This is an optimization exercise on Yosys and OpenROAD, whose aim is small area and a short achievable clock period, not a production implementation.
RTL that was checked went through simulation tests only; none was proved equivalent to the original.
Some runs may be left out. An edit can pass the tests and still lose a function that they never use.
Function not checked in runs 2 to 10: the RTL went through the layout flow alone.
Power is estimated from default activity; no workload was simulated.

==> run.sh <==
#!/bin/bash
# synth_recipe.tcl (not shown) runs the flow's synth.tcl, then flattens the netlist and writes it again
# the make line also repeats each setting of config.mk as NAME=value (left out here)
make -C /OpenROAD-flow-scripts/flow DESIGN_CONFIG=/design/flow/config.mk WORK_HOME=/design/flow/orfs CLKGATE_MAP_FILE= SYNTH_SCRIPT=/design/flow/synth_recipe.tcl finish
==> config.mk <==
export PLATFORM = sky130hd
export DESIGN_NAME = reg_alu
export DESIGN_NICKNAME = reg_alu
export VERILOG_FILES = /design/flow/design.v
export SDC_FILE = /design/flow/constraint.sdc
export NUM_CORES = 4
export LEC_CHECK = 0
export ABC_CLOCK_PERIOD_IN_PS = 5000
export CAP_MARGIN = 20
export CORE_MARGIN = 2
export CORE_UTILIZATION = 40
export SETUP_SLACK_MARGIN = 4
export SLEW_MARGIN = 20
==> constraint.sdc <==
create_clock -name core_clock -period 12.0 [get_ports {clk}]
set_input_delay 2.4000 -clock core_clock [delete_from_list [all_inputs] [get_ports {clk}]]
set_output_delay 2.4000 -clock core_clock [all_outputs]
set_load 0.01 [all_outputs]
==> design.v <==
module alu(input wire [1:0] op,input wire [15:0]i0,i1,output wire [15:0] o,output wire cout);
	wire [14:0] c;
	alu_slice _i0(op,i0[0],i1[0],op[0],o[0],c[0]);
	alu_slice _i1(op,i0[1],i1[1],c[0],o[1],c[1]);
	alu_slice _i2(op,i0[2],i1[2],c[1],o[2],c[2]);
	alu_slice _i3(op,i0[3],i1[3],c[2],o[3],c[3]);
	alu_slice _i4(op,i0[4],i1[4],c[3],o[4],c[4]);
	alu_slice _i5(op,i0[5],i1[5],c[4],o[5],c[5]);	
	alu_slice _i6(op,i0[6],i1[6],c[5],o[6],c[6]);
	alu_slice _i7(op,i0[7],i1[7],c[6],o[7],c[7]);	
	alu_slice _i8(op,i0[8],i1[8],c[7],o[8],c[8]);
	alu_slice _i9(op,i0[9],i1[9],c[8],o[9],c[9]);	
	alu_slice _i10(op,i0[10],i1[10],c[9],o[10],c[10]);
	alu_slice _i11(op,i0[11],i1[11],c[10],o[11],c[11]);
	alu_slice _i12(op,i0[12],i1[12],c[11],o[12],c[12]);
	alu_slice _i13(op,i0[13],i1[13],c[12],o[13],c[13]);
	alu_slice _i14(op,i0[14],i1[14],c[13],o[14],c[14]);
	alu_slice _i15(op,i0[15],i1[15],c[14],o[15],cout);
endmodule
module fa(input wire i0,i1,cin,output wire sum,cout);
	wire t0,t1,t2;
	xor _i0(sum,i0,i1,cin);
	and _i1(t0,i0,i1);
	and _i2(t1,i1,cin);
	and _t3(t2,cin,i0);
	or _i4(cout,t0,t1,t2);
endmodule 
module addsub(input wire addsub,i0,i1,cin,output wire sumdiff,cout);
	wire t;
	xor _i1(t,i1,addsub);
	fa _i0(i0,t,cin,sumdiff,cout);
endmodule
module alu_slice(input wire[1:0] op,input wire i0,i1,cin,output wire o,cout);
	wire t_sumdiff,t_and,t_or,t_andor;
	addsub _i0(op[0],i0,i1,cin,t_sumdiff,cout);
	and _i1(t_and,i0,i1);
	or _i2(t_or,i0,i1);
	mux2 _i3(t_and,t_or,op[0],t_andor);
	mux2 _i4(t_sumdiff,t_andor,op[1],o);
endmodule
module mux2(D0, D1, S, Y);
output Y;
input D0, D1, S;
wire T1, T2, Sbar;
and (T1, D1, S), (T2, D0, Sbar);
not (Sbar, S);
or (Y, T1, T2);
endmodule
module invert (input wire i, output wire o);
   assign o = !i;
endmodule
module and2 (input wire i0, i1, output wire o);
  assign o = i0 & i1;
endmodule
module or2 (input wire i0, i1, output wire o);
  assign o = i0 | i1;
endmodule
module xor2 (input wire i0, i1, output wire o);
  assign o = i0 ^ i1;
endmodule
module nand2 (input wire i0, i1, output wire o);
   wire t;
   and2 and2_0 (i0, i1, t);
   invert invert_0 (t, o);
endmodule
module nor2 (input wire i0, i1, output wire o);
   wire t;
   or2 or2_0 (i0, i1, t);
   invert invert_0 (t, o);
endmodule
module xnor2 (input wire i0, i1, output wire o);
   wire t;
   xor2 xor2_0 (i0, i1, t);
   invert invert_0 (t, o);
endmodule
module and3 (input wire i0, i1, i2, output wire o);
   wire t;
   and2 and2_0 (i0, i1, t);
   and2 and2_1 (i2, t, o);
endmodule
module or3 (input wire i0, i1, i2, output wire o);
   wire t;
   or2 or2_0 (i0, i1, t);
   or2 or2_1 (i2, t, o);
endmodule
module nor3 (input wire i0, i1, i2, output wire o);
   wire t;
   or2 or2_0 (i0, i1, t);
   nor2 nor2_0 (i2, t, o);
endmodule
module nand3 (input wire i0, i1, i2, output wire o);
   wire t;
   and2 and2_0 (i0, i1, t);
   nand2 nand2_1 (i2, t, o);
endmodule
module xor3 (input wire i0, i1, i2, output wire o);
   wire t;
   xor2 xor2_0 (i0, i1, t);
   xor2 xor2_1 (i2, t, o);
endmodule
module xnor3 (input wire i0, i1, i2, output wire o);
   wire t;
   xor2 xor2_0 (i0, i1, t);
   xnor2 xnor2_0 (i2, t, o);
endmodule
module mux4 (input wire [0:3] i, input wire j1, j0, output wire o);
  wire  t0, t1;
  mux2 mux2_0 (i[0], i[1], j1, t0);
  mux2 mux2_1 (i[2], i[3], j1, t1);
  mux2 mux2_2 (t0, t1, j0, o);
endmodule
module mux8 (input wire [0:7] i, input wire j2, j1, j0, output wire o);
  wire  t0, t1;
  mux4 mux4_0 (i[0:3], j2, j1, t0);
  mux4 mux4_1 (i[4:7], j2, j1, t1);
  mux2 mux2_0 (t0, t1, j0, o);
endmodule
module demux2 (input wire i, j, output wire o0, o1);
  assign o0 = (j==0)?i:1'b0;
  assign o1 = (j==1)?i:1'b0;
endmodule
module demux4 (input wire i, j1, j0, output wire [0:3] o);
  wire  t0, t1;
  demux2 demux2_0 (i, j1, t0, t1);
  demux2 demux2_1 (t0, j0, o[0], o[1]);
  demux2 demux2_2 (t1, j0, o[2], o[3]);
endmodule
module demux8 (input wire i, j2, j1, j0, output wire [0:7] o);
  wire  t0, t1;
  demux2 demux2_0 (i, j2, t0, t1);
  demux4 demux4_0 (t0, j1, j0, o[0:3]);
  demux4 demux4_1 (t1, j1, j0, o[4:7]);
endmodule
module df (input wire clk, in, output wire out);
  reg df_out;
  always@(posedge clk) df_out <= in;
  assign out = df_out;
endmodule
module dfr (input wire clk, reset, in, output wire out);
  wire reset_, df_in;
  invert invert_0 (reset, reset_);
  and2 and2_0 (in, reset_, df_in);
  df df_0 (clk, df_in, out);
endmodule
module dfrl (input wire clk, reset, load, in, output wire out);
  wire _in;
  mux2 mux2_0(out, in, load, _in);
  dfr dfr_1(clk, reset, _in, out);
endmodule
module reg16(input wire clk,reset,load,input wire [15:0]din,output wire [15:0]r);
	dfrl d0(clk,reset,load,din[0],r[0]);
	dfrl d1(clk,reset,load,din[1],r[1]);
	dfrl d2(clk,reset,load,din[2],r[2]);
	dfrl d3(clk,reset,load,din[3],r[3]);
	dfrl d4(clk,reset,load,din[4],r[4]);
	dfrl d5(clk,reset,load,din[5],r[5]);
	dfrl d6(clk,reset,load,din[6],r[6]);
	dfrl d7(clk,reset,load,din[7],r[7]);
	dfrl d8(clk,reset,load,din[8],r[8]);
	dfrl d9(clk,reset,load,din[9],r[9]);
	dfrl d10(clk,reset,load,din[10],r[10]);
	dfrl d11(clk,reset,load,din[11],r[11]);
	dfrl d12(clk,reset,load,din[12],r[12]);
	dfrl d13(clk,reset,load,din[13],r[13]);
	dfrl d14(clk,reset,load,din[14],r[14]);
	dfrl d15(clk,reset,load,din[15],r[15]);
endmodule
module reg_file (input wire clk, reset, wr, input wire [2:0] rd_addr_a, rd_addr_b, wr_addr, input wire [15:0] d_in, output wire [15:0] d_out_a, d_out_b);
	wire [0:7]load;
	wire [0:15]r0,r1,r2,r3,r4,r5,r6,r7;
	demux8 dmx(wr,wr_addr[2],wr_addr[1],wr_addr[0],load);
	reg16 reg0(clk,reset,load[0],d_in,r0);
	reg16 reg1(clk,reset,load[1],d_in,r1);
	reg16 reg2(clk,reset,load[2],d_in,r2);
	reg16 reg3(clk,reset,load[3],d_in,r3);
	reg16 reg4(clk,reset,load[4],d_in,r4);
	reg16 reg5(clk,reset,load[5],d_in,r5);
	reg16 reg6(clk,reset,load[6],d_in,r6);
	reg16 reg7(clk,reset,load[7],d_in,r7);
	mux128_16 mm0(r0,r1,r2,r3,r4,r5,r6,r7,rd_addr_a[2],rd_addr_a[1],rd_addr_a[0],d_out_a);
	mux128_16 mm1(r0,r1,r2,r3,r4,r5,r6,r7,rd_addr_b[2],rd_addr_b[1],rd_addr_b[0],d_out_b);
endmodule
module mux128_16(input wire [15:0]i0,i1,i2,i3,i4,i5,i6,i7,input wire s0,s1,s2,output wire [15:0]o);
	mux8 mx0({i0[0],i1[0],i2[0],i3[0],i4[0],i5[0],i6[0],i7[0]},s2,s1,s0,o[0]);
	mux8 mx1({i0[1],i1[1],i2[1],i3[1],i4[1],i5[1],i6[1],i7[1]},s2,s1,s0,o[1]);
	mux8 mx2({i0[2],i1[2],i2[2],i3[2],i4[2],i5[2],i6[2],i7[2]},s2,s1,s0,o[2]);
	mux8 mx3({i0[3],i1[3],i2[3],i3[3],i4[3],i5[3],i6[3],i7[3]},s2,s1,s0,o[3]);
	mux8 mx4({i0[4],i1[4],i2[4],i3[4],i4[4],i5[4],i6[4],i7[4]},s2,s1,s0,o[4]);
	mux8 mx5({i0[5],i1[5],i2[5],i3[5],i4[5],i5[5],i6[5],i7[5]},s2,s1,s0,o[5]);
	mux8 mx6({i0[6],i1[6],i2[6],i3[6],i4[6],i5[6],i6[6],i7[6]},s2,s1,s0,o[6]);
	mux8 mx7({i0[7],i1[7],i2[7],i3[7],i4[7],i5[7],i6[7],i7[7]},s2,s1,s0,o[7]);
	mux8 mx8({i0[8],i1[8],i2[8],i3[8],i4[8],i5[8],i6[8],i7[8]},s2,s1,s0,o[8]);
	mux8 mx9({i0[9],i1[9],i2[9],i3[9],i4[9],i5[9],i6[9],i7[9]},s2,s1,s0,o[9]);
	mux8 mx10({i0[10],i1[10],i2[10],i3[10],i4[10],i5[10],i6[10],i7[10]},s2,s1,s0,o[10]);
	mux8 mx11({i0[11],i1[11],i2[11],i3[11],i4[11],i5[11],i6[11],i7[11]},s2,s1,s0,o[11]);
	mux8 mx12({i0[12],i1[12],i2[12],i3[12],i4[12],i5[12],i6[12],i7[12]},s2,s1,s0,o[12]);
	mux8 mx13({i0[13],i1[13],i2[13],i3[13],i4[13],i5[13],i6[13],i7[13]},s2,s1,s0,o[13]);
	mux8 mx14({i0[14],i1[14],i2[14],i3[14],i4[14],i5[14],i6[14],i7[14]},s2,s1,s0,o[14]);
	mux8 mx15({i0[15],i1[15],i2[15],i3[15],i4[15],i5[15],i6[15],i7[15]},s2,s1,s0,o[15]);
endmodule
module mux2for16(input wire [15:0] din_regular, alu_out, input wire selector, output wire [15:0]din_final);
	mux2 m0(din_regular[0], alu_out[0], selector, din_final[0]);
	mux2 m1(din_regular[1], alu_out[1], selector, din_final[1]);
	mux2 m2(din_regular[2], alu_out[2], selector, din_final[2]);
	mux2 m3(din_regular[3], alu_out[3], selector, din_final[3]);
	mux2 m4(din_regular[4], alu_out[4], selector, din_final[4]);
	mux2 m5(din_regular[5], alu_out[5], selector, din_final[5]);
	mux2 m6(din_regular[6], alu_out[6], selector, din_final[6]);
	mux2 m7(din_regular[7], alu_out[7], selector, din_final[7]);
	mux2 m8(din_regular[8], alu_out[8], selector, din_final[8]);
	mux2 m9(din_regular[9], alu_out[9], selector, din_final[9]);
	mux2 m10(din_regular[10], alu_out[10], selector, din_final[10]);
	mux2 m11(din_regular[11], alu_out[11], selector, din_final[11]);
	mux2 m12(din_regular[12], alu_out[12], selector, din_final[12]);
	mux2 m13(din_regular[13], alu_out[13], selector, din_final[13]);
	mux2 m14(din_regular[14], alu_out[14], selector, din_final[14]);
	mux2 m15(din_regular[15], alu_out[15], selector, din_final[15]);
endmodule
module reg_alu (input wire clk, reset, sel, wr, input wire [1:0] op, input wire [2:0] rd_addr_a,
		rd_addr_b, wr_addr, input wire [15:0] d_in, output wire [15:0] d_out_a, d_out_b, output wire cout);
	wire [15:0] alu_out;
	wire [15:0] newdin;
	mux2for16 select(d_in, alu_out, sel, newdin);
	reg_file new_reg(clk, reset, wr, rd_addr_a, rd_addr_b, wr_addr, newdin, d_out_a, d_out_b);
	alu calc(op, d_out_a, d_out_b, alu_out, cout);
endmodule
Fig. 1: run 1, full-chip view from the flow's report step
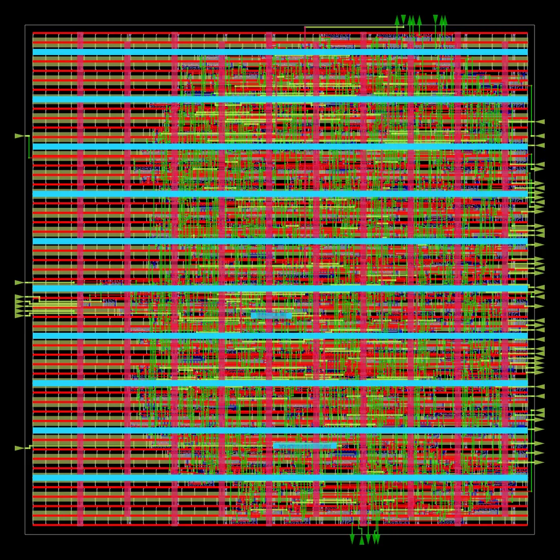
Post-Layout Cell Count: 1201
die width: 146 um
routed wire length: 23.8 mm

Fig. 2: run 1, clock distribution
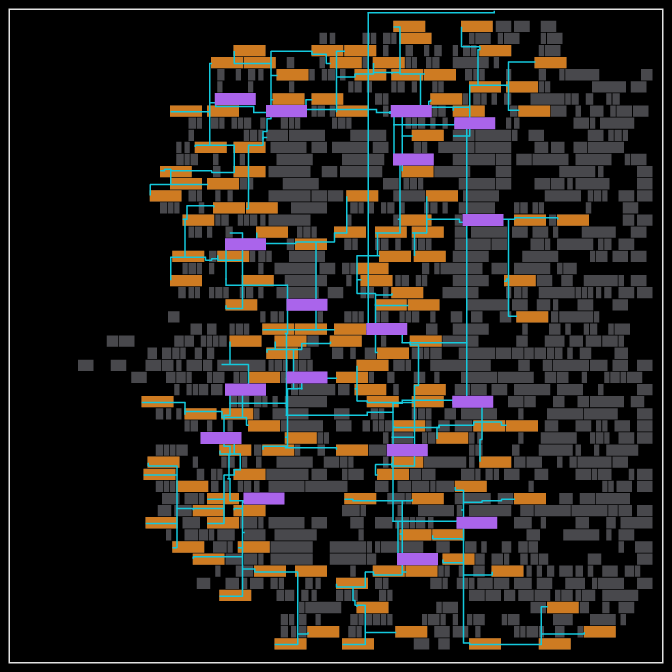
[clock wires] cyan | length: 1670 um
[clock-net drivers] purple | count: 17
[flip-flops] orange | count: 128
routed clock nets: 18
clk_skew: 10.3 ps
P_clk: 0.000486 W
clock power share: 0.440
Clock Latency Late Sink: 420 ps

Fig. 3: run 1, clock tree after CTS
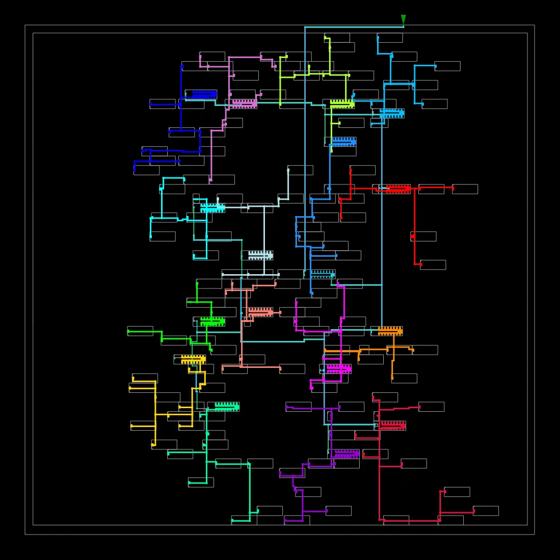
H-Tree Level Count: 4
Clock Sinks: 128
num sequential: 128

==> flow_metrics.tcl, run 1 <==
set metrics [dict create \
    drt_first_pass_iters 5 \
    largestPowerGroup "the clock network" \
    max_slew_margin 0.230 \
    syn_inst 901 \
    clk_pin_slew_ps 50 \
    setup_viol 0 \
    worst_pin_slew_ps 1150 \
    hold_class "reg2reg" \
    insertedDiodeCount 0 \
    synth_top_area_cell "dfxtp_1" \
    first_iter_violations 567 \
    antenna_found_initial 2 \
    port_buffers 63 \
    ctsHoldBuffers 0 \
    min_period_ps 11320 \
    cts_tree "done" \
    hold_viol 0 \
    synthTopCellsByCount "253 x nand2_1, 128 x dfxtp_1, 114 x a21oi_1" \
    pre_cts_ws_ps 150 \
    ys.flop_type "dfxtp_1" \
    fillers 1868 \
    synth-edff-count 0 \
    crit_fanout 6 \
    cts-root-buf "clkbuf_16" \
    rows 52 \
    cap_violations 0 \
    via_per_inst 5.53 \
    drive_above_1_share 0.206 \
    synth.area.top_cells "dfxtp_1 32%, nand2_1 12%, mux4_2 11%" \
    grtUsageTotal 0.223 \
    comb_cell_power_w 0.000175 \
    endpoint_kind "output port" \
    arrival_ps 8920 \
    yosys_register_bits 128 \
    vdd_drop_max_v 0.0000604 \
    syn_area_sq_mm 0.00812 \
    ant_nets 0 \
    cpMostUsedCell "fa_2" \
    final_area_sq_mm 0.00961 \
    cp_slowest_cell "mux4_2" \
    fin_crit_sh 0.943 \
    dp.cells 1166 \
    p_per_area_mw_per_mm2 115 \
    yosysMostFrequentCell "nand2_1" \
    synth_seq_area_share 0.316 \
    dr_total_vias 6639 \
    place_hpwl_mm 15.9 \
    cp.required_ps 9600 \
    ys_async_sr_fraction 0 \
    io_pins 64 \
    cp_cell_sequence "buf_12, mux4_2, mux2i_4, xnor2_2, fa_2, inv_2, fa_2, fa_2, fa_2, fa_2, fa_2, fa_2, fa_2, fa_2, fa_2, fa_2, fa_2, fa_2, fa_2, fa_2, inv_2, clkdlybuf4s15_2" \
    nNetsFinal 966 \
    tns_ps 0 \
    synth.avg_cell_area_sq_um 9.01 \
    power.internal_w 0.000810 \
    placed_area_sq_mm 0.00875 \
    grt_setup_unrepaired "true" \
    seqPwrFrac 0.401 \
    status "finished clean" \
    cts_made_buffers 17 \
    core_sq_mm 0.0201 \
    grt_max_degree 66 \
    grt_pass1_vias 6360 \
    worstSetupStartpointType "primary input" \
    area.growth.synth_to_final_pct 18.4 \
    grt_pass1_wl_mm 36.9 \
    worst_slack_ps 679 \
    clockBufferDepth 2 \
    synth.top_cell.area_share 0.316 \
    place_congestion 0.849 \
    gr-total-overflow 0 \
    p_seq_w 0.000443 \
    max_stage_delay_ps 550 \
    critical-path-top-delay-family "adder cells" \
    dieArea_sq_mm 0.0215 \
    syn_nets 947 \
    drc 0 \
    p_switching_w 0.000295 \
    criticalPathCategory "in2out" \
    swShare 0.267 \
    yosys_warnings 1 \
    path_buf_inv 4 \
    fmax_mhz 88.3 \
]
run 1: cells in the final DEF, fill, tap and decap left out, drive strengths merged, types with 2 or more instances in the layout:
master	synthesis	final
a211oi	8	8
a21oi	114	114
a22oi	11	11
a31oi	13	13
buf	59	37
clkbuf	37	25
clkdlybuf4s50	0	55
clkinv	1	5
dfxtp	128	128
dlygate4sd2	0	2
fa	15	15
inv	37	37
maj3	14	14
mux2i	39	39
mux4	59	59
nand2	253	253
nand2b	5	5
nand3	7	7
nand3b	2	2
nand4	2	2
nor2	41	41
nor2b	8	8
nor3	3	3
o21ai	25	25
xnor2	15	15
run 1: logic make-up (layout without fill, tap and decap cells):
kind of cell,Yosys count,count (layout),share of synthesized area
AO/OA/AOI/OAI,174,174,0.141
multiplexers,98,98,0.221
adder cells (fa/ha/maj),29,29,0.0546
buffers and inverters,134,164,0.0938
flip-flops,128,128,0.316
AND/OR/NAND/NOR,323,323,0.157
XOR/XNOR,15,15,0.0162
run 1: per-stage QoR:
step                 util  hold WS (ps)  power, W
global placement    0.435           456  0.000612
global route        0.478           484   0.00114
finish              0.478           469   0.00110
detailed placement  0.435           460  0.000613
CTS                 0.472           467   0.00110
floorplan               -           440  0.000569
run 1: routing by layer:
metal | global-route usage | up-vias | routed length [um]
li1 | - | 3122 | -
met1 | 0.323 | 3225 | 10900
met2 | 0.342 | 262 | 10700
met3 | 0.0459 | 26 | 1800
met4 | 0.0578 | 4 | 247
met5 | 0 | - | 26
run 1: final timing paths:
kind | start | endpoint | slack, ps | depth (start not counted)
max | rd_addr_b[0] | cout | 680 | 22
min | new_reg.reg4.d4.dfr_1.df_0.df_out | new_reg.reg4.d4.dfr_1.df_0.df_out | 470 | 2
max reg2reg | new_reg.reg7.d1.dfr_1.df_0.df_out | new_reg.reg3.d15.dfr_1.df_0.df_out | 4670 | 24
min reg2reg | new_reg.reg4.d4.dfr_1.df_0.df_out | new_reg.reg4.d4.dfr_1.df_0.df_out | 470 | 2
run 1: final cells by class:
type	count	area, sq um	share of cell area
multi-input combinational	639	5110	0.532
clock buffer	24	492	0.0512
tap	270	338	0.0352
clock inverter	6	57.6	0.00599
sequential	128	2560	0.267
timing repair buffer	96	907	0.0944
inverter	38	143	0.0148
run 1: timing repair:
action	in CTS	in global routing
setup endpoints to repair	33	34
pin swaps	7	11
setup buffers	3	2
gates resized for setup	46	31
Fig. 4: run 1, cell area per tile
The bar under the picture is 50 um long. The die is cut into 15 by 15 equal tiles; white is low, dark blue is high, 0 to 100% covered.
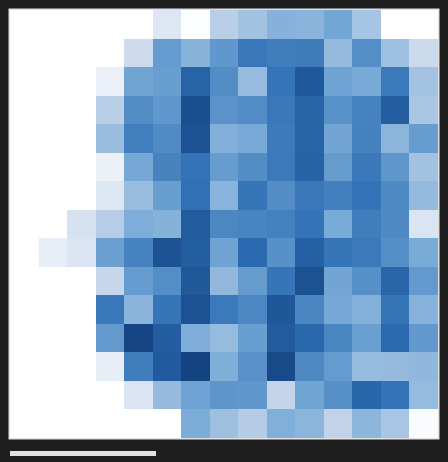

==> run 2: changes to the inputs <==
==> design.v (replaced) <==
module alu (input wire reset, sel, input wire [1:0] op, input wire [15:0] a, b, d,
	    output wire [15:0] w, output wire cout);
	wire inv = op[0] & ~op[1];
	wire [15:0] bx = b ^ {16{inv}};
	wire [15:0] g = a & bx;
	wire [15:0] t = a | bx;
	wire [15:0] p = a ^ bx;
	wire [16:0] c;
	wire [3:0] gg, pp;
	assign c[0] = inv;
	genvar k;
	generate
		for (k = 0; k < 4; k = k + 1) begin : grp
			wire [3:0] gi = g[4*k +: 4], ti = t[4*k +: 4];
			assign gg[k] = gi[3] | (ti[3] & gi[2]) | (ti[3] & ti[2] & gi[1]) | (ti[3] & ti[2] & ti[1] & gi[0]);
			assign pp[k] = &ti;
			assign c[4*k+1] = gi[0] | (ti[0] & c[4*k]);
			assign c[4*k+2] = gi[1] | (ti[1] & gi[0]) | (ti[1] & ti[0] & c[4*k]);
			assign c[4*k+3] = gi[2] | (ti[2] & gi[1]) | (ti[2] & ti[1] & gi[0]) | (ti[2] & ti[1] & ti[0] & c[4*k]);
		end
	endgenerate
	assign c[4]  = gg[0] | (pp[0] & c[0]);
	assign c[8]  = gg[1] | (pp[1] & gg[0]) | (pp[1] & pp[0] & c[0]);
	assign c[12] = gg[2] | (pp[2] & gg[1]) | (pp[2] & pp[1] & gg[0]) | (pp[2] & pp[1] & pp[0] & c[0]);
	assign c[16] = gg[3] | (pp[3] & gg[2]) | (pp[3] & pp[2] & gg[1]) | (pp[3] & pp[2] & pp[1] & gg[0])
	             | (pp[3] & pp[2] & pp[1] & pp[0] & c[0]);
	assign cout = c[16];
	wire [15:0] s = p ^ c[15:0];
	wire [15:0] r = op[1] ? (op[0] ? t : g) : s;
	assign w = (sel ? r : d) & {16{~reset}};
endmodule
module wrdec (input wire reset, wr, input wire [2:0] addr, output wire [7:0] ld, nld);
	genvar i;
	generate
		for (i = 0; i < 8; i = i + 1) begin : g
			assign ld[i] = (wr & (addr == i)) | reset;
			assign nld[i] = ~ld[i];
		end
	endgenerate
endmodule
module dec3 (input wire [2:0] addr, output wire [7:0] y);
	genvar i;
	generate
		for (i = 0; i < 8; i = i + 1) begin : g
			assign y[i] = (addr == i);
		end
	endgenerate
endmodule
module hold16 (input wire ld, nld, input wire [15:0] d, q, output wire [15:0] y);
	assign y = ({16{ld}} & d) | ({16{nld}} & q);
endmodule
module rdmux (input wire [7:0] sel, input wire [127:0] q, output wire [15:0] o);
	assign o = ({16{sel[0]}} & q[15:0])    | ({16{sel[1]}} & q[31:16])
	         | ({16{sel[2]}} & q[47:32])   | ({16{sel[3]}} & q[63:48])
	         | ({16{sel[4]}} & q[79:64])   | ({16{sel[5]}} & q[95:80])
	         | ({16{sel[6]}} & q[111:96])  | ({16{sel[7]}} & q[127:112]);
endmodule
module reg_alu (input wire clk, reset, sel, wr, input wire [1:0] op, input wire [2:0] rd_addr_a,
		rd_addr_b, wr_addr, input wire [15:0] d_in, output wire [15:0] d_out_a, d_out_b, output wire cout);
	wire [15:0] wdata;
	wire [7:0] ld, nld, ra, rb;
	wire [127:0] y;
	reg [15:0] r0, r1, r2, r3, r4, r5, r6, r7;
	wire [127:0] q = {r7, r6, r5, r4, r3, r2, r1, r0};
	wrdec wdec (.reset(reset), .wr(wr), .addr(wr_addr), .ld(ld), .nld(nld));
	dec3 adec (.addr(rd_addr_a), .y(ra));
	dec3 bdec (.addr(rd_addr_b), .y(rb));
	genvar i;
	generate
		for (i = 0; i < 8; i = i + 1) begin : row
			hold16 h (.ld(ld[i]), .nld(nld[i]), .d(wdata), .q(q[16*i +: 16]), .y(y[16*i +: 16]));
		end
	endgenerate
	always @(posedge clk) begin
		r0 <= y[15:0];
		r1 <= y[31:16];
		r2 <= y[47:32];
		r3 <= y[63:48];
		r4 <= y[79:64];
		r5 <= y[95:80];
		r6 <= y[111:96];
		r7 <= y[127:112];
	end
	rdmux ma (.sel(ra), .q(q), .o(d_out_a));
	rdmux mb (.sel(rb), .q(q), .o(d_out_b));
	alu calc (.reset(reset), .sel(sel), .op(op), .a(d_out_a), .b(d_out_b), .d(d_in), .w(wdata), .cout(cout));
endmodule
--- a/config.mk
+++ b/config.mk
@@ -13 +13,2 @@
 export SLEW_MARGIN = 20
+export SYNTH_HIERARCHICAL = 1
Fig. 5: run 2, cell area per tile
The bar under the picture is 50 um long. The die is cut into 14 by 14 equal tiles; white is low, dark blue is high, 0 to 100% covered.
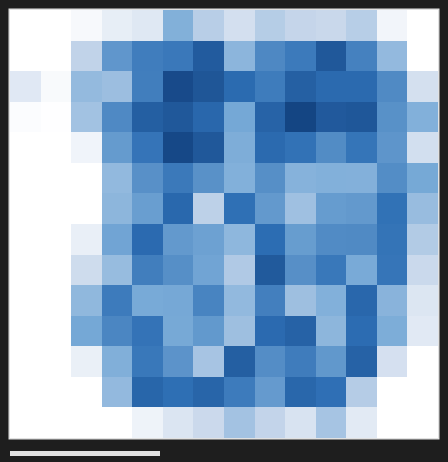
nearly empty tiles: 19%
fullest tile: 92%
tiles over 75% full: 16%
densest ninth of the die: north
starting density of the core: 0.408
final core utilization: 0.478
core area: 0.0188 sq mm

Fig. 6: run 2, port wiring
The bar under the picture is 50 um long.
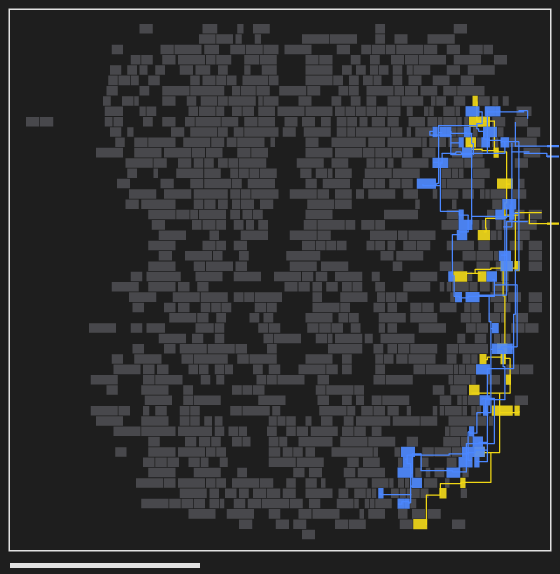
[sel] yellow | bits: 1 | direction: input | edge: east | end cells: 21 | wire: 220 um
[op] blue | bits: 2 | direction: input | edge: east | end cells: 50 | wire: 648 um

==> flow_metrics.tcl, run 2 <==
set metrics [dict create \
    drc 0 \
    critical-path-top-delay-family "compound AO/OA/AOI/OAI gates" \
    ctsHoldBuffers 0 \
    synth_seq_area_share 0.335 \
    cp.required_ps 9600 \
    grt_max_degree 33 \
    nNetsFinal 888 \
    timing.rr.start "r6[0]" \
    clk_pin_slew_ps 60 \
    syn_nets 825 \
    cp_cell_sequence "buf_2, nor3b_4, buf_6, a22oi_2, nand4_1, or3b_4, a2111o_1, a2111oi_4, nor4_4, o21ai_2, a21oi_1, o21bai_1, clkbuf_2" \
    syn_area_sq_mm 0.00765 \
    vdd_drop_max_v 0.0000969 \
    reg2reg_slack_ps 7270 \
    r2r_cells 14 \
    crit_fanout 9 \
    wl_mm 27.1 \
    via_per_inst 6.58 \
    drt_first_pass_iters 6 \
    place_congestion 0.923 \
    grt_pass1_vias 7028 \
    final_common_cell "dfxtp_1" \
    worst_pin_slew_ps 1210 \
    fmax_mhz 127 \
    dr_total_vias 7053 \
    min_from "r3[10]" \
    io_pins 64 \
    r2r-end "r4[13]" \
    yosysMostFrequentCell "dfxtp_1" \
    syn_inst 762 \
    status "finished clean" \
    synthTopCellsByCount "128 x dfxtp_1, 122 x a22oi_1, 80 x a22o_1" \
    first_iter_violations 779 \
    tns_ps 0 \
    endpoint_kind "output port" \
    synth.area.top_cells "dfxtp_1 33%, a22oi_1 12%, a22o_1 9.2%" \
    whs_ps 504 \
    drive_above_1_share 0.227 \
    grt_pass1_wl_mm 40.7 \
    yosys_register_bits 128 \
    finalPower_w 0.00144 \
    insertedDiodeCount 0 \
    gr-total-overflow 0 \
    final_cells 1072 \
    fin_crit_sh 0.654 \
    synth-edff-count 0 \
    hold_viol 0 \
    place_hpwl_mm 17.4 \
    dieArea_sq_mm 0.0203 \
    min_period_ps 7850 \
    hold_class "reg2reg" \
    rows 50 \
    layout_common_cells "128 x dfxtp_1, 118 x a22oi_1, 80 x a22o_1" \
    max_stage_delay_ps 500 \
    ant_nets 0 \
    p_per_area_mw_per_mm2 161 \
    clockBufferDepth 2 \
    yosys_warnings 7 \
    synth.top_cell.area_share 0.335 \
    synth.avg_cell_area_sq_um 10.0 \
    die_w_um 142 \
    path_buf_inv 3 \
    criticalPathCategory "in2out" \
    max_slew_margin 0.196 \
    fin_skew_ps 7.17 \
]
Fig. 7: run 2, clock tree after CTS
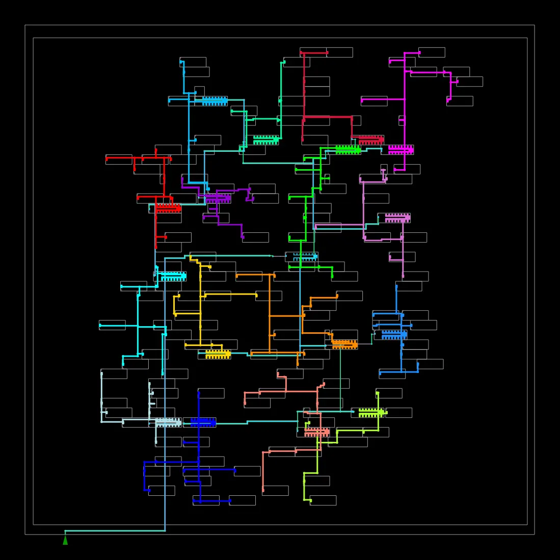
CTS buffer count: 17
CTS root buf: clkbuf_16

==> run 2: kinds of logic (layout without fill, tap and decap cells) <==
| logic type | after synthesis | in the layout | synth area share |
|---|---|---|---|
| XOR/XNOR | 23 | 23 | 0.0263 |
| multiplexers | 15 | 15 | 0.0200 |
| AO/OA/AOI/OAI | 328 | 328 | 0.347 |
| AND/OR/NAND/NOR | 114 | 114 | 0.0859 |
| adder cells (fa/ha/maj) | 32 | 32 | 0.0553 |
| buffers and inverters | 122 | 198 | 0.131 |
| flip-flops | 128 | 128 | 0.335 |
==> run 2: per-stage QoR <==
step | area [sq um] | setup WS (ps)
finish | 8980 | 4150
global route | 8980 | 4010
CTS | 8910 | 4060
detailed placement | 7950 | 2810
global placement | 7920 | 2610
floorplan | 7650 | 4240
==> run 2: report_power, final <==
group	switching, W	total [W]	leakage [nW]	internal [W]
combinational	0.000225	0.000415	2.29	0.000191
clock	0.000190	0.000484	0.270	0.000294
sequential	0.0000557	0.000542	1.06	0.000486
total	0.000470	0.00144	3.62	0.000971
==> run 2: repair_timing <==
item                       4_1_cts  5_1_grt
pin swaps                       10        7
cloned                           0        1
resized for setup               41       19
hold endpoints to repair         0        0
setup endpoints to repair        1        1
setup buffers                   35        5
==> run 2: per-layer routing <==
metal	routed length [um]	share of wire	vias up	GRT usage
met4	1180	0.044	0	0.147
met2	12700	0.47	464	0.429
li1	-	-	3081	-
met1	10800	0.40	3411	0.328
met3	2370	0.088	97	0.0622
met5	0	0	-	0
==> run 2: cell type report <==
cell class                 instances  area, sq um
sequential                       128         2560
clock buffer                      22          464
timing repair buffer             125         1160
fill                            1731         9790
tap                              234          293
clock inverter                    10         87.6
multi-input combinational        512         4260
inverter                          41          154
==> run 2: modules after synthesis (local to each module, per instance) <==
module	area [sq um]	flops+latches
dec3	65.1	0
hold16	196	0
alu	1650	0
rdmux	779	0
wrdec	180	0
reg_alu	2560	128
==> run 2: worst max path at each step <==
| stage | start | to | slack [ps] | cells after the start |
|---|---|---|---|---|
| after floorplan | op[0] | cout | 4240 | 13 |
| after global placement | rd_addr_b[0] | cout | 2610 | 14 |
| after detailed placement | rd_addr_b[0] | cout | 2810 | 15 |
| after CTS | rd_addr_a[0] | cout | 4060 | 15 |
| after global routing | rd_addr_b[1] | cout | 4010 | 15 |
| final | rd_addr_b[0] | cout | 4150 | 13 |
Fig. 8: run 2, full-chip view from the flow's report step
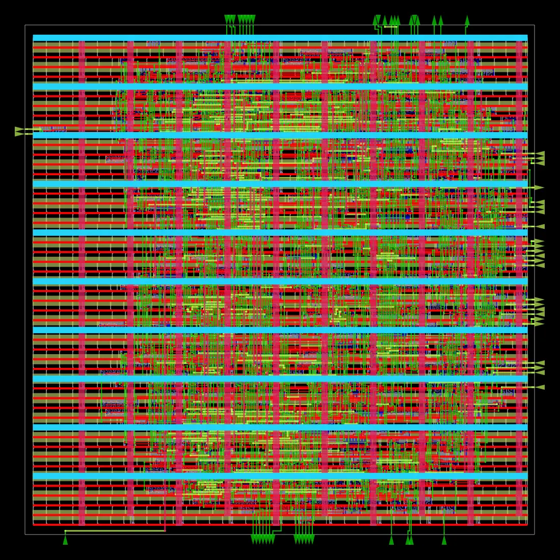

## Run 3: files that changed since run 2, shown whole
==> design.v <==
module alu (input wire reset, sel, input wire [1:0] op, input wire [15:0] a, b, d,
	    output wire [15:0] w, output wire cout);
	wire inv, s_d, s_sum, s_lg, s_or;
	wire [15:0] g, p;
	wire [16:0] c;
	wire [3:0] gg, pp;
	aluctl ctl (.reset(reset), .sel(sel), .op(op), .inv(inv), .s_d(s_d), .s_sum(s_sum), .s_lg(s_lg), .s_or(s_or));
	assign c[0] = inv;
	genvar i, k;
	generate
		for (i = 0; i < 16; i = i + 1) begin : bs
			pgen pg (.a(a[i]), .b(b[i]), .inv(inv), .g(g[i]), .p(p[i]));
			wsel ws (.s_d(s_d), .s_sum(s_sum), .s_lg(s_lg), .s_or(s_or), .d(d[i]), .p(p[i]), .g(g[i]), .c(c[i]), .w(w[i]));
		end
		for (k = 0; k < 4; k = k + 1) begin : grp
			cla4 cl (.g(g[4*k +: 4]), .t(p[4*k +: 4]), .ci(c[4*k]), .c(c[4*k+1 +: 3]), .gg(gg[k]), .pp(pp[k]));
		end
	endgenerate
	cla4top ct (.g(gg), .p(pp), .ci(c[0]), .c4(c[4]), .c8(c[8]), .c12(c[12]), .c16(c[16]));
	assign cout = c[16];
endmodule
module aluctl (input wire reset, sel, input wire [1:0] op, output wire inv, s_d, s_sum, s_lg, s_or);
	assign inv = op[0] & ~op[1];
	assign s_d = ~sel & ~reset;
	assign s_sum = sel & ~op[1] & ~reset;
	assign s_lg = sel & op[1] & ~reset;
	assign s_or = sel & op[1] & op[0] & ~reset;
endmodule
module pgen (input wire a, b, inv, output wire g, p);
	wire bx = b ^ inv;
	assign g = a & bx;
	assign p = a ^ bx;
endmodule
module wsel (input wire s_d, s_sum, s_lg, s_or, d, p, g, c, output wire w);
	assign w = (s_d & d) | (s_sum & (p ^ c)) | (s_lg & g) | (s_or & p);
endmodule
module cla4 (input wire [3:0] g, t, input wire ci, output wire [2:0] c, output wire gg, pp);
	assign c[0] = g[0] | (t[0] & ci);
	assign c[1] = g[1] | (t[1] & g[0]) | (t[1] & t[0] & ci);
	assign c[2] = g[2] | (t[2] & g[1]) | (t[2] & t[1] & g[0]) | (t[2] & t[1] & t[0] & ci);
	assign gg = g[3] | (t[3] & g[2]) | (t[3] & t[2] & g[1]) | (t[3] & t[2] & t[1] & g[0]);
	assign pp = &t;
endmodule
module cla4top (input wire [3:0] g, p, input wire ci, output wire c4, c8, c12, c16);
	assign c4  = g[0] | (p[0] & ci);
	assign c8  = g[1] | (p[1] & g[0]) | (p[1] & p[0] & ci);
	assign c12 = g[2] | (p[2] & g[1]) | (p[2] & p[1] & g[0]) | (p[2] & p[1] & p[0] & ci);
	assign c16 = g[3] | (p[3] & g[2]) | (p[3] & p[2] & g[1]) | (p[3] & p[2] & p[1] & g[0])
	           | (p[3] & p[2] & p[1] & p[0] & ci);
endmodule
module wrdec (input wire reset, wr, input wire [2:0] addr, output wire [7:0] ld, nld);
	genvar i;
	generate
		for (i = 0; i < 8; i = i + 1) begin : g
			assign ld[i] = (wr & (addr == i)) | reset;
			assign nld[i] = ~ld[i];
		end
	endgenerate
endmodule
module dec3 (input wire [2:0] addr, output wire [7:0] y);
	genvar i;
	generate
		for (i = 0; i < 8; i = i + 1) begin : g
			assign y[i] = (addr == i);
		end
	endgenerate
endmodule
module hold1 (input wire ld, nld, d, q, output wire y);
	assign y = (ld & d) | (nld & q);
endmodule
module rd8 (input wire [7:0] s, q, output wire o);
	assign o = |(s & q);
endmodule
module reg_alu (input wire clk, reset, sel, wr, input wire [1:0] op, input wire [2:0] rd_addr_a,
		rd_addr_b, wr_addr, input wire [15:0] d_in, output wire [15:0] d_out_a, d_out_b, output wire cout);
	wire [15:0] wdata;
	wire [7:0] ld, nld, ra, rb;
	wire [127:0] y;
	reg [15:0] r0, r1, r2, r3, r4, r5, r6, r7;
	wire [127:0] q = {r7, r6, r5, r4, r3, r2, r1, r0};
	wrdec wdec (.reset(reset), .wr(wr), .addr(wr_addr), .ld(ld), .nld(nld));
	dec3 adec (.addr(rd_addr_a), .y(ra));
	dec3 bdec (.addr(rd_addr_b), .y(rb));
	genvar i, j;
	generate
		for (i = 0; i < 8; i = i + 1) begin : row
			for (j = 0; j < 16; j = j + 1) begin : col
				hold1 h (.ld(ld[i]), .nld(nld[i]), .d(wdata[j]), .q(q[16*i+j]), .y(y[16*i+j]));
			end
		end
		for (j = 0; j < 16; j = j + 1) begin : rd
			rd8 ma (.s(ra), .q({q[112+j], q[96+j], q[80+j], q[64+j], q[48+j], q[32+j], q[16+j], q[j]}), .o(d_out_a[j]));
			rd8 mb (.s(rb), .q({q[112+j], q[96+j], q[80+j], q[64+j], q[48+j], q[32+j], q[16+j], q[j]}), .o(d_out_b[j]));
		end
	endgenerate
	always @(posedge clk) begin
		r0 <= y[15:0];
		r1 <= y[31:16];
		r2 <= y[47:32];
		r3 <= y[63:48];
		r4 <= y[79:64];
		r5 <= y[95:80];
		r6 <= y[111:96];
		r7 <= y[127:112];
	end
	alu calc (.reset(reset), .sel(sel), .op(op), .a(d_out_a), .b(d_out_b), .d(d_in), .w(wdata), .cout(cout));
endmodule
==> config.mk <==
export PLATFORM = sky130hd
export DESIGN_NAME = reg_alu
export DESIGN_NICKNAME = reg_alu
export VERILOG_FILES = /design/flow/design.v
export SDC_FILE = /design/flow/constraint.sdc
export NUM_CORES = 4
export LEC_CHECK = 0
export ABC_CLOCK_PERIOD_IN_PS = 5000
export CAP_MARGIN = 20
export CORE_MARGIN = 2
export CORE_UTILIZATION = 40
export SETUP_SLACK_MARGIN = 5
export SLEW_MARGIN = 20
export SYNTH_HIERARCHICAL = 1
Fig. 9: run 3, full-chip view from the flow's report step
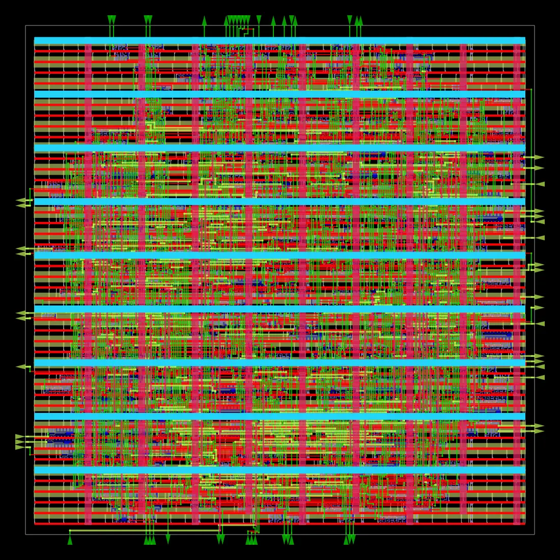
Post-Layout Cell Count: 958
die area: 0.0166 sq mm
routed wire length: 25.9 mm
final core utilization: 0.573
final std cell area, no fill: 0.00871 sq mm

Fig. 10: run 3, clock distribution
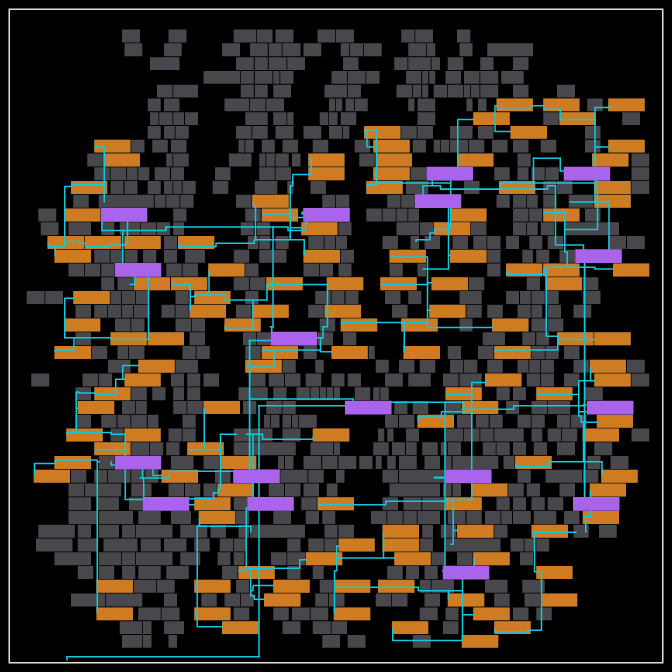
[flip-flops] orange | count: 128
[clock-net drivers] purple | count: 17
[clock wires] cyan | length: 1710 um
routed clock nets: 18
flops lie: spread over the die

Fig. 11: run 3, port wiring
The bar under the picture is 50 um long.
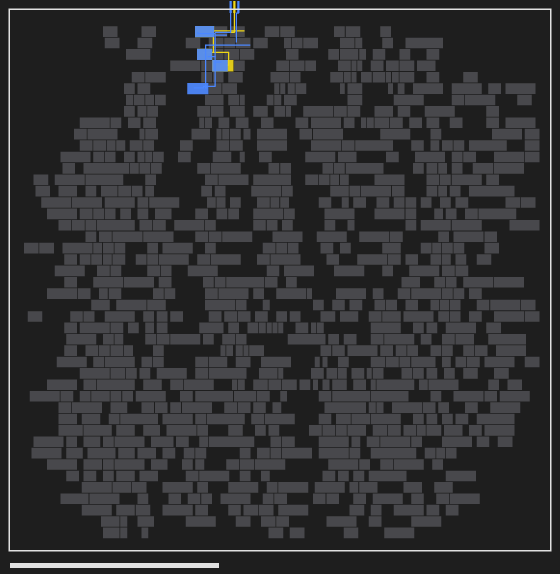
[sel] yellow | bits: 1 | direction: input | edge: north | end cells: 4 | wire: 30.7 um
[op] blue | bits: 2 | direction: input | edge: north | end cells: 4 | wire: 66.3 um
I/O Buffers: 63
I/O pins: 64

==> flow_metrics.tcl, run 3 <==
set metrics [dict create \
    status "finished clean" \
    syn_nets 649 \
    min_from "r0[12]" \
    cap_violations 0 \
    criticalPathCategory "in2out" \
    place_hpwl_mm 14.6 \
    cts-root-buf "clkbuf_16" \
    cts_made_buffers 17 \
    cts_tree "done" \
    syn_inst 602 \
    fin_crit_sh 0.593 \
    rows 45 \
    r2r_cells 15 \
    core_sq_mm 0.0152 \
    area.growth.synth_to_final_pct 39.5 \
    cp.required_ps 9600 \
    p_per_area_mw_per_mm2 182 \
    chipHeight_um 129 \
    ys_async_sr_fraction 0 \
    synth_seq_area_share 0.411 \
    insertedDiodeCount 0 \
    grt_pass1_wl_mm 38.0 \
    clockBufferDepth 2 \
    crit_end "cout" \
    yosys_register_bits 128 \
    place_congestion 0.891 \
    vdd_drop_max_v 0.000116 \
    worst_pin_slew_ps 1100 \
    max_stage_delay_ps 270 \
    synth-edff-count 0 \
    routedWlPerCell_um 27.0 \
    max_slew_margin 0.267 \
    crit_path_start "rd_addr_b[2]" \
    grt_pass1_vias 6527 \
    via_per_inst 7.05 \
    worstSetupStartpointType "primary input" \
    cpMostUsedCell "a21o_1" \
    yosys_warnings 7 \
    die_w_um 129 \
    ant_nets 0 \
    min_period_ps 7120 \
    reg2reg_slack_ps 8310 \
    cts.sinks 128 \
    crit_fanout 8 \
    layout_common_cells "128 x a22o_1, 128 x dfxtp_1, 112 x a22oi_1" \
    drv_slew 0 \
    syn_area_sq_mm 0.00624 \
    synth.top_cell.area_share 0.411 \
    r2r-end "r6[15]" \
    synthTopCellsByCount "128 x a22o_1, 128 x a22oi_1, 128 x dfxtp_1" \
    critical-path-top-delay-family "compound AO/OA/AOI/OAI gates" \
    setup_viol 0 \
    dr_total_vias 6754 \
    hold_viol 0 \
    grt_setup_unrepaired "true" \
    first_iter_violations 1080 \
    start_util 0.411 \
    grtUsageTotal 0.305 \
    clk_pin_slew_ps 60 \
    cp.depth 13 \
    gr-total-overflow 0 \
    cts_htree_levels 4 \
    synth_cell_type_count 28 \
    tns_ps 0 \
    fmax_mhz 141 \
    arrival_ps 4720 \
    clock_latency_ps 430 \
    dp.cells 864 \
    grt_max_degree 20 \
    fin_skew_ps 9.82 \
    cp_slowest_cell "xor2_4" \
    hold_class "reg2reg" \
    holdPathStages 1 \
    synth.avg_cell_area_sq_um 10.4 \
    timing.rr.start "r3[1]" \
    ys.flop_type "dfxtp_1" \
    drive_above_1_share 0.221 \
    path_buf_inv 3 \
    drt_first_pass_iters 6 \
    cp_cell_sequence "buf_12, nor3b_4, buf_4, a22oi_2, nand4_1, xor2_4, ha_4, a21oi_2, o21ai_2, a21o_1, a21o_1, a31o_1, buf_2" \
    p_leak_nw 3.47 \
    drc 0 \
    endpoint_kind "output port" \
    antenna_found_initial 0 \
    nNetsFinal 805 \
    synth.area.top_cells "dfxtp_1 41%, a22o_1 18%, a22oi_1 15%" \
    synth_top_area_cell "dfxtp_1" \
]
run 3: logic make-up (layout without fill, tap and decap cells):
family / after synthesis / after routing / synth area share
flops: 128 / 128 / 0.411
fa+ha+maj: 16 / 16 / 0.0321
buf+inv: 21 / 189 / 0.0158
compound gates: 336 / 336 / 0.425
xor+xnor: 32 / 32 / 0.0449
simple gates: 69 / 69 / 0.0718
run 3: cell type report:
class | count | area (sq um)
Clock inverter | 13 | 188
Clock buffer | 18 | 439
Multi-Input combinational cell | 453 | 3880
Sequential cell | 128 | 2560
Tap cell | 188 | 235
Inverter | 17 | 63.8
Timing Repair Buffer | 141 | 1340
Fill cell | 1294 | 6490
run 3: worst min-delay path by stage:
stage | end | slack [ps]
2_1_floorplan | r0[0] | 460
3_3_place_gp | r5[9] | 480
3_5_place_dp | r4[3] | 480
4_1_cts | r7[13] | 500
5_1_grt | r2[0] | 510
6_report | r0[12] | 500
run 3: what timing repair did:
| action | in CTS | in global routing |
|---|---|---|
| buffers inserted | 56 | 7 |
| hold buffers | 0 | 0 |
| endpoints found under the setup margin | 17 | 2 |
| pin swaps | 30 | 21 |
| gates resized for setup | 79 | 23 |
run 3: report_power, final:
group | internal [W] | switching (W) | total, W
Clock | 0.000352 | 0.000203 | 0.000555
Combinational | 0.000233 | 0.000232 | 0.000465
Sequential | 0.000501 | 0.0000669 | 0.000568
Total | 0.00109 | 0.000502 | 0.00159
run 3: layer usage:
metal | vias to the layer above | global-route usage | wire [um]
met5 | - | 0 | 0
met4 | 0 | 0.173 | 1380
met3 | 115 | 0.0707 | 2530
met2 | 497 | 0.471 | 11700
met1 | 3264 | 0.393 | 10300
li1 | 2878 | - | -
run 3: through the flow:
step	utilization	setup WS (ps)	area, sq um	hold WS, ps	total power [W]
3_5_place_dp	0.478	3390	7270	482	0.000950
4_1_cts	0.561	4980	8530	500	0.00155
5_1_grt	0.573	4800	8710	512	0.00164
2_1_floorplan	-	5080	6310	463	0.000806
3_3_place_gp	0.478	3450	7270	476	0.000941
6_report	0.573	4880	8710	499	0.00159
run 3: Yosys stat by module, one instance, submodules excluded, excerpt:
module / cells inside / flops+latches
reg_alu: 128 / 128
wrdec: 24 / 0
dec3: 8 / 0
cla4: 10 / 0
rd8: 5 / 0
pgen: 2 / 0
Fig. 12: run 3, clock tree after CTS
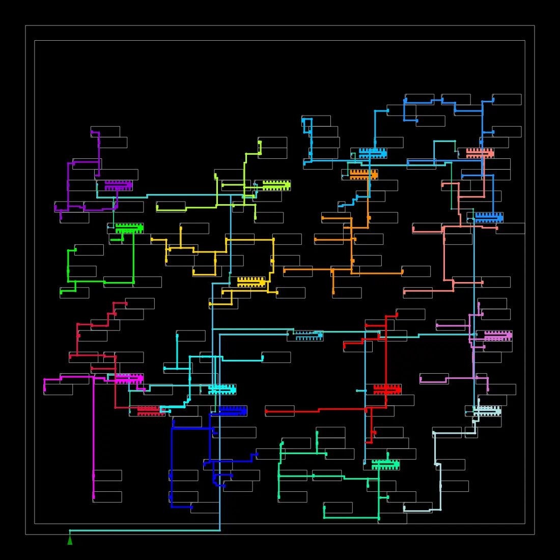

==> run 4: changes to the inputs <==
--- a/config.mk
+++ b/config.mk
@@ -11,3 +11,3 @@
 export CORE_UTILIZATION = 40
-export SETUP_SLACK_MARGIN = 5
+export SETUP_SLACK_MARGIN = 4
 export SLEW_MARGIN = 20
Fig. 13: run 4, clock tree after CTS
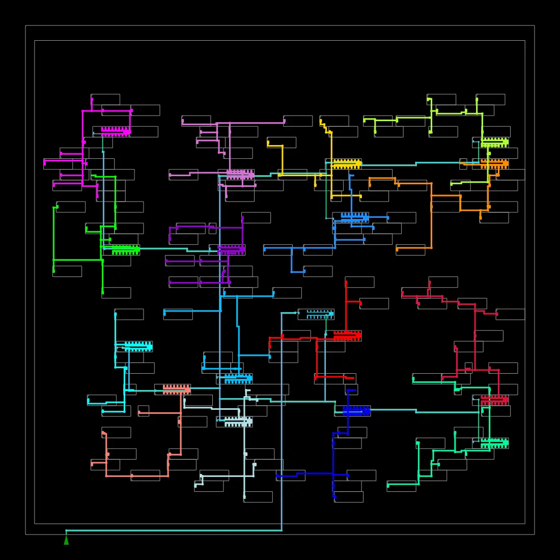

Fig. 14: run 4, cell area per tile
The bar under the picture is 50 um long. The die is cut into 13 by 13 equal tiles; white is low, dark blue is high, 0 to 100% covered.
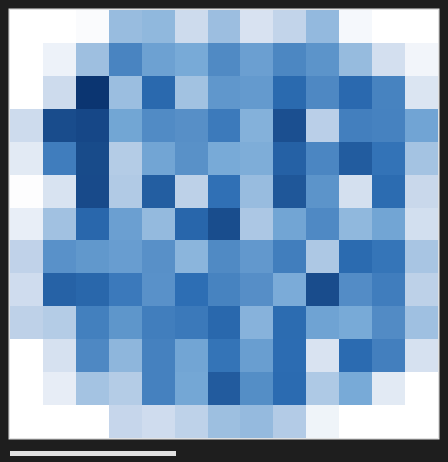
emptiest ninth of the die: south-west
fullest tile: 98%
nearly empty tiles: 9.5%
core area: 0.0152 sq mm
final core utilization: 0.524
starting density of the core: 0.411

Fig. 15: run 4, port wiring
The bar under the picture is 50 um long.
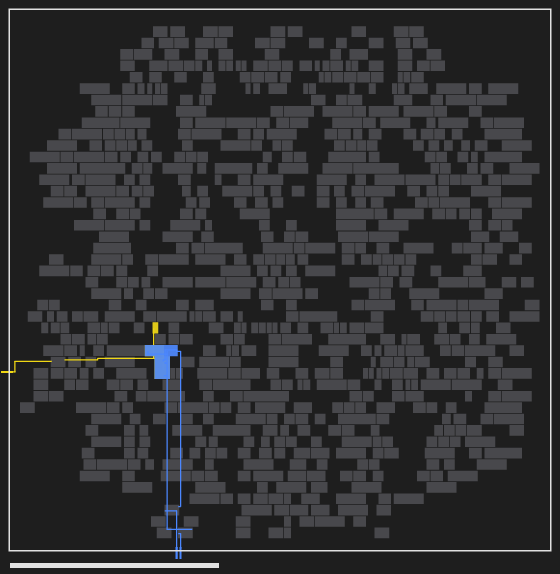
[op] blue | bits: 2 | direction: input | edge: south | end cells: 4 | wire: 116 um
[sel] yellow | bits: 1 | direction: input | edge: west | end cells: 4 | wire: 47.3 um

==> flow_metrics.tcl, run 4 <==
set metrics [dict create \
    drive_above_1_share 0.119 \
    whs_ps 503 \
    routed-wl-met3_mm 3.11 \
    worst_pin_slew_ps 1120 \
    wl_mm 25.0 \
    final_area_sq_mm 0.00797 \
    dp.cells 868 \
    chipHeight_um 129 \
    max_slew_margin 0.256 \
    worstSetupStartpointType "primary input" \
    place_congestion 0.904 \
    rows 45 \
    clk_pin_slew_ps 60 \
    ys_async_sr_fraction 0 \
    hold_class "reg2reg" \
    synthTopCellsByCount "128 x a22o_1, 128 x a22oi_1, 128 x dfxtp_1" \
    place_hpwl_mm 14.4 \
    grt_setup_unrepaired "false" \
    setup_viol 0 \
    grtUsageTotal 0.299 \
    fmax_mhz 128 \
    yosys.area_share.adder 0.0321 \
    placed_area_sq_mm 0.00726 \
    cts.sinks 128 \
    synthMuxAreaShare 0 \
    wl_met2_mm 10.5 \
    finalPower_w 0.00149 \
    yosys_warnings 7 \
    layout_common_cells "128 x a22oi_1, 128 x a22o_1, 128 x dfxtp_1" \
    dr_total_vias 6474 \
    first_iter_violations 1169 \
    die_w_um 129 \
    final_cells 911 \
    endpoint_kind "output port" \
    criticalPathCategory "in2out" \
    synth-edff-count 0 \
    synth_cell_type_count 28 \
    syn_area_sq_mm 0.00624 \
    grt_pass1_wl_mm 36.5 \
    min_period_ps 7820 \
    via_per_inst 7.11 \
    cts_htree_levels 4 \
    pre_cts_ws_ps 3740 \
    cp.required_ps 9600 \
    synth.top_cell.area_share 0.411 \
    tns_ps 0 \
    p_per_area_mw_per_mm2 187 \
    status "finished clean" \
    hold_viol 0 \
    vdd_drop_max_v 0.000106 \
    met1_length_mm 10.5 \
    cts_made_buffers 17 \
    synth_top_family_by_area "compound AO/OA/AOI/OAI gates" \
    cts_tree "done" \
    grt_max_degree 20 \
    worst_slack_ps 4180 \
    clockBufferDepth 2 \
    ys.flop_type "dfxtp_1" \
    drv_slew 0 \
    syn_inst 602 \
    io_pins 64 \
    fin_crit_sh 0.652 \
    antenna_found_initial 1 \
    synth-xor-area-share 0.0449 \
    yosys_register_bits 128 \
    port_buffers 63 \
    gr-total-overflow 0 \
    synth-compound-area-share 0.425 \
    drc 0 \
    fillers 1345 \
    synth.avg_cell_area_sq_um 10.4 \
    drt_first_pass_iters 8 \
    clock_latency_ps 430 \
    p_leak_nw 3.14 \
    synth_seq_area_share 0.411 \
    grt_pass1_vias 6162 \
    fin_skew_ps 8.88 \
    routedWlPerCell_um 27.4 \
    synth.area.top_cells "dfxtp_1 41%, a22o_1 18%, a22oi_1 15%" \
    dieArea_sq_mm 0.0166 \
    synth-simple-area-share 0.0718 \
    arrival_ps 5420 \
    synth_top_area_cell "dfxtp_1" \
    cap_violations 0 \
    nNetsFinal 756 \
    cts-root-buf "clkbuf_16" \
    syn_nets 649 \
    top_layer_used "met4" \
    crit_fanout 16 \
    area.growth.synth_to_final_pct 27.7 \
    ant_nets 0 \
]
run 4: cell counts after synthesis:
No cell type changed its count.
run 4: power breakdown:
part           leakage, nW  switching, W  internal [W]
clock                0.296      0.000201      0.000331
sequential            1.06     0.0000632      0.000501
combinational         1.79      0.000210      0.000185
run 4: cell type report:
class / count / area (sq um) / share of cell area
well taps: 188 / 235 / 0.0295
flip-flops and latches: 128 / 2560 / 0.322
clock inverters: 14 / 165 / 0.0207
diodes: 1 / 2.50 / 0.000314
multi-input cells: 453 / 3650 / 0.458
repair buffers: 92 / 850 / 0.107
clock buffers: 18 / 439 / 0.0551
inverters: 17 / 63.8 / 0.00801
run 4: path summary, 6_finish.rpt:
check	from	end	slack [ps]	cells past startpoint
setup / recovery	rd_addr_a[2]	cout	4180	11
hold / removal	r0[8]	r0[8]	500	1
setup reg to reg	r0[1]	r2[15]	8420	14
hold reg to reg	r0[8]	r0[8]	500	1
run 4: repair_timing:
item                       in CTS  in global routing
gates cloned                    0                  0
setup endpoints to repair       1                  1
hold buffers                    0                  0
resized for setup              14                  8
setup buffers                   0                 10
run 4: cells by family after synthesis:
kind of cell | after synthesis
fa+ha+maj | 16
buf+inv | 21
simple gates | 69
xor+xnor | 32
compound gates | 336
flops | 128
run 4: metal layers:
layer | vias to the layer above | track usage
met5 | - | 0.0118
met4 | 0 | 0.128
met3 | 71 | 0.112
met2 | 483 | 0.427
met1 | 3137 | 0.404
li1 | 2783 | -
run 4: critical path: stages:
cell,delay [ps]
dlygate4sd2_1,400
and3b_4,360
a22oi_1,230
nand4_1,170
ha_1,410
a21oi_1,180
o21ai_1,80
a21o_1,190
a21o_1,280
a31o_1,240
clkdlybuf4s50_1,470
run 4: per-module statistics from Yosys, one instance, submodules excluded, a selection:
| module | cells inside | flip-flops and latches |
|---|---|---|
| aluctl | 5 | 0 |
| cla4 | 10 | 0 |
| cla4top | 5 | 0 |
| dec3 | 8 | 0 |
| hold1 | 1 | 0 |
| pgen | 2 | 0 |
| rd8 | 5 | 0 |
| reg_alu | 128 | 128 |
| wrdec | 24 | 0 |
| wsel | 4 | 0 |
Fig. 16: run 4, gate families picked out
The bar under the picture is 50 um long.
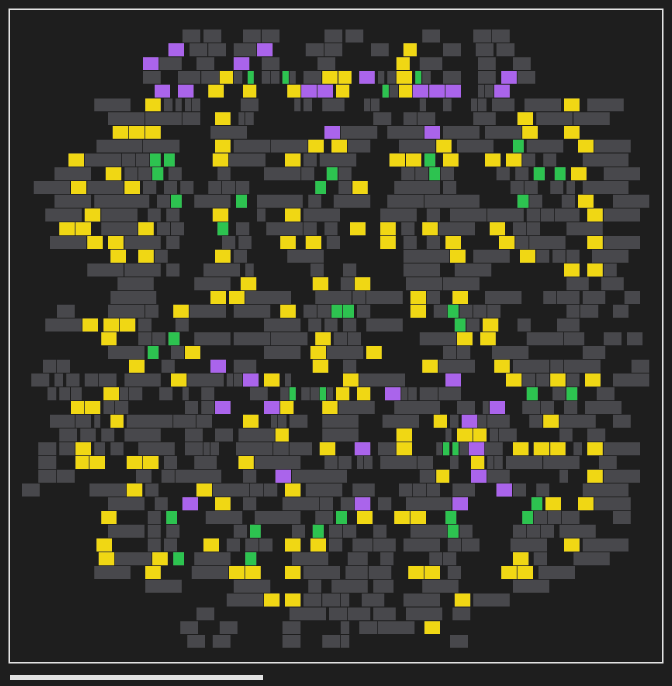

==> run 5: changes to the inputs <==
==> flow/run.sh (new file) <==
#!/bin/bash
set -e
echo 'export BUFFER_PORTS_ARGS = -buffer_cell sky130_fd_sc_hd__buf_2' >> config.mk
bash standard.sh > standard.log 2>&1
==> standard.sh (new file) <==
#!/bin/bash
# synth_recipe.tcl (not shown) runs the flow's synth.tcl, then flattens the netlist and writes it again
# the make line also repeats each setting of config.mk as NAME=value (left out here)
make -C /OpenROAD-flow-scripts/flow DESIGN_CONFIG=/design/flow/config.mk WORK_HOME=/design/flow/orfs CLKGATE_MAP_FILE= SYNTH_SCRIPT=/design/flow/synth_recipe.tcl "${@:-finish}"
--- a/config.mk
+++ b/config.mk
@@ -11,2 +11,4 @@
 export CORE_UTILIZATION = 40
+export CTS_BUF_LIST = sky130_fd_sc_hd__clkbuf_4
+export CTS_CLUSTER_SIZE = 16
 export SETUP_SLACK_MARGIN = 4
@@ -14 +16,2 @@
 export SYNTH_HIERARCHICAL = 1
+export BUFFER_PORTS_ARGS = -buffer_cell sky130_fd_sc_hd__buf_2
removed: run.sh
Fig. 17: run 5, gate families picked out
The bar under the picture is 50 um long.
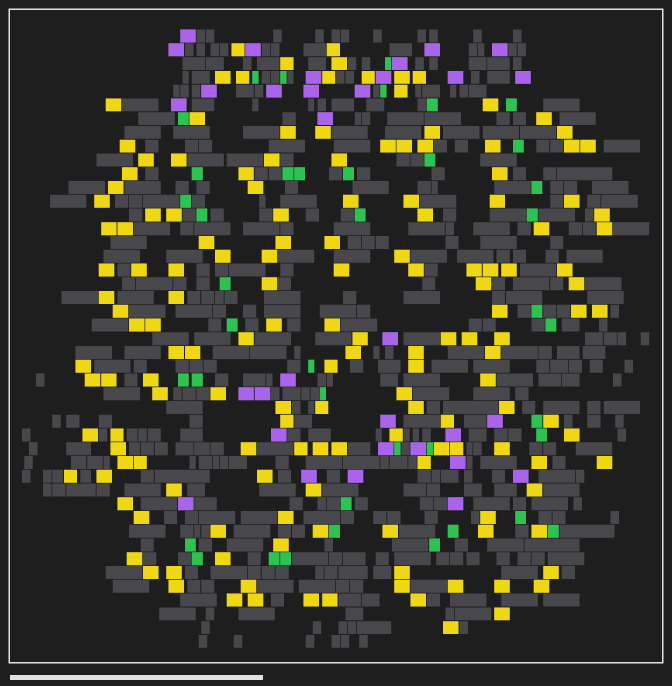
[non-inverting ao/oa cells] yellow | cells: 156 | most used: a22o_1 | where: spread over the die
[nand cells] green | cells: 40 | most used: nand4_1
[xor and xnor cells] purple | cells: 32

Fig. 18: run 5, clock tree after CTS
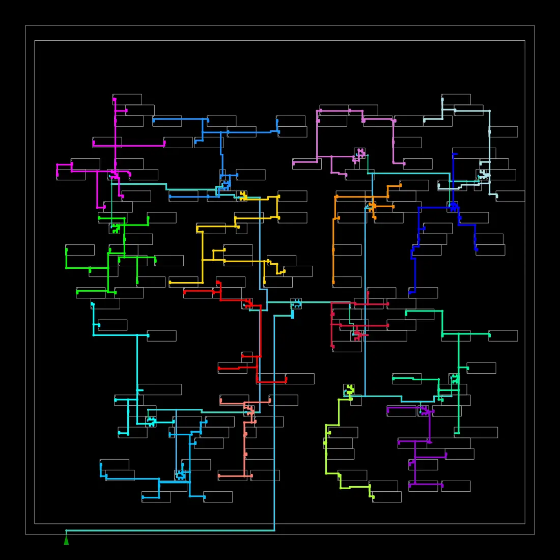
CTS root buf: clkbuf_4

Fig. 19: run 5, cell area per tile
The bar under the picture is 50 um long. The die is cut into 13 by 13 equal tiles; white is low, dark blue is high, 0 to 100% covered.
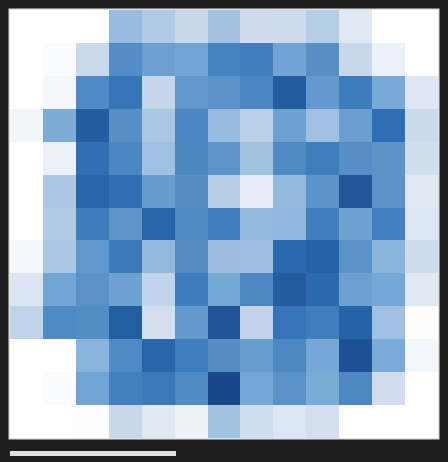
tiles over 75% full: 8.9%
mean over tiles: 42%
nearly empty tiles: 13%
fullest tile: 90%

==> flow_metrics.tcl, run 5 <==
set metrics [dict create \
    synth_top_area_cell "dfxtp_1" \
    max_slew_margin 0.317 \
    cap_violations 0 \
    grt_pass1_vias 6263 \
    gr-total-overflow 0 \
    clk_pin_slew_ps 110 \
    layout_common_cells "128 x a22oi_1, 128 x a22o_1, 128 x dfxtp_1" \
    grt.met2_usage 0.455 \
    drive_above_1_share 0.185 \
    endpoint_kind "output port" \
    use_met3 0.0898 \
    core_sq_mm 0.0152 \
    worst_slack_ps 4200 \
    syn_nets 649 \
    nNetsFinal 744 \
    cts_tree "done" \
    ctsHoldBuffers 0 \
    grt_pass1_wl_mm 36.4 \
    cp.required_ps 9600 \
    place_hpwl_mm 14.7 \
    drt_first_pass_iters 8 \
    area.growth.synth_to_final_pct 16.7 \
    antenna_found_initial 1 \
    ant_nets 0 \
    grt_max_degree 20 \
    post_cts_resized 0 \
    syn_inst 602 \
    place_congestion 0.892 \
    synth_seq_area_share 0.411 \
    busiest_layer "met2" \
    synth.area.top_cells "dfxtp_1 41%, a22o_1 18%, a22oi_1 15%" \
    wl_mm 24.3 \
    dr_total_vias 6471 \
    synthTopCellsByCount "128 x a22o_1, 128 x a22oi_1, 128 x dfxtp_1" \
    drc 0 \
    hold_class "reg2reg" \
    hold_viol 0 \
    cts.sinks 128 \
    fillers 1452 \
    syn_area_sq_mm 0.00624 \
    setup_viol 0 \
    p_leak_nw 3.01 \
    status "finished clean" \
    cts_made_buffers 17 \
    chipHeight_um 129 \
    synth_cell_type_count 28 \
    drv_slew 0 \
    io_pins 64 \
    crit_fanout 16 \
    port_buffers 63 \
    use_met1 0.372 \
    fin_crit_sh 0.650 \
    synth-edff-count 0 \
    start_util 0.411 \
    cts_htree_levels 4 \
    yosys_warnings 7 \
    fin_skew_ps 18.8 \
    via_per_inst 7.21 \
    fmax_mhz 128 \
    first_iter_violations 941 \
    arrival_ps 5400 \
    synth.top_cell.area_share 0.411 \
    yosys_register_bits 128 \
    worstSetupStartpointType "primary input" \
    die_w_um 129 \
    rows 45 \
    tns_ps 0 \
    clock_latency_ps 560 \
    vdd_drop_max_v 0.0000741 \
    grt_setup_unrepaired "false" \
    worst_pin_slew_ps 1020 \
    postCtsSetupRepairBufs 0 \
    clockBufferDepth 2 \
    synth.avg_cell_area_sq_um 10.4 \
    ys_async_sr_fraction 0 \
    grtUsageTotal 0.291 \
    dieArea_sq_mm 0.0166 \
    min_period_ps 7800 \
    pre_cts_ws_ps 4330 \
    routedWlPerCell_um 27.0 \
    p_per_area_mw_per_mm2 175 \
    ys.flop_type "dfxtp_1" \
    criticalPathCategory "in2out" \
]
-- run 5: cell counts after synthesis --
Identical to the previous run, type by type.
-- run 5: cells by family after synthesis --
| kind of cell | Yosys count | synth area share |
|---|---|---|
| AOI/OAI and AO/OA | 336 | 0.425 |
| DFF | 128 | 0.411 |
| adders and majority gates | 16 | 0.0321 |
| buffers and inverters | 21 | 0.0158 |
| xor gates and xnor gates | 32 | 0.0449 |
| and+or+nand+nor | 69 | 0.0718 |
-- run 5: power by group --
group	leakage (nW)	internal [W]	switching (W)	total, W
logic	1.79	0.000158	0.000209	0.000367
registers	1.06	0.000500	0.0000616	0.000562
clock network	0.166	0.000184	0.000162	0.000346
total	3.01	0.000842	0.000433	0.00127
-- run 5: worst max-delay path, stage by stage --
cell     delay, ps
buf_2          180
nor3b_4        830
a22oi_1        180
nand4_1        200
xor2_1         170
ha_1           320
a21oi_1        180
o21ai_1         90
a21o_1         200
a21o_1         260
a31o_1         240
buf_2          130
-- run 5: per-stage QoR --
step | std cells | util | area, sq um | total power [W] | hold WS [ps]
2_1_floorplan | 602 | - | 6240 | 0.000805 | 463
3_3_place_gp | 866 | 0.457 | 6940 | 0.000911 | 475
3_5_place_dp | 866 | 0.457 | 6950 | 0.000924 | 483
4_1_cts | 897 | 0.479 | 7280 | 0.00126 | 511
5_1_grt | 898 | 0.479 | 7280 | 0.00133 | 521
6_report | 898 | 0.479 | 7280 | 0.00127 | 515
-- run 5: final cells by class --
type                            count  area [sq um]  share of cell area
Antenna cell                        1          2.50            0.000344
Clock buffer                       18           135              0.0186
Clock inverter                     13           194              0.0266
Inverter                           17          63.8             0.00876
Multi-Input combinational cell    453          3650               0.501
Sequential cell                   128          2560               0.352
Tap cell                          188           235              0.0323
Timing Repair Buffer               80           443              0.0608
-- run 5: final timing paths --
kind	startpoint	endpoint	slack, ps	cells past startpoint
hold / removal	r7[4]	r7[4]	510	1
hold reg to reg	r7[4]	r7[4]	510	1
setup / recovery	rd_addr_b[2]	cout	4200	12
setup reg to reg	r0[1]	r6[15]	8370	14
-- run 5: per-layer routing --
| metal | share of wire | up-vias |
|---|---|---|
| li1 | - | 2765 |
| met4 | 0.037 | 0 |
| met2 | 0.45 | 451 |
| met5 | 0 | - |
| met1 | 0.41 | 3162 |
| met3 | 0.10 | 93 |
Fig. 20: run 5, full-chip view from the flow's report step
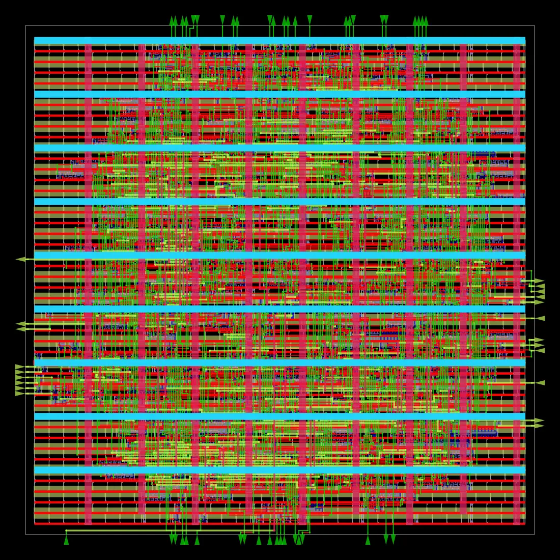

==> run 6: changes to the inputs <==
==> flow/run.sh (replaced) <==
#!/bin/bash
set -e
echo 'export BUFFER_PORTS_ARGS = -buffer_cell sky130_fd_sc_hd__buf_1' >> config.mk
bash standard.sh > standard.log 2>&1
--- a/config.mk
+++ b/config.mk
@@ -16,2 +16,2 @@
 export SYNTH_HIERARCHICAL = 1
-export BUFFER_PORTS_ARGS = -buffer_cell sky130_fd_sc_hd__buf_2
+export BUFFER_PORTS_ARGS = -buffer_cell sky130_fd_sc_hd__buf_1
Fig. 21: run 6, full-chip view from the flow's report step
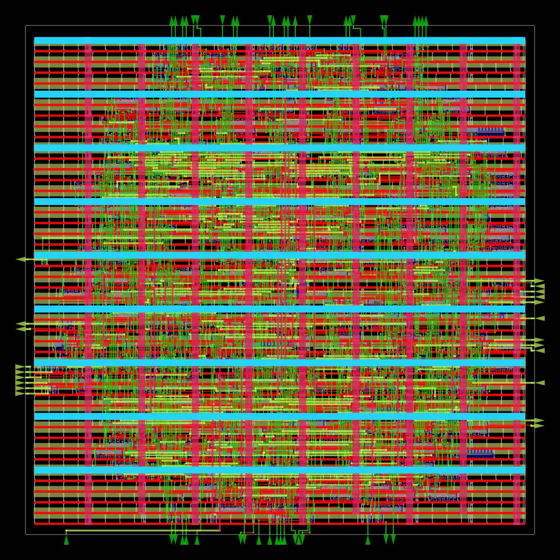
final std cell area, no fill: 0.00720 sq mm
row cnt: 45
routed wire length: 23.9 mm

Fig. 22: run 6, clock tree after CTS
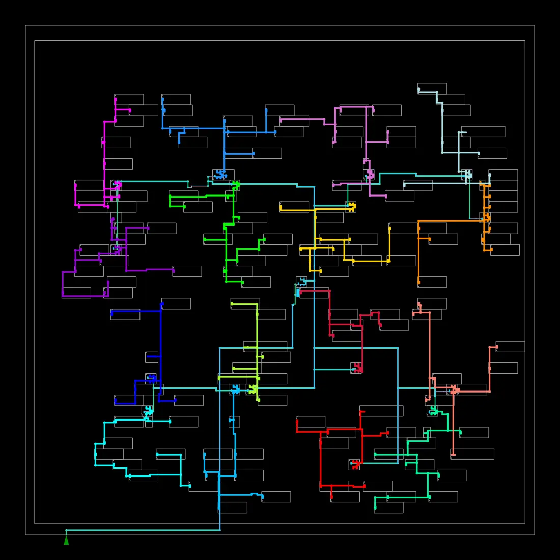

Fig. 23: run 6, clock distribution
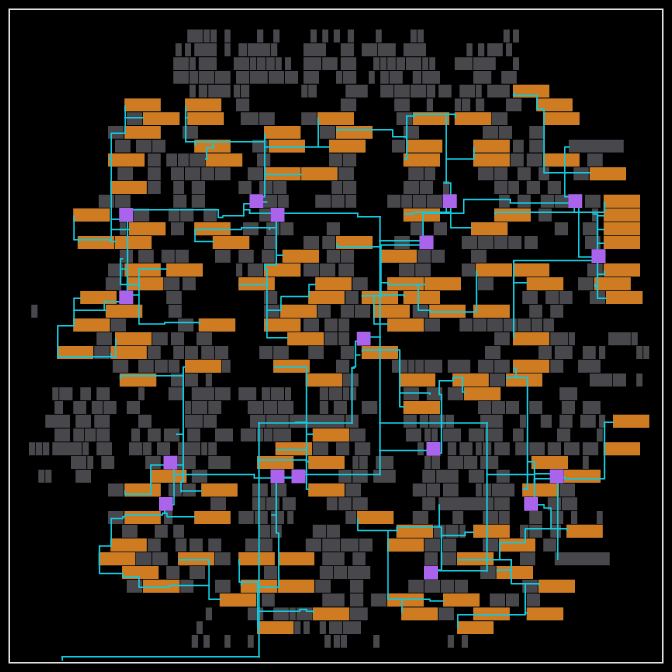
[clock-net drivers] purple | count: 17
[flip-flops] orange | count: 128
[clock wires] cyan | length: 1560 um
flops lie: spread over the die
routed clock nets: 18

==> flow_metrics.tcl, run 6 <==
set metrics [dict create \
    largestPowerGroup "registers" \
    ys_async_sr_fraction 0 \
    fmax_mhz 131 \
    fillers 1455 \
    vdd_drop_max_v 0.0000602 \
    crit_fanout 16 \
    synth_top_area_cell "dfxtp_1" \
    dr_total_vias 6395 \
    p_comb_frac 0.285 \
    drc 0 \
    synth-edff-count 0 \
    clock_latency_ps 560 \
    place_congestion 0.894 \
    drt_first_pass_iters 6 \
    grt_setup_unrepaired "false" \
    cts_tree "done" \
    syn_inst 602 \
    post_cts_resized 0 \
    routedWlPerCell_um 26.5 \
    via_per_inst 7.10 \
    max_slew_margin 0.274 \
    synth.area.top_cells "dfxtp_1 41%, a22o_1 18%, a22oi_1 15%" \
    yosys_register_bits 128 \
    endpoint_kind "output port" \
    nNetsFinal 746 \
    cts-root-buf "clkbuf_4" \
    ys.flop_type "dfxtp_1" \
    path_buf_inv 2 \
    min_period_ps 7640 \
    port_buffers 63 \
    core_sq_mm 0.0152 \
    fin_crit_sh 0.637 \
    clk_pin_slew_ps 100 \
    power_clock_w 0.000332 \
    synth_cell_type_count 28 \
    start_util 0.411 \
    p_seq_w 0.000563 \
    area.growth.synth_to_final_pct 15.3 \
    power.internal_w 0.000821 \
    chipHeight_um 129 \
    hold_class "reg2reg" \
    grtUsageTotal 0.286 \
    cap_violations 0 \
    clock_power_share 0.266 \
    ant_nets 0 \
    arrival_ps 5240 \
    fin_skew_ps 15.7 \
    grt_pass1_vias 5941 \
    cts_htree_levels 4 \
    cp_slowest_cell "and3b_2" \
    criticalPathCategory "in2out" \
    status "finished clean" \
    syn_area_sq_mm 0.00624 \
    seqPwrFrac 0.450 \
    cp.required_ps 9600 \
    clockBufferDepth 2 \
    comb_cell_power_w 0.000356 \
    dieArea_sq_mm 0.0166 \
    yosys_warnings 7 \
    worst_pin_slew_ps 1090 \
    max_stage_delay_ps 450 \
    ctsHoldBuffers 0 \
    cts_made_buffers 17 \
    syn_nets 649 \
    grt_max_degree 20 \
    die_w_um 129 \
    synth.top_cell.area_share 0.411 \
    synth.avg_cell_area_sq_um 10.4 \
    postCtsSetupRepairBufs 0 \
    synth_seq_area_share 0.411 \
    worstSetupStartpointType "primary input" \
    p_per_area_mw_per_mm2 174 \
    drv_slew 0 \
    cts.sinks 128 \
    p_leak_nw 2.81 \
    reg2reg_slack_ps 8320 \
    cp_cell_sequence "buf_1, and3b_2, a22oi_1, nand4_1, xor2_1, ha_1, a21oi_1, o21ai_1, a21o_1, a21o_1, a31o_1, buf_1" \
    gr-total-overflow 0 \
    drive_above_1_share 0.0997 \
    first_iter_violations 1082 \
    hold_viol 0 \
    p_switching_w 0.000431 \
    io_pins 64 \
    place_hpwl_mm 14.3 \
    antenna_found_initial 1 \
    grt_pass1_wl_mm 35.2 \
    synthTopCellsByCount "128 x a22o_1, 128 x a22oi_1, 128 x dfxtp_1" \
    tns_ps 0 \
    setup_viol 0 \
    critical-path-top-delay-family "compound AO/OA/AOI/OAI gates" \
    layout_common_cells "128 x a22oi_1, 128 x a22o_1, 128 x dfxtp_1" \
    swShare 0.344 \
    finalPower_w 0.00125 \
]
[run 6: cell counts after synthesis]
Identical to the previous run, type by type.
[run 6: routing by layer]
layer	routed length [um]	part of all wire	GRT usage	up-vias
li1	-	-	-	2768
met1	9790	0.41	0.393	3080
met2	10300	0.43	0.419	489
met3	3090	0.13	0.0857	58
met4	669	0.028	0.111	0
met5	0	0	0	-
[run 6: layout make-up]
type / instances / area (sq um) / share of cell area
multi-input cells: 453 / 3640 / 0.505
flip-flops and latches: 128 / 2560 / 0.356
repair buffers: 82 / 379 / 0.0527
well taps: 188 / 235 / 0.0327
clock inverters: 12 / 166 / 0.0231
clock buffers: 20 / 150 / 0.0209
inverters: 17 / 63.8 / 0.00887
diodes: 1 / 2.50 / 0.000348
[run 6: cell families after synthesis]
| group | after synthesis | share of synthesized area |
|---|---|---|
| AO/OA/AOI/OAI | 336 | 0.425 |
| XOR/XNOR | 32 | 0.0449 |
| adder cells (fa/ha/maj) | 16 | 0.0321 |
| buffers and inverters | 21 | 0.0158 |
| flip-flops | 128 | 0.411 |
| AND/OR/NAND/NOR | 69 | 0.0718 |
[run 6: stage by stage]
step                      cells  instance area (sq um)  setup WS (ps)  hold slack, ps   util
final                       901                   7200           4360             513  0.473
after global routing        901                   7200           4200             532  0.473
after CTS                   900                   7190           4420             512  0.473
after detailed placement    868                   6880           4440             481  0.452
after global placement      868                   6880           4550             476  0.452
after floorplan             602                   6240           4480             463      -
[run 6: per-module statistics from Yosys, one instance, submodules excluded, a selection]
module | cells inside | area, sq um | times used | flops+latches
wsel | 4 | 27.5 | 16 | 0
rd8 | 5 | 36.3 | 32 | 0
hold1 | 1 | 8.76 | 128 | 0
dec3 | 8 | 65.1 | 2 | 0
aluctl | 5 | 37.5 | 1 | 0
pgen | 2 | 21.3 | 16 | 0
cla4 | 10 | 57.6 | 4 | 0
reg_alu | 128 | 2560 | 1 | 128
cla4top | 5 | 38.8 | 1 | 0
wrdec | 24 | 180 | 1 | 0
[run 6: worst paths after layout]
kind / start / to / cells past startpoint
setup / recovery: rd_addr_b[1] / cout / 12
setup reg to reg: r0[1] / r6[15] / 14
hold reg to reg: r5[13] / r5[13] / 1
hold / removal: r5[13] / r5[13] / 1
Fig. 24: run 6, cell area per tile
The bar under the picture is 50 um long. The die is cut into 13 by 13 equal tiles; white is low, dark blue is high, 0 to 100% covered.
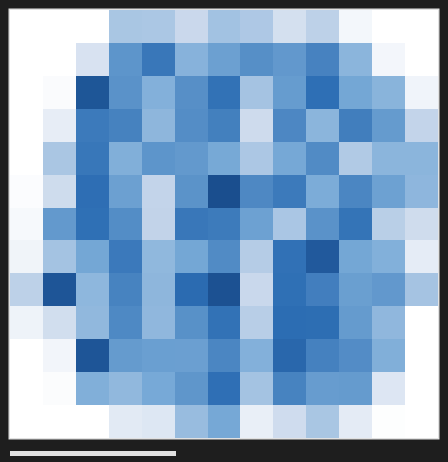

--- run 7 (changed files replaced; the others as in run 6) ---
==> design.v <==
module alu (input wire reset, sel, input wire [1:0] op, input wire [15:0] a, b, d,
	    output wire [15:0] w, output wire cout);
	wire inv, s_d, s_sum, s_lg, s_or;
	wire [15:0] ng, nt, p;            
	wire [7:0] g2, t2;                
	wire [3:0] ng4, nt4;              
	wire [1:0] g8, t8;                
	wire [15:0] c;                    
	aluctl ctl (.reset(reset), .sel(sel), .op(op), .inv(inv), .s_d(s_d), .s_sum(s_sum), .s_lg(s_lg), .s_or(s_or));
	genvar i;
	generate
		pgen0 pg0 (.a(a[0]), .b(b[0]), .inv(inv), .ng(ng[0]), .nt(nt[0]), .p(p[0]));
		for (i = 1; i < 16; i = i + 1) begin : bs
			pgen pg (.a(a[i]), .b(b[i]), .inv(inv), .ng(ng[i]), .nt(nt[i]), .p(p[i]));
		end
		for (i = 0; i < 8; i = i + 1) begin : l1
			gtn2p n (.ngh(ng[2*i+1]), .nth(nt[2*i+1]), .ngl(ng[2*i]), .ntl(nt[2*i]), .g(g2[i]), .t(t2[i]));
		end
		for (i = 0; i < 4; i = i + 1) begin : l2
			gtp2n n (.gh(g2[2*i+1]), .th(t2[2*i+1]), .gl(g2[2*i]), .tl(t2[2*i]), .ng(ng4[i]), .nt(nt4[i]));
		end
		for (i = 0; i < 2; i = i + 1) begin : l3
			gtn2p n (.ngh(ng4[2*i+1]), .nth(nt4[2*i+1]), .ngl(ng4[2*i]), .ntl(nt4[2*i]), .g(g8[i]), .t(t8[i]));
		end
	endgenerate
	gtp g16 (.g(g8[1]), .t(t8[1]), .c(g8[0]), .co(cout));
	assign c[0] = inv;
	ninv c1i (.a(ng[0]), .y(c[1]));
	assign c[2] = g2[0];
	gtn c3i (.ng(ng[2]), .nt(nt[2]), .c(c[2]), .co(c[3]));
	ninv c4i (.a(ng4[0]), .y(c[4]));
	gtn c5i (.ng(ng[4]), .nt(nt[4]), .c(c[4]), .co(c[5]));
	gtp c6i (.g(g2[2]), .t(t2[2]), .c(c[4]), .co(c[6]));
	gtn c7i (.ng(ng[6]), .nt(nt[6]), .c(c[6]), .co(c[7]));
	assign c[8] = g8[0];
	gtn c9i (.ng(ng[8]), .nt(nt[8]), .c(c[8]), .co(c[9]));
	gtp c10i (.g(g2[4]), .t(t2[4]), .c(c[8]), .co(c[10]));
	gtn c11i (.ng(ng[10]), .nt(nt[10]), .c(c[10]), .co(c[11]));
	gtn c12i (.ng(ng4[2]), .nt(nt4[2]), .c(c[8]), .co(c[12]));
	gtn c13i (.ng(ng[12]), .nt(nt[12]), .c(c[12]), .co(c[13]));
	gtp c14i (.g(g2[6]), .t(t2[6]), .c(c[12]), .co(c[14]));
	gtn c15i (.ng(ng[14]), .nt(nt[14]), .c(c[14]), .co(c[15]));
	generate
		for (i = 0; i < 16; i = i + 1) begin : ws
			wsel s (.s_d(s_d), .s_sum(s_sum), .s_lg(s_lg), .s_or(s_or), .d(d[i]), .p(p[i]), .ng(ng[i]), .c(c[i]), .w(w[i]));
		end
	endgenerate
endmodule
module aluctl (input wire reset, sel, input wire [1:0] op, output wire inv, s_d, s_sum, s_lg, s_or);
	assign inv = op[0] & ~op[1];
	assign s_d = ~sel & ~reset;
	assign s_sum = sel & ~op[1] & ~reset;
	assign s_lg = sel & op[1] & ~reset;
	assign s_or = sel & op[1] & op[0] & ~reset;
endmodule
module pgen (input wire a, b, inv, output wire ng, nt, p);
	wire bx;
	xor2m x (.a(b), .b(inv), .y(bx));
	gtbit gt (.a(a), .b(bx), .ng(ng), .nt(nt), .p(p));
endmodule
module xor2m (input wire a, b, output wire y);
	assign y = a ^ b;
endmodule
module gtbit (input wire a, b, output wire ng, nt, p);
	assign ng = ~(a & b);
	assign nt = ~(a | b);
	xor2m pp (.a(a), .b(b), .y(p));
endmodule
module pgen0 (input wire a, b, inv, output wire ng, nt, p);
	wire bx;
	xor2m x (.a(b), .b(inv), .y(bx));
	gtbit0 gt (.a(a), .b(bx), .ci(inv), .ng(ng), .nt(nt), .p(p));
endmodule
module gtbit0 (input wire a, b, ci, output wire ng, nt, p);
	wire ng0;
	assign ng0 = ~(a & b);
	assign nt = ~(a | b);
	xor2m pp (.a(a), .b(b), .y(p));
	gtn2p1 cg (.ng(ng0), .nt(nt), .nci(~ci), .ngo(ng));
endmodule
module gtn2p1 (input wire ng, nt, nci, output wire ngo);
	assign ngo = ng & (nt | nci);
endmodule
module gtn2p (input wire ngh, nth, ngl, ntl, output wire g, t);
	assign g = ~(ngh & (nth | ngl));
	assign t = ~(nth | ntl);
endmodule
module gtp2n (input wire gh, th, gl, tl, output wire ng, nt);
	assign ng = ~(gh | (th & gl));
	assign nt = ~(th & tl);
endmodule
module gtp (input wire g, t, c, output wire co);
	assign co = g | (t & c);
endmodule
module gtn (input wire ng, nt, c, output wire co);
	assign co = ~ng | (~nt & c);
endmodule
module ninv (input wire a, output wire y);
	assign y = ~a;
endmodule
module wsel (input wire s_d, s_sum, s_lg, s_or, d, p, ng, c, output wire w);
	assign w = (s_d & d) | (s_sum & (p ^ c)) | (s_lg & ~ng) | (s_or & p);
endmodule
module wrdec (input wire reset, wr, input wire [2:0] addr, output wire [7:0] ld, nld);
	genvar i;
	generate
		for (i = 0; i < 8; i = i + 1) begin : g
			assign ld[i] = (wr & (addr == i)) | reset;
			assign nld[i] = ~ld[i];
		end
	endgenerate
endmodule
module dec3 (input wire [2:0] addr, output wire [7:0] y);
	genvar i;
	generate
		for (i = 0; i < 8; i = i + 1) begin : g
			assign y[i] = (addr == i);
		end
	endgenerate
endmodule
module hold1 (input wire ld, nld, d, q, output wire y);
	assign y = (ld & d) | (nld & q);
endmodule
module rd8 (input wire [7:0] s, q, output wire o);
	assign o = |(s & q);
endmodule
module reg_alu (input wire clk, reset, sel, wr, input wire [1:0] op, input wire [2:0] rd_addr_a,
		rd_addr_b, wr_addr, input wire [15:0] d_in, output wire [15:0] d_out_a, d_out_b, output wire cout);
	wire [15:0] wdata;
	wire [7:0] ld, nld, ra, rb;
	wire [127:0] y;
	reg [15:0] r0, r1, r2, r3, r4, r5, r6, r7;
	wire [127:0] q = {r7, r6, r5, r4, r3, r2, r1, r0};
	wrdec wdec (.reset(reset), .wr(wr), .addr(wr_addr), .ld(ld), .nld(nld));
	dec3 adec (.addr(rd_addr_a), .y(ra));
	dec3 bdec (.addr(rd_addr_b), .y(rb));
	genvar i, j;
	generate
		for (i = 0; i < 8; i = i + 1) begin : row
			for (j = 0; j < 16; j = j + 1) begin : col
				hold1 h (.ld(ld[i]), .nld(nld[i]), .d(wdata[j]), .q(q[16*i+j]), .y(y[16*i+j]));
			end
		end
		for (j = 0; j < 16; j = j + 1) begin : rd
			rd8 ma (.s(ra), .q({q[112+j], q[96+j], q[80+j], q[64+j], q[48+j], q[32+j], q[16+j], q[j]}), .o(d_out_a[j]));
			rd8 mb (.s(rb), .q({q[112+j], q[96+j], q[80+j], q[64+j], q[48+j], q[32+j], q[16+j], q[j]}), .o(d_out_b[j]));
		end
	endgenerate
	always @(posedge clk) begin
		r0 <= y[15:0];
		r1 <= y[31:16];
		r2 <= y[47:32];
		r3 <= y[63:48];
		r4 <= y[79:64];
		r5 <= y[95:80];
		r6 <= y[111:96];
		r7 <= y[127:112];
	end
	alu calc (.reset(reset), .sel(sel), .op(op), .a(d_out_a), .b(d_out_b), .d(d_in), .w(wdata), .cout(cout));
endmodule
Fig. 25: run 7, cell area per tile
The bar under the picture is 50 um long. The die is cut into 13 by 13 equal tiles; white is low, dark blue is high, 0 to 100% covered.
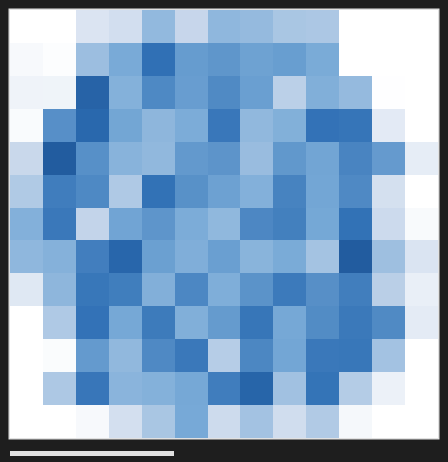
tiles over 75% full: 3.6%
fullest tile: 82%
emptiest ninth of the die: north-east
nearly empty tiles: 13%
mean over tiles: 42%

Fig. 26: run 7, gate families picked out
The bar under the picture is 50 um long.
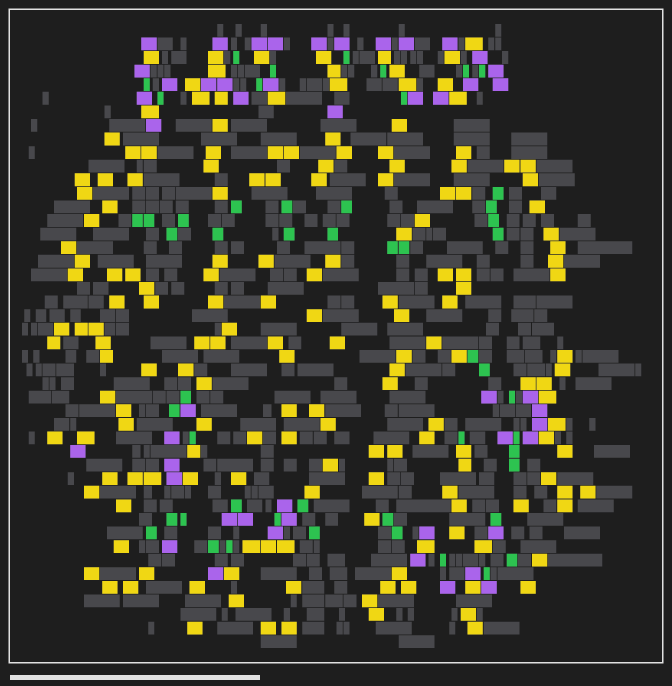
[nand cells] green | cells: 51 | most used: nand4_1
[xor and xnor cells] purple | cells: 48 | most used: xor2_1
[non-inverting ao/oa cells] yellow | cells: 172 | most used: a22o_1 | where: spread over the die
multi-input combinational area share: 0.512
commonest non-fill, non-tap cell in the layout: a22o_1
Post-Layout Cell Count: 961

Fig. 27: run 7, clock distribution
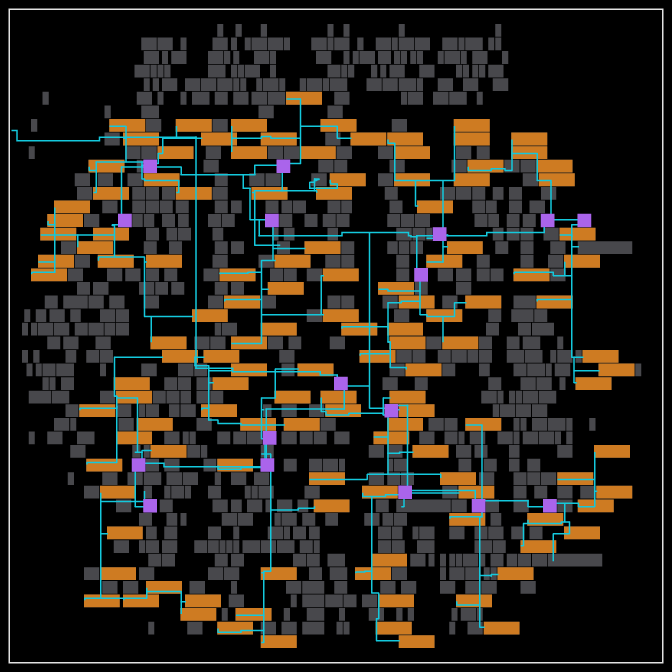
[clock-net drivers] purple | count: 17
[clock wires] cyan | length: 1520 um
[flip-flops] orange | count: 128
routed clock nets: 18

==> flow_metrics.tcl, run 7 <==
set metrics [dict create \
    hold_viol 0 \
    crit_end "cout" \
    nNetsFinal 763 \
    syn_area_sq_mm 0.00641 \
    p_per_area_mw_per_mm2 168 \
    synth.avg_cell_area_sq_um 10.0 \
    cp_slowest_cell "and3b_2" \
    via_per_inst 6.74 \
    die_w_um 131 \
    chipHeight_um 131 \
    syn_inst 638 \
    antenna_found_initial 0 \
    setup_viol 0 \
    hold_class "reg2reg" \
    fin_skew_ps 24.5 \
    clockBufferDepth 2 \
    place_congestion 0.905 \
    dr_total_vias 6478 \
    max_slew_margin 0.243 \
    reg2reg_slack_ps 8510 \
    drive_above_1_share 0.122 \
    fillers 1550 \
    fin_crit_sh 0.628 \
    drc 0 \
    cts-root-buf "clkbuf_4" \
    clock_latency_ps 540 \
    drt_first_pass_iters 6 \
    cp_cell_sequence "buf_1, and3b_2, a22oi_1, nand4_1, xor2_1, nor2_1, o21a_1, o21ai_2, a21oi_2, o21ai_2, a21o_1, buf_1" \
    tns_ps 0 \
    gr-total-overflow 0 \
    clk_pin_slew_ps 100 \
    endpoint_kind "output port" \
    status "finished clean" \
    cts_htree_levels 4 \
    grt_pass1_vias 6176 \
    p_leak_nw 2.99 \
    vdd_drop_max_v 0.0000813 \
    drv_slew 0 \
    min_period_ps 7540 \
    cts.sinks 128 \
    syn_nets 669 \
    rows 46 \
    postCtsSetupRepairBufs 0 \
    multi_input_area_sq_mm 0.00376 \
    core_sq_mm 0.0158 \
    place_hpwl_mm 14.6 \
    layout_common_cells "144 x a22o_1, 128 x a22oi_1, 128 x dfxtp_1" \
    arrival_ps 5140 \
    fmax_mhz 133 \
    first_iter_violations 847 \
    port_buffers 63 \
    yosys_warnings 7 \
    worstSetupStartpointType "primary input" \
    area.growth.synth_to_final_pct 14.6 \
    ctsHoldBuffers 0 \
    seqCellArea_sq_mm 0.00256 \
    routedWlPerCell_um 24.8 \
    grt_setup_unrepaired "false" \
    grt_max_degree 20 \
    cts_made_buffers 17 \
    post_cts_resized 0 \
    r2r_cells 16 \
    worst_pin_slew_ps 1140 \
    cp.required_ps 9600 \
    grt_pass1_wl_mm 35.6 \
    crit_path_start "rd_addr_b[0]" \
    dieArea_sq_mm 0.0170 \
    wl_mm 23.8 \
    io_pins 64 \
    max_stage_delay_ps 550 \
    cap_violations 0 \
    cts_tree "done" \
]
run 7: cell types whose count changed in the layout (fill, tap and decap cells not counted), moves of 18 or more:
| cell | delta |
|---|---|
| nor2_1 | +20 |
| o21ai_1 | -20 |
| o21ai_2 | +18 |
| xor2_1 | +32 |
run 7: through the flow:
step | setup WS (ps) | hold slack, ps | area [sq um] | cells | total power (W)
after floorplan | 4640 | 463 | 6410 | 638 | 0.000816
after global placement | 4660 | 477 | 7060 | 929 | 0.000917
after detailed placement | 4520 | 481 | 7060 | 929 | 0.000927
after CTS | 4510 | 511 | 7340 | 961 | 0.00123
after global routing | 4290 | 526 | 7340 | 961 | 0.00129
final | 4460 | 516 | 7340 | 961 | 0.00123
run 7: critical path: cells and delay by family:
family,cells,cell delay [ps]
xor gates and xnor gates,1,260
buffers and inverters,2,420
AOI/OAI and AO/OA,6,1260
and+or+nand+nor,3,780
run 7: cell type report:
type                    count  area share
clock inverters            13      0.0198
multi-input cells         478       0.512
repair buffers             79      0.0486
flip-flops and latches    128       0.349
inverters                  28      0.0143
clock buffers              19      0.0194
well taps                 216      0.0368
run 7: layer usage:
layer	part of all wire	wire, um	GRT usage
met5	0	0	0
met4	0.031	735	0.120
met1	0.42	10000	0.379
met3	0.10	2490	0.0586
met2	0.44	10600	0.427
run 7: power breakdown:
group	leakage, nW	switching, W	total, W	internal, W
sequential	1.06	0.0000640	0.000564	0.000500
clock	0.156	0.000159	0.000304	0.000146
combinational	1.77	0.000223	0.000366	0.000143
run 7: worst min path at each step:
stage                     endpoint  cells past startpoint   start
after floorplan              r0[0]                      1   r0[0]
after global placement       r0[3]                      1   r0[3]
after detailed placement     r2[1]                      1   r2[1]
after CTS                    r5[0]                      1   r5[0]
after global routing        r2[11]                      1  r2[11]
final                        r2[6]                      1   r2[6]
Fig. 28: run 7, full-chip view from the flow's report step
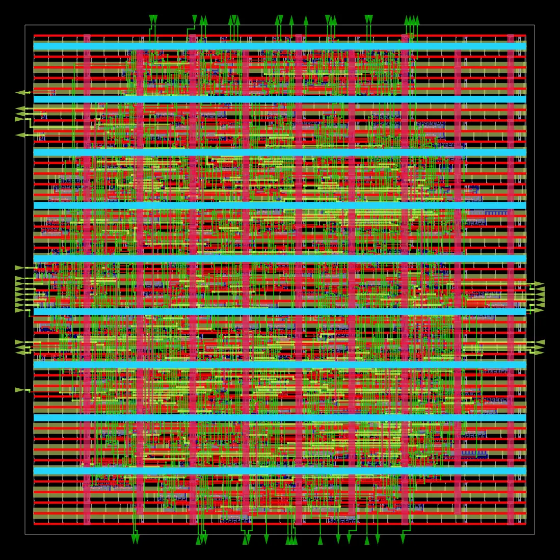

==> run 8: changes to the inputs <==
--- a/design.v
+++ b/design.v
@@ -129,3 +129,3 @@
 	wire [15:0] wdata;
-	wire [7:0] ld, nld, ra, rb;
+	wire [7:0] ld, nld, ra0, ra1, rb0, rb1;
 	wire [127:0] y;
@@ -134,4 +134,6 @@
 	wrdec wdec (.reset(reset), .wr(wr), .addr(wr_addr), .ld(ld), .nld(nld));
-	dec3 adec (.addr(rd_addr_a), .y(ra));
-	dec3 bdec (.addr(rd_addr_b), .y(rb));
+	dec3 adec0 (.addr(rd_addr_a), .y(ra0));
+	dec3 adec1 (.addr(rd_addr_a), .y(ra1));
+	dec3 bdec0 (.addr(rd_addr_b), .y(rb0));
+	dec3 bdec1 (.addr(rd_addr_b), .y(rb1));
 	genvar i, j;
@@ -144,4 +146,4 @@
 		for (j = 0; j < 16; j = j + 1) begin : rd
-			rd8 ma (.s(ra), .q({q[112+j], q[96+j], q[80+j], q[64+j], q[48+j], q[32+j], q[16+j], q[j]}), .o(d_out_a[j]));
-			rd8 mb (.s(rb), .q({q[112+j], q[96+j], q[80+j], q[64+j], q[48+j], q[32+j], q[16+j], q[j]}), .o(d_out_b[j]));
+			rd8 ma (.s(j < 8 ? ra0 : ra1), .q({q[112+j], q[96+j], q[80+j], q[64+j], q[48+j], q[32+j], q[16+j], q[j]}), .o(d_out_a[j]));
+			rd8 mb (.s(j < 8 ? rb0 : rb1), .q({q[112+j], q[96+j], q[80+j], q[64+j], q[48+j], q[32+j], q[16+j], q[j]}), .o(d_out_b[j]));
 		end
--- a/config.mk
+++ b/config.mk
@@ -11,4 +11,3 @@
 export CORE_UTILIZATION = 40
-export CTS_BUF_LIST = sky130_fd_sc_hd__clkbuf_4
-export CTS_CLUSTER_SIZE = 16
+export CTS_BUF_LIST = sky130_fd_sc_hd__clkbuf_8
 export SETUP_SLACK_MARGIN = 4
Fig. 29: run 8, full-chip view from the flow's report step
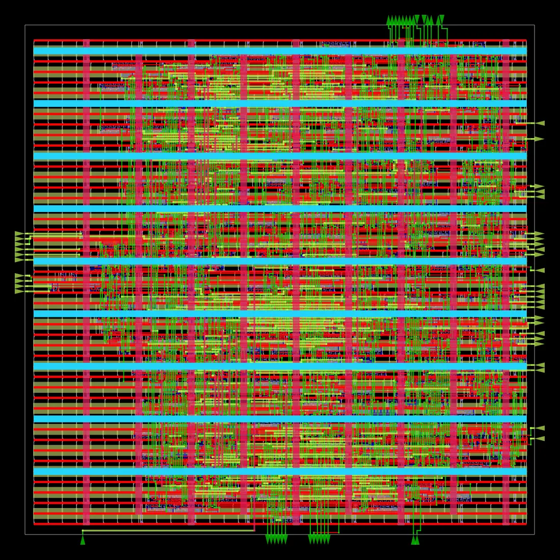
row cnt: 46
final std cell area, no fill: 0.00762 sq mm
die width: 132 um

Fig. 30: run 8, clock distribution
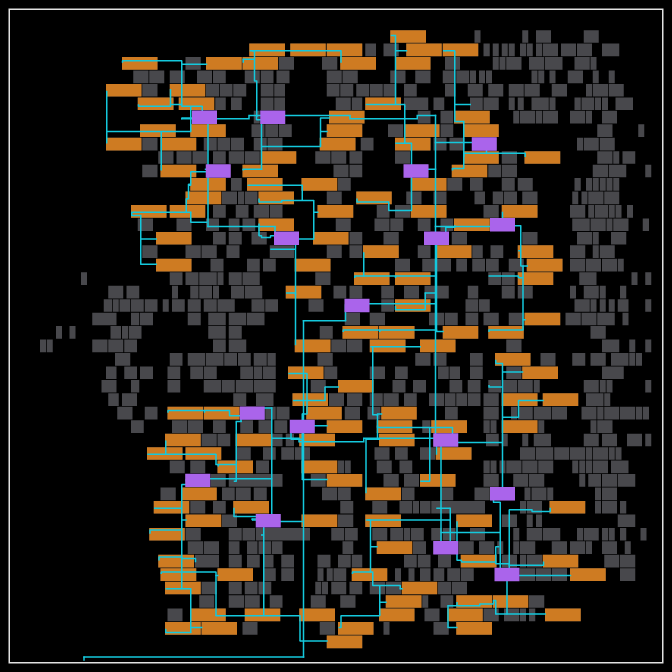
[flip-flops] orange | count: 128
[clock-net drivers] purple | count: 17
[clock wires] cyan | length: 1590 um
routed clock nets: 18

==> flow_metrics.tcl, run 8 <==
set metrics [dict create \
    grtUsageTotal 0.282 \
    grt_pass1_wl_mm 37.6 \
    max_slew_margin 0.227 \
    cp_slowest_cell "nor3_2" \
    insertedDiodeCount 0 \
    synth.avg_cell_area_sq_um 9.99 \
    fin_crit_sh 0.638 \
    cap_violations 0 \
    dieArea_sq_mm 0.0174 \
    io_pins 64 \
    clk_pin_slew_ps 70 \
    fin_skew_ps 15.7 \
    worstSetupStartpointType "primary input" \
    routedWlPerCell_um 25.3 \
    min_from "r7[11]" \
    whs_ps 504 \
    drt_first_pass_iters 6 \
    dr_total_vias 6676 \
    syn_inst 654 \
    grt_max_degree 20 \
    path_buf_inv 2 \
    endpoint_kind "output port" \
    yosys_warnings 7 \
    grt_setup_unrepaired "false" \
    antenna_found_initial 0 \
    syn_area_sq_mm 0.00654 \
    timing.rr.start "r5[0]" \
    tns_ps 0 \
    critical-path-top-delay-family "compound AO/OA/AOI/OAI gates" \
    pre_cts_ws_ps 4240 \
    final_common_cell "a22o_1" \
    gr-total-overflow 0 \
    worst_slack_ps 4340 \
    cts_tree "done" \
    max_stage_delay_ps 720 \
    fillers 1530 \
    cts.sinks 128 \
    seqCellArea_sq_mm 0.00256 \
    drv_slew 0 \
    via_per_inst 6.79 \
    setup_viol 0 \
    wl_mm 24.8 \
    post_cts_resized 0 \
    arrival_ps 5260 \
    syn_nets 685 \
    criticalPathCategory "in2out" \
    area.growth.synth_to_final_pct 16.6 \
    hold_viol 0 \
    layout_common_cells "144 x a22o_1, 128 x a22oi_1, 128 x dfxtp_1" \
    cp_cell_sequence "buf_1, nor3_2, a22oi_1, nand4_1, xor2_1, nor2_1, o21a_1, o21ai_2, a21oi_2, o21ai_2, a21o_1, buf_1" \
    worst_pin_slew_ps 1150 \
    first_iter_violations 965 \
    cts_htree_levels 4 \
    finalPower_w 0.00134 \
    place_hpwl_mm 16.3 \
    nNetsFinal 785 \
    placed_area_sq_mm 0.00718 \
    drc 0 \
    status "finished clean" \
    cp.required_ps 9600 \
    postCtsSetupRepairBufs 0 \
    drive_above_1_share 0.130 \
    ant_nets 0 \
    crit_path_start "rd_addr_b[1]" \
    crit_fanout 16 \
    cts_made_buffers 17 \
    vdd_drop_max_v 0.0000743 \
    clockBufferDepth 2 \
    place_congestion 0.923 \
    grt_pass1_vias 6306 \
    fmax_mhz 131 \
    cts-root-buf "clkbuf_8" \
    min_period_ps 7660 \
    ctsHoldBuffers 0 \
]
Fig. 31: run 8, cell area per tile
The bar under the picture is 50 um long. The die is cut into 13 by 13 equal tiles; white is low, dark blue is high, 0 to 100% covered.
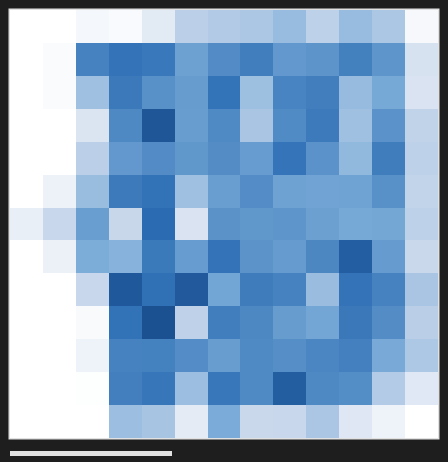
nearly empty tiles: 14%
densest ninth of the die: centre
emptiest ninth of the die: south-west
mean over tiles: 42%
final core utilization: 0.478
core area: 0.0159 sq mm
starting density of the core: 0.410

-- run 8: path summary, 6_finish.rpt --
check             endpoint  slack [ps]  depth (start not counted)
hold / removal      r7[11]         500                          1
setup / recovery      cout        4340                         12
hold reg to reg     r7[11]         500                          1
setup reg to reg    r6[15]        8510                         16
-- run 8: layout make-up --
type / count / area share
timing repair buffer: 85 / 0.0524
tap: 216 / 0.0355
clock inverter: 11 / 0.0181
multi-input combinational: 494 / 0.506
inverter: 28 / 0.0138
sequential: 128 / 0.336
clock buffer: 21 / 0.0379
-- run 8: layer usage --
| metal | global-route usage | vias up | part of all wire |
|---|---|---|---|
| li1 | - | 2915 | - |
| met1 | 0.390 | 3239 | 0.43 |
| met2 | 0.408 | 448 | 0.42 |
| met3 | 0.0988 | 74 | 0.13 |
| met4 | 0.0984 | 0 | 0.030 |
| met5 | 0 | - | 0 |
-- run 8: stage by stage --
step | std cells | util
4_1_cts | 982 | 0.477
6_report | 983 | 0.478
3_3_place_gp | 950 | 0.450
3_5_place_dp | 950 | 0.450
2_1_floorplan | 654 | -
5_1_grt | 983 | 0.478
-- run 8: power breakdown --
part           internal [W]  total, W  switching [W]
Sequential         0.000500  0.000564      0.0000633
Combinational      0.000146  0.000381       0.000235
Clock              0.000225  0.000397       0.000172
-- run 8: worst register-to-register path, stage by stage (launching register included) --
cell and delay, ps:
dfxtp_1 320, a22oi_1 210, nand4_1 190, xor2_1 280
nor2_1 90, o21a_1 220, o21ai_2 220, a21oi_2 90
o21ai_2 310, inv_1 110, o21ai_2 190, a21o_1 190
inv_1 60, o21ai_2 130, xor2_1 80, a221o_1 440
a22o_1 270
Fig. 32: run 8, clock tree after CTS
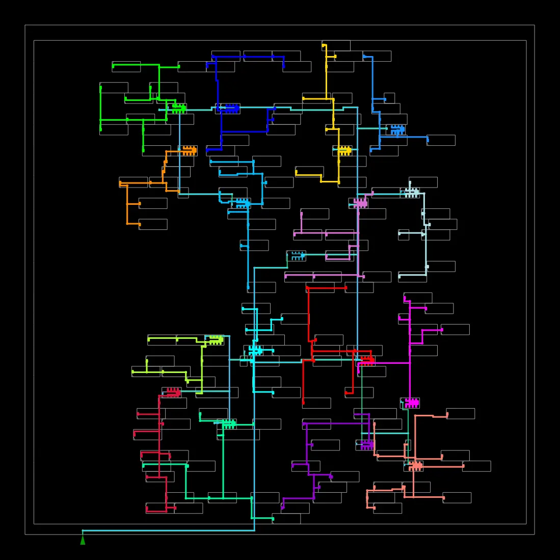

==> run 9: changes to the inputs <==
--- a/config.mk
+++ b/config.mk
@@ -12,3 +12,3 @@
 export CTS_BUF_LIST = sky130_fd_sc_hd__clkbuf_8
-export SETUP_SLACK_MARGIN = 4
+export SETUP_SLACK_MARGIN = 4.5
 export SLEW_MARGIN = 20
Fig. 33: run 9, clock tree after CTS
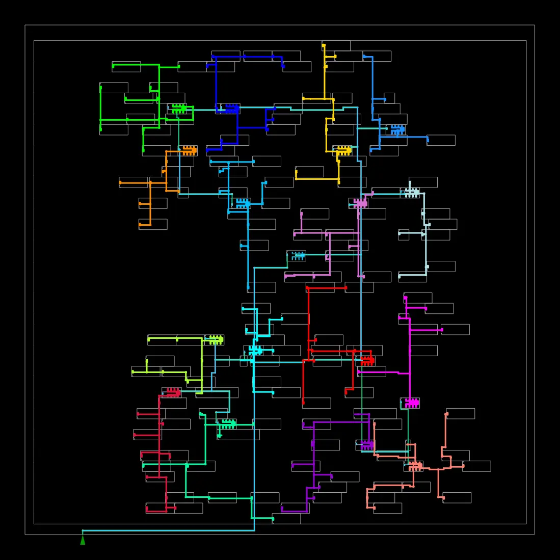
CTS root buf: clkbuf_8

Fig. 34: run 9, cell area per tile
The bar under the picture is 50 um long. The die is cut into 13 by 13 equal tiles; white is low, dark blue is high, 0 to 100% covered.
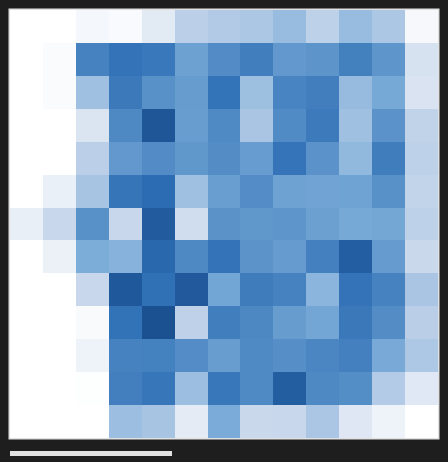
fullest tile: 87%
densest ninth of the die: centre
emptiest ninth of the die: south-west
nearly empty tiles: 14%

==> flow_metrics.tcl, run 9 <==
set metrics [dict create \
    power.internal_w 0.000872 \
    fmax_mhz 137 \
    first_iter_violations 896 \
    clock_power_share 0.295 \
    port_buffers 63 \
    yosys_warnings 7 \
    worst_pin_slew_ps 1130 \
    hold_class "reg2reg" \
    layout_common_cells "144 x a22o_1, 128 x a22oi_1, 128 x dfxtp_1" \
    place_congestion 0.923 \
    syn_nets 685 \
    endpoint_kind "output port" \
    grt_pass1_vias 6327 \
    insertedDiodeCount 0 \
    synth.avg_cell_area_sq_um 9.99 \
    routedWlPerCell_um 25.3 \
    via_per_inst 6.78 \
    arrival_ps 4890 \
    cts_made_buffers 17 \
    seqPwrFrac 0.420 \
    hold_viol 0 \
    gr-total-overflow 0 \
    swShare 0.351 \
    max_slew_margin 0.240 \
    cts_tree "done" \
    grt_max_degree 20 \
    antenna_found_initial 0 \
    wl_mm 24.9 \
    drt_first_pass_iters 8 \
    cts.sinks 128 \
    fin_skew_ps 12.5 \
    clk_pin_slew_ps 70 \
    start_util 0.410 \
    finish.utilization 0.481 \
    core_sq_mm 0.0159 \
    syn_inst 654 \
    min_period_ps 7290 \
    p_per_area_mw_per_mm2 175 \
    drv_slew 0 \
    fin_crit_sh 0.608 \
    place_hpwl_mm 16.3 \
    clockBufferDepth 2 \
    die_w_um 132 \
    final_common_cell "a22o_1" \
    p_leak_nw 3.15 \
    rows 46 \
    clock_latency_ps 460 \
    setup_viol 0 \
    criticalPathCategory "in2out" \
    status "finished clean" \
    cts_htree_levels 4 \
    cp.required_ps 9600 \
    grt_setup_unrepaired "false" \
    crit_fanout 16 \
    grtUsageTotal 0.282 \
    dr_total_vias 6664 \
    tns_ps 0 \
    drc 0 \
    syn_area_sq_mm 0.00654 \
    io_pins 64 \
    area.growth.synth_to_final_pct 17.2 \
    ant_nets 0 \
    worstSetupStartpointType "primary input" \
    p_comb_frac 0.285 \
    dieArea_sq_mm 0.0174 \
    chipHeight_um 132 \
    drive_above_1_share 0.141 \
    grt_pass1_wl_mm 37.6 \
    nNetsFinal 785 \
    vdd_drop_max_v 0.0000740 \
    cap_violations 0 \
    p_switching_w 0.000472 \
]
Fig. 35: run 9, port wiring
The bar under the picture is 50 um long.
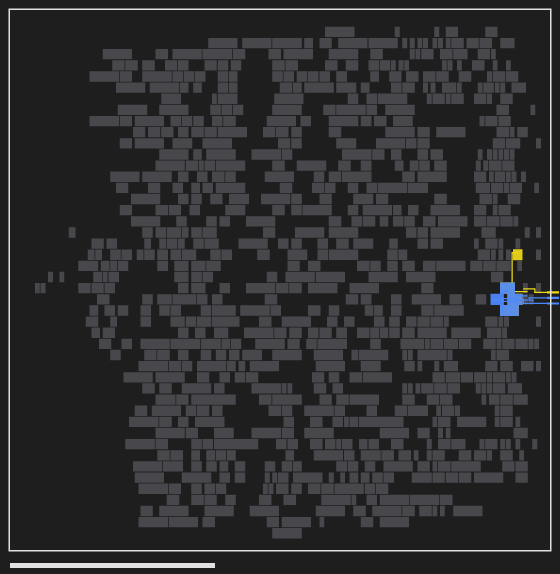
[op] blue | bits: 2 | direction: input | edge: east | end cells: 4 | wire: 34.7 um
[sel] yellow | bits: 1 | direction: input | edge: east | end cells: 4 | wire: 29.2 um

[run 9: repair_timing]
item | CTS | global route
pin swaps | 0 | 1
setup buffers | 0 | 1
setup endpoints to repair | 1 | 1
hold buffers | 0 | 0
gates resized for setup | 4 | 8
[run 9: path summary, 6_finish.rpt]
path                      from  endpoint  slack, ps  depth (start not counted)
setup / recovery  rd_addr_b[1]      cout       4710                         12
hold / removal          r7[11]    r7[11]        500                          1
setup reg to reg         r5[0]    r5[15]       8550                         16
hold reg to reg         r7[11]    r7[11]        500                          1
[run 9: power groups by stage]
stage	Clock [W]	Combinational (W)	Sequential [W]
floorplan	0	0.000266	0.000551
global placement	0	0.000357	0.000565
detailed placement	0	0.000371	0.000568
CTS	0.000397	0.000373	0.000560
global route	0.000417	0.000412	0.000572
finish	0.000397	0.000383	0.000564
[run 9: through the flow]
stage	instance area (sq um)	worst slack, ps	instances	hold slack (ps)	power (W)
6_report	7660	4710	983	503	0.00134
5_1_grt	7660	4550	983	520	0.00140
4_1_cts	7620	4520	982	503	0.00133
3_5_place_dp	7180	4240	950	482	0.000939
3_3_place_gp	7170	4130	950	476	0.000922
2_1_floorplan	6540	4880	654	463	0.000817
[run 9: critical path, cell delays in order]
cell and delay (ps):
buf_2 240, and3b_2 330, a22oi_1 250, nand4_1 220
xor2_2 240, nor2_1 70, o21a_1 210, o21ai_2 220
a21oi_2 90, o21ai_2 310, a21o_1 160, buf_1 140
[run 9: final cells by class]
| cell class | count | area (sq um) |
|---|---|---|
| Sequential cell | 128 | 2560 |
| Tap cell | 216 | 270 |
| Multi-Input combinational cell | 494 | 3890 |
| Timing Repair Buffer | 85 | 409 |
| Inverter | 28 | 105 |
| Clock buffer | 21 | 289 |
| Fill cell | 1520 | 8280 |
| Clock inverter | 11 | 138 |
[run 9: metal layers]
layer,vias up,global-route usage,part of all wire,wire [um]
met1,3231,0.390,0.43,10700
met3,61,0.100,0.13,3150
met4,0,0.0996,0.027,672
met5,-,0,0,0
li1,2913,-,-,-
met2,459,0.407,0.41,10300
Fig. 36: run 9, gate families picked out
The bar under the picture is 50 um long.
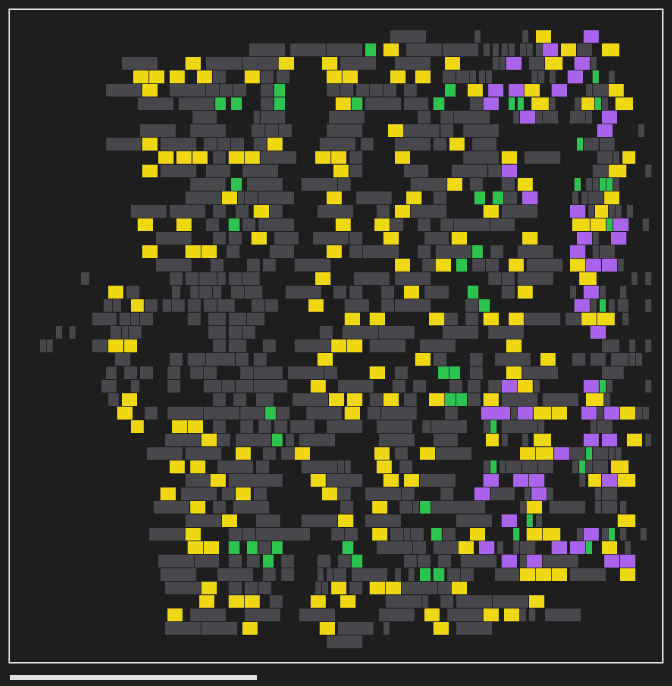

==> run 10: changes to the inputs <==
--- a/config.mk
+++ b/config.mk
@@ -12,3 +12,3 @@
 export CTS_BUF_LIST = sky130_fd_sc_hd__clkbuf_8
-export SETUP_SLACK_MARGIN = 4.5
+export SETUP_SLACK_MARGIN = 5
 export SLEW_MARGIN = 20
Fig. 37: run 10, gate families picked out
The bar under the picture is 50 um long.
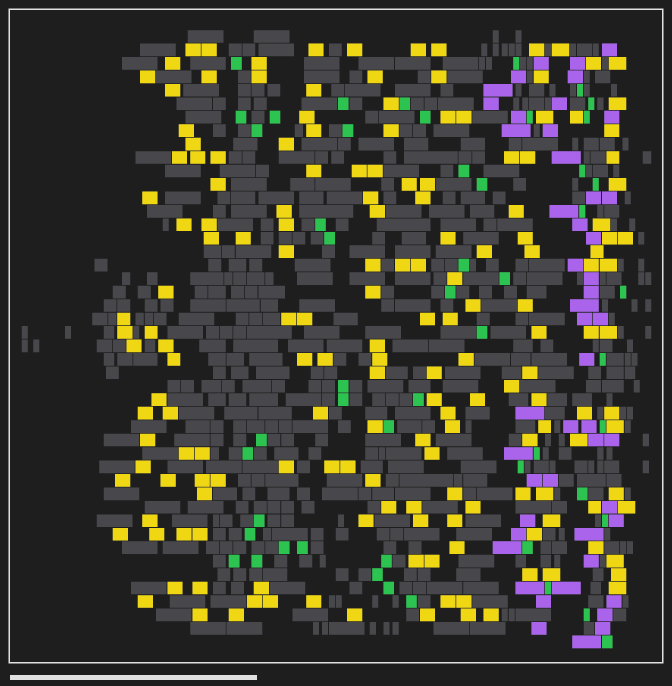
[xor and xnor cells] purple | cells: 48 | most used: xor2_1 | where: a column on the right
[non-inverting ao/oa cells] yellow | cells: 172 | most used: a22o_1 | where: spread over the die
[nand cells] green | cells: 51 | most used: nand4_1
Post-Layout Cell Count: 1023
multi-input combinational area share: 0.493

Fig. 38: run 10, full-chip view from the flow's report step
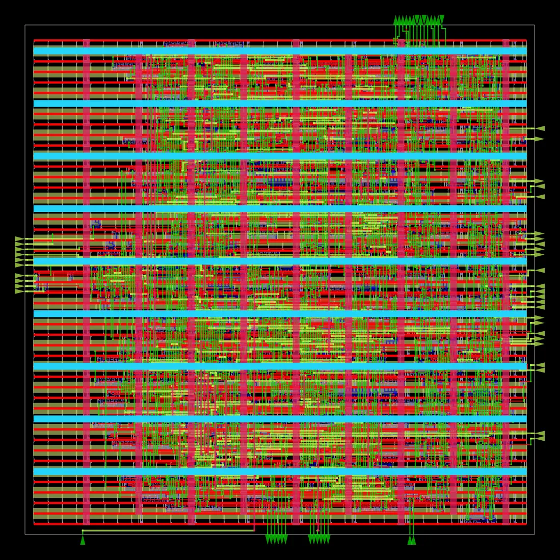
final std cell area, no fill: 0.00831 sq mm
routed wire length: 25.7 mm
final core utilization: 0.522

Fig. 39: run 10, port wiring
The bar under the picture is 50 um long.
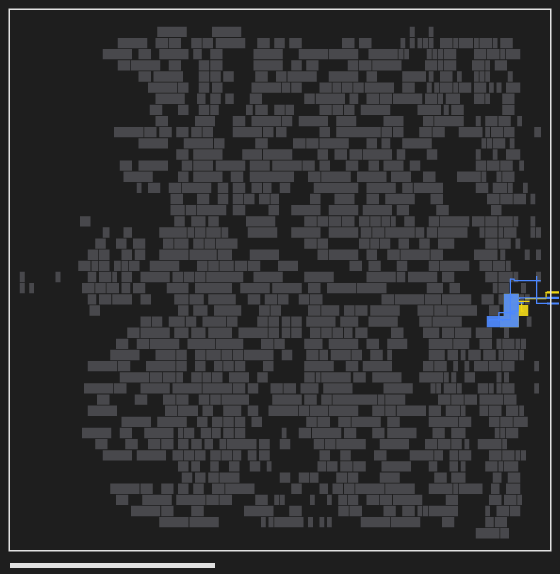
[sel] yellow | bits: 1 | direction: input | edge: east | end cells: 4 | wire: 22.2 um
[op] blue | bits: 2 | direction: input | edge: east | end cells: 4 | wire: 51.6 um

==> flow_metrics.tcl, run 10 <==
set metrics [dict create \
    status "finished clean" \
    r2r-end "r5[15]" \
    drt_first_pass_iters 7 \
    fin_crit_sh 0.585 \
    nNetsFinal 824 \
    via_per_inst 6.76 \
    vdd_drop_max_v 0.0000803 \
    syn_nets 685 \
    chipHeight_um 132 \
    max_slew_margin 0.214 \
    rows 46 \
    tns_ps 0 \
    hold_class "reg2reg" \
    grtUsageTotal 0.282 \
    grt_pass1_vias 6409 \
    min_period_ps 7020 \
    clock_power_share 0.284 \
    final_common_cell "a22o_1" \
    drc 0 \
    yosys_warnings 7 \
    dieArea_sq_mm 0.0174 \
    worst_slack_ps 4980 \
    pre_cts_ws_ps 3940 \
    hold_viol 0 \
    worstSetupStartpointType "primary input" \
    crit_end "cout" \
    antenna_found_initial 0 \
    cap_violations 0 \
    start_util 0.410 \
    first_iter_violations 989 \
    port_buffers 63 \
    cts_made_buffers 17 \
    drive_above_1_share 0.222 \
    cts_htree_levels 4 \
    worst_pin_slew_ps 1170 \
    reg2reg_slack_ps 8580 \
    layout_common_cells "144 x a22o_1, 128 x dfxtp_1, 122 x a22oi_1" \
    drv_slew 0 \
    die_w_um 132 \
    ctsHoldBuffers 0 \
    gr-total-overflow 0 \
    grt_setup_unrepaired "true" \
    fillers 1466 \
    clockBufferDepth 2 \
    grt_max_degree 20 \
    grt_pass1_wl_mm 37.7 \
    setup_viol 0 \
    area.growth.synth_to_final_pct 27.2 \
    crit_path_start "rd_addr_b[0]" \
    cp.required_ps 9600 \
    endpoint_kind "output port" \
    p_leak_nw 3.45 \
    r2r_cells 17 \
    swShare 0.350 \
    routedWlPerCell_um 25.1 \
    syn_inst 654 \
    cts.sinks 128 \
    io_pins 64 \
    seqPwrFrac 0.407 \
    seqCellArea_sq_mm 0.00256 \
    syn_area_sq_mm 0.00654 \
    criticalPathCategory "in2out" \
    synth.avg_cell_area_sq_um 9.99 \
    core_sq_mm 0.0159 \
    power.internal_w 0.000908 \
    place_hpwl_mm 16.4 \
    p_switching_w 0.000488 \
    fin_skew_ps 11.7 \
    multi_input_area_sq_mm 0.00410 \
    p_comb_frac 0.309 \
    fmax_mhz 143 \
    ant_nets 0 \
    cts_tree "done" \
    arrival_ps 4620 \
    dr_total_vias 6918 \
    p_per_area_mw_per_mm2 168 \
    timing.rr.start "r2[0]" \
    clock_latency_ps 440 \
    place_congestion 0.913 \
    clk_pin_slew_ps 70 \
    crit_fanout 7 \
    cts-root-buf "clkbuf_8" \
]
## run 10: power groups by stage
| stage | combinational [W] | clock, W | sequential [W] |
|---|---|---|---|
| 3_3_place_gp | 0.000357 | 0 | 0.000567 |
| 2_1_floorplan | 0.000266 | 0 | 0.000551 |
| 3_5_place_dp | 0.000369 | 0 | 0.000569 |
| 4_1_cts | 0.000391 | 0.000398 | 0.000562 |
| 5_1_grt | 0.000460 | 0.000418 | 0.000575 |
| 6_report | 0.000432 | 0.000397 | 0.000568 |
## run 10: through the flow
| stage | std cells | total power, W | cell area (sq um) | hold WS [ps] |
|---|---|---|---|---|
| after floorplan | 654 | 0.000817 | 6540 | 463 |
| after global placement | 945 | 0.000924 | 7140 | 476 |
| after detailed placement | 945 | 0.000938 | 7140 | 480 |
| after CTS | 1001 | 0.00135 | 7920 | 501 |
| after global routing | 1022 | 0.00145 | 8310 | 514 |
| final | 1023 | 0.00140 | 8310 | 505 |
## run 10: what timing repair did
item	CTS	global route
pin swaps	8	26
endpoints found under the hold margin	0	0
gates resized for setup	35	51
setup buffers	24	19
endpoints found under the setup margin	3	2
cloned	0	2
## run 10: worst min path at each step
stage,startpoint,to,depth (start not counted)
after floorplan,r0[0],r0[0],1
after global placement,r5[9],r5[9],1
after detailed placement,r7[15],r7[15],1
after CTS,r7[15],r7[15],1
after global routing,r7[12],r7[12],1
final,r7[15],r7[15],1
## run 10: final cells by class
type,instances,area share
Tap cell,216,0.0325
Clock inverter,14,0.0209
Multi-Input combinational cell,494,0.493
Sequential cell,128,0.308
Timing Repair Buffer,124,0.103
Clock buffer,18,0.0298
Antenna cell,1,0.000301
Inverter,28,0.0126
## run 10: layer usage
layer | part of all wire | GRT usage | wire length (um)
met5 | 0 | 0 | 0
met4 | 0.030 | 0.115 | 760
met3 | 0.11 | 0.0719 | 2910
met2 | 0.43 | 0.407 | 11000
met1 | 0.43 | 0.398 | 11000
## run 10: critical path, stage by stage
cell and delay, ps:
buf_12 110, buf_8 120, and3b_2 260, buf_4 160
a22oi_2 190, nand4_1 270, xor2_2 320, nor2_2 80
nor2_2 170, nand2_2 80, o21ai_4 180, a21o_1 140
clkbuf_2 120

[separate check: timing with driven ports]
No port has a modelled driver above. Below, the same layouts with a new extraction and two added sets of constraints. Step 1, drivers: a clkbuf_16 drives clk and a buf_2 each remaining input, both assumed. Step 2 also shifts input and output timing later by t, the mid clock arrival at the registers, as if the neighbouring blocks saw the same clock. a / b / c = no drivers / after step 1 / after step 2; a / b = the first two.
run	shift t [ns]	slack for setup (ns)	slew at the worst register clock pin (ns)
run 1	0.457	0.679 / 0.544 / 0.544	0.06 / 0.06
run 2	0.470	4.149 / 4.128 / 4.128	0.06 / 0.06
run 3	0.465	4.883 / 4.837 / 4.837	0.06 / 0.06
run 4	0.467	4.176 / 4.146 / 4.146	0.06 / 0.06
run 5	0.587	4.205 / 4.182 / 4.182	0.12 / 0.12
run 6	0.585	4.358 / 4.336 / 4.336	0.12 / 0.12
run 7	0.564	4.459 / 4.421 / 4.421	0.12 / 0.12
run 8	0.491	4.339 / 4.301 / 4.301	0.08 / 0.08
run 9	0.488	4.706 / 4.670 / 4.670	0.08 / 0.08
run 10	0.467	4.983 / 4.892 / 4.892	0.08 / 0.08
After both steps every run listed still meets setup and hold. The setup slack of run 1, which loses most, moves by -0.135 ns with the drivers and by -0.135 ns with both steps.
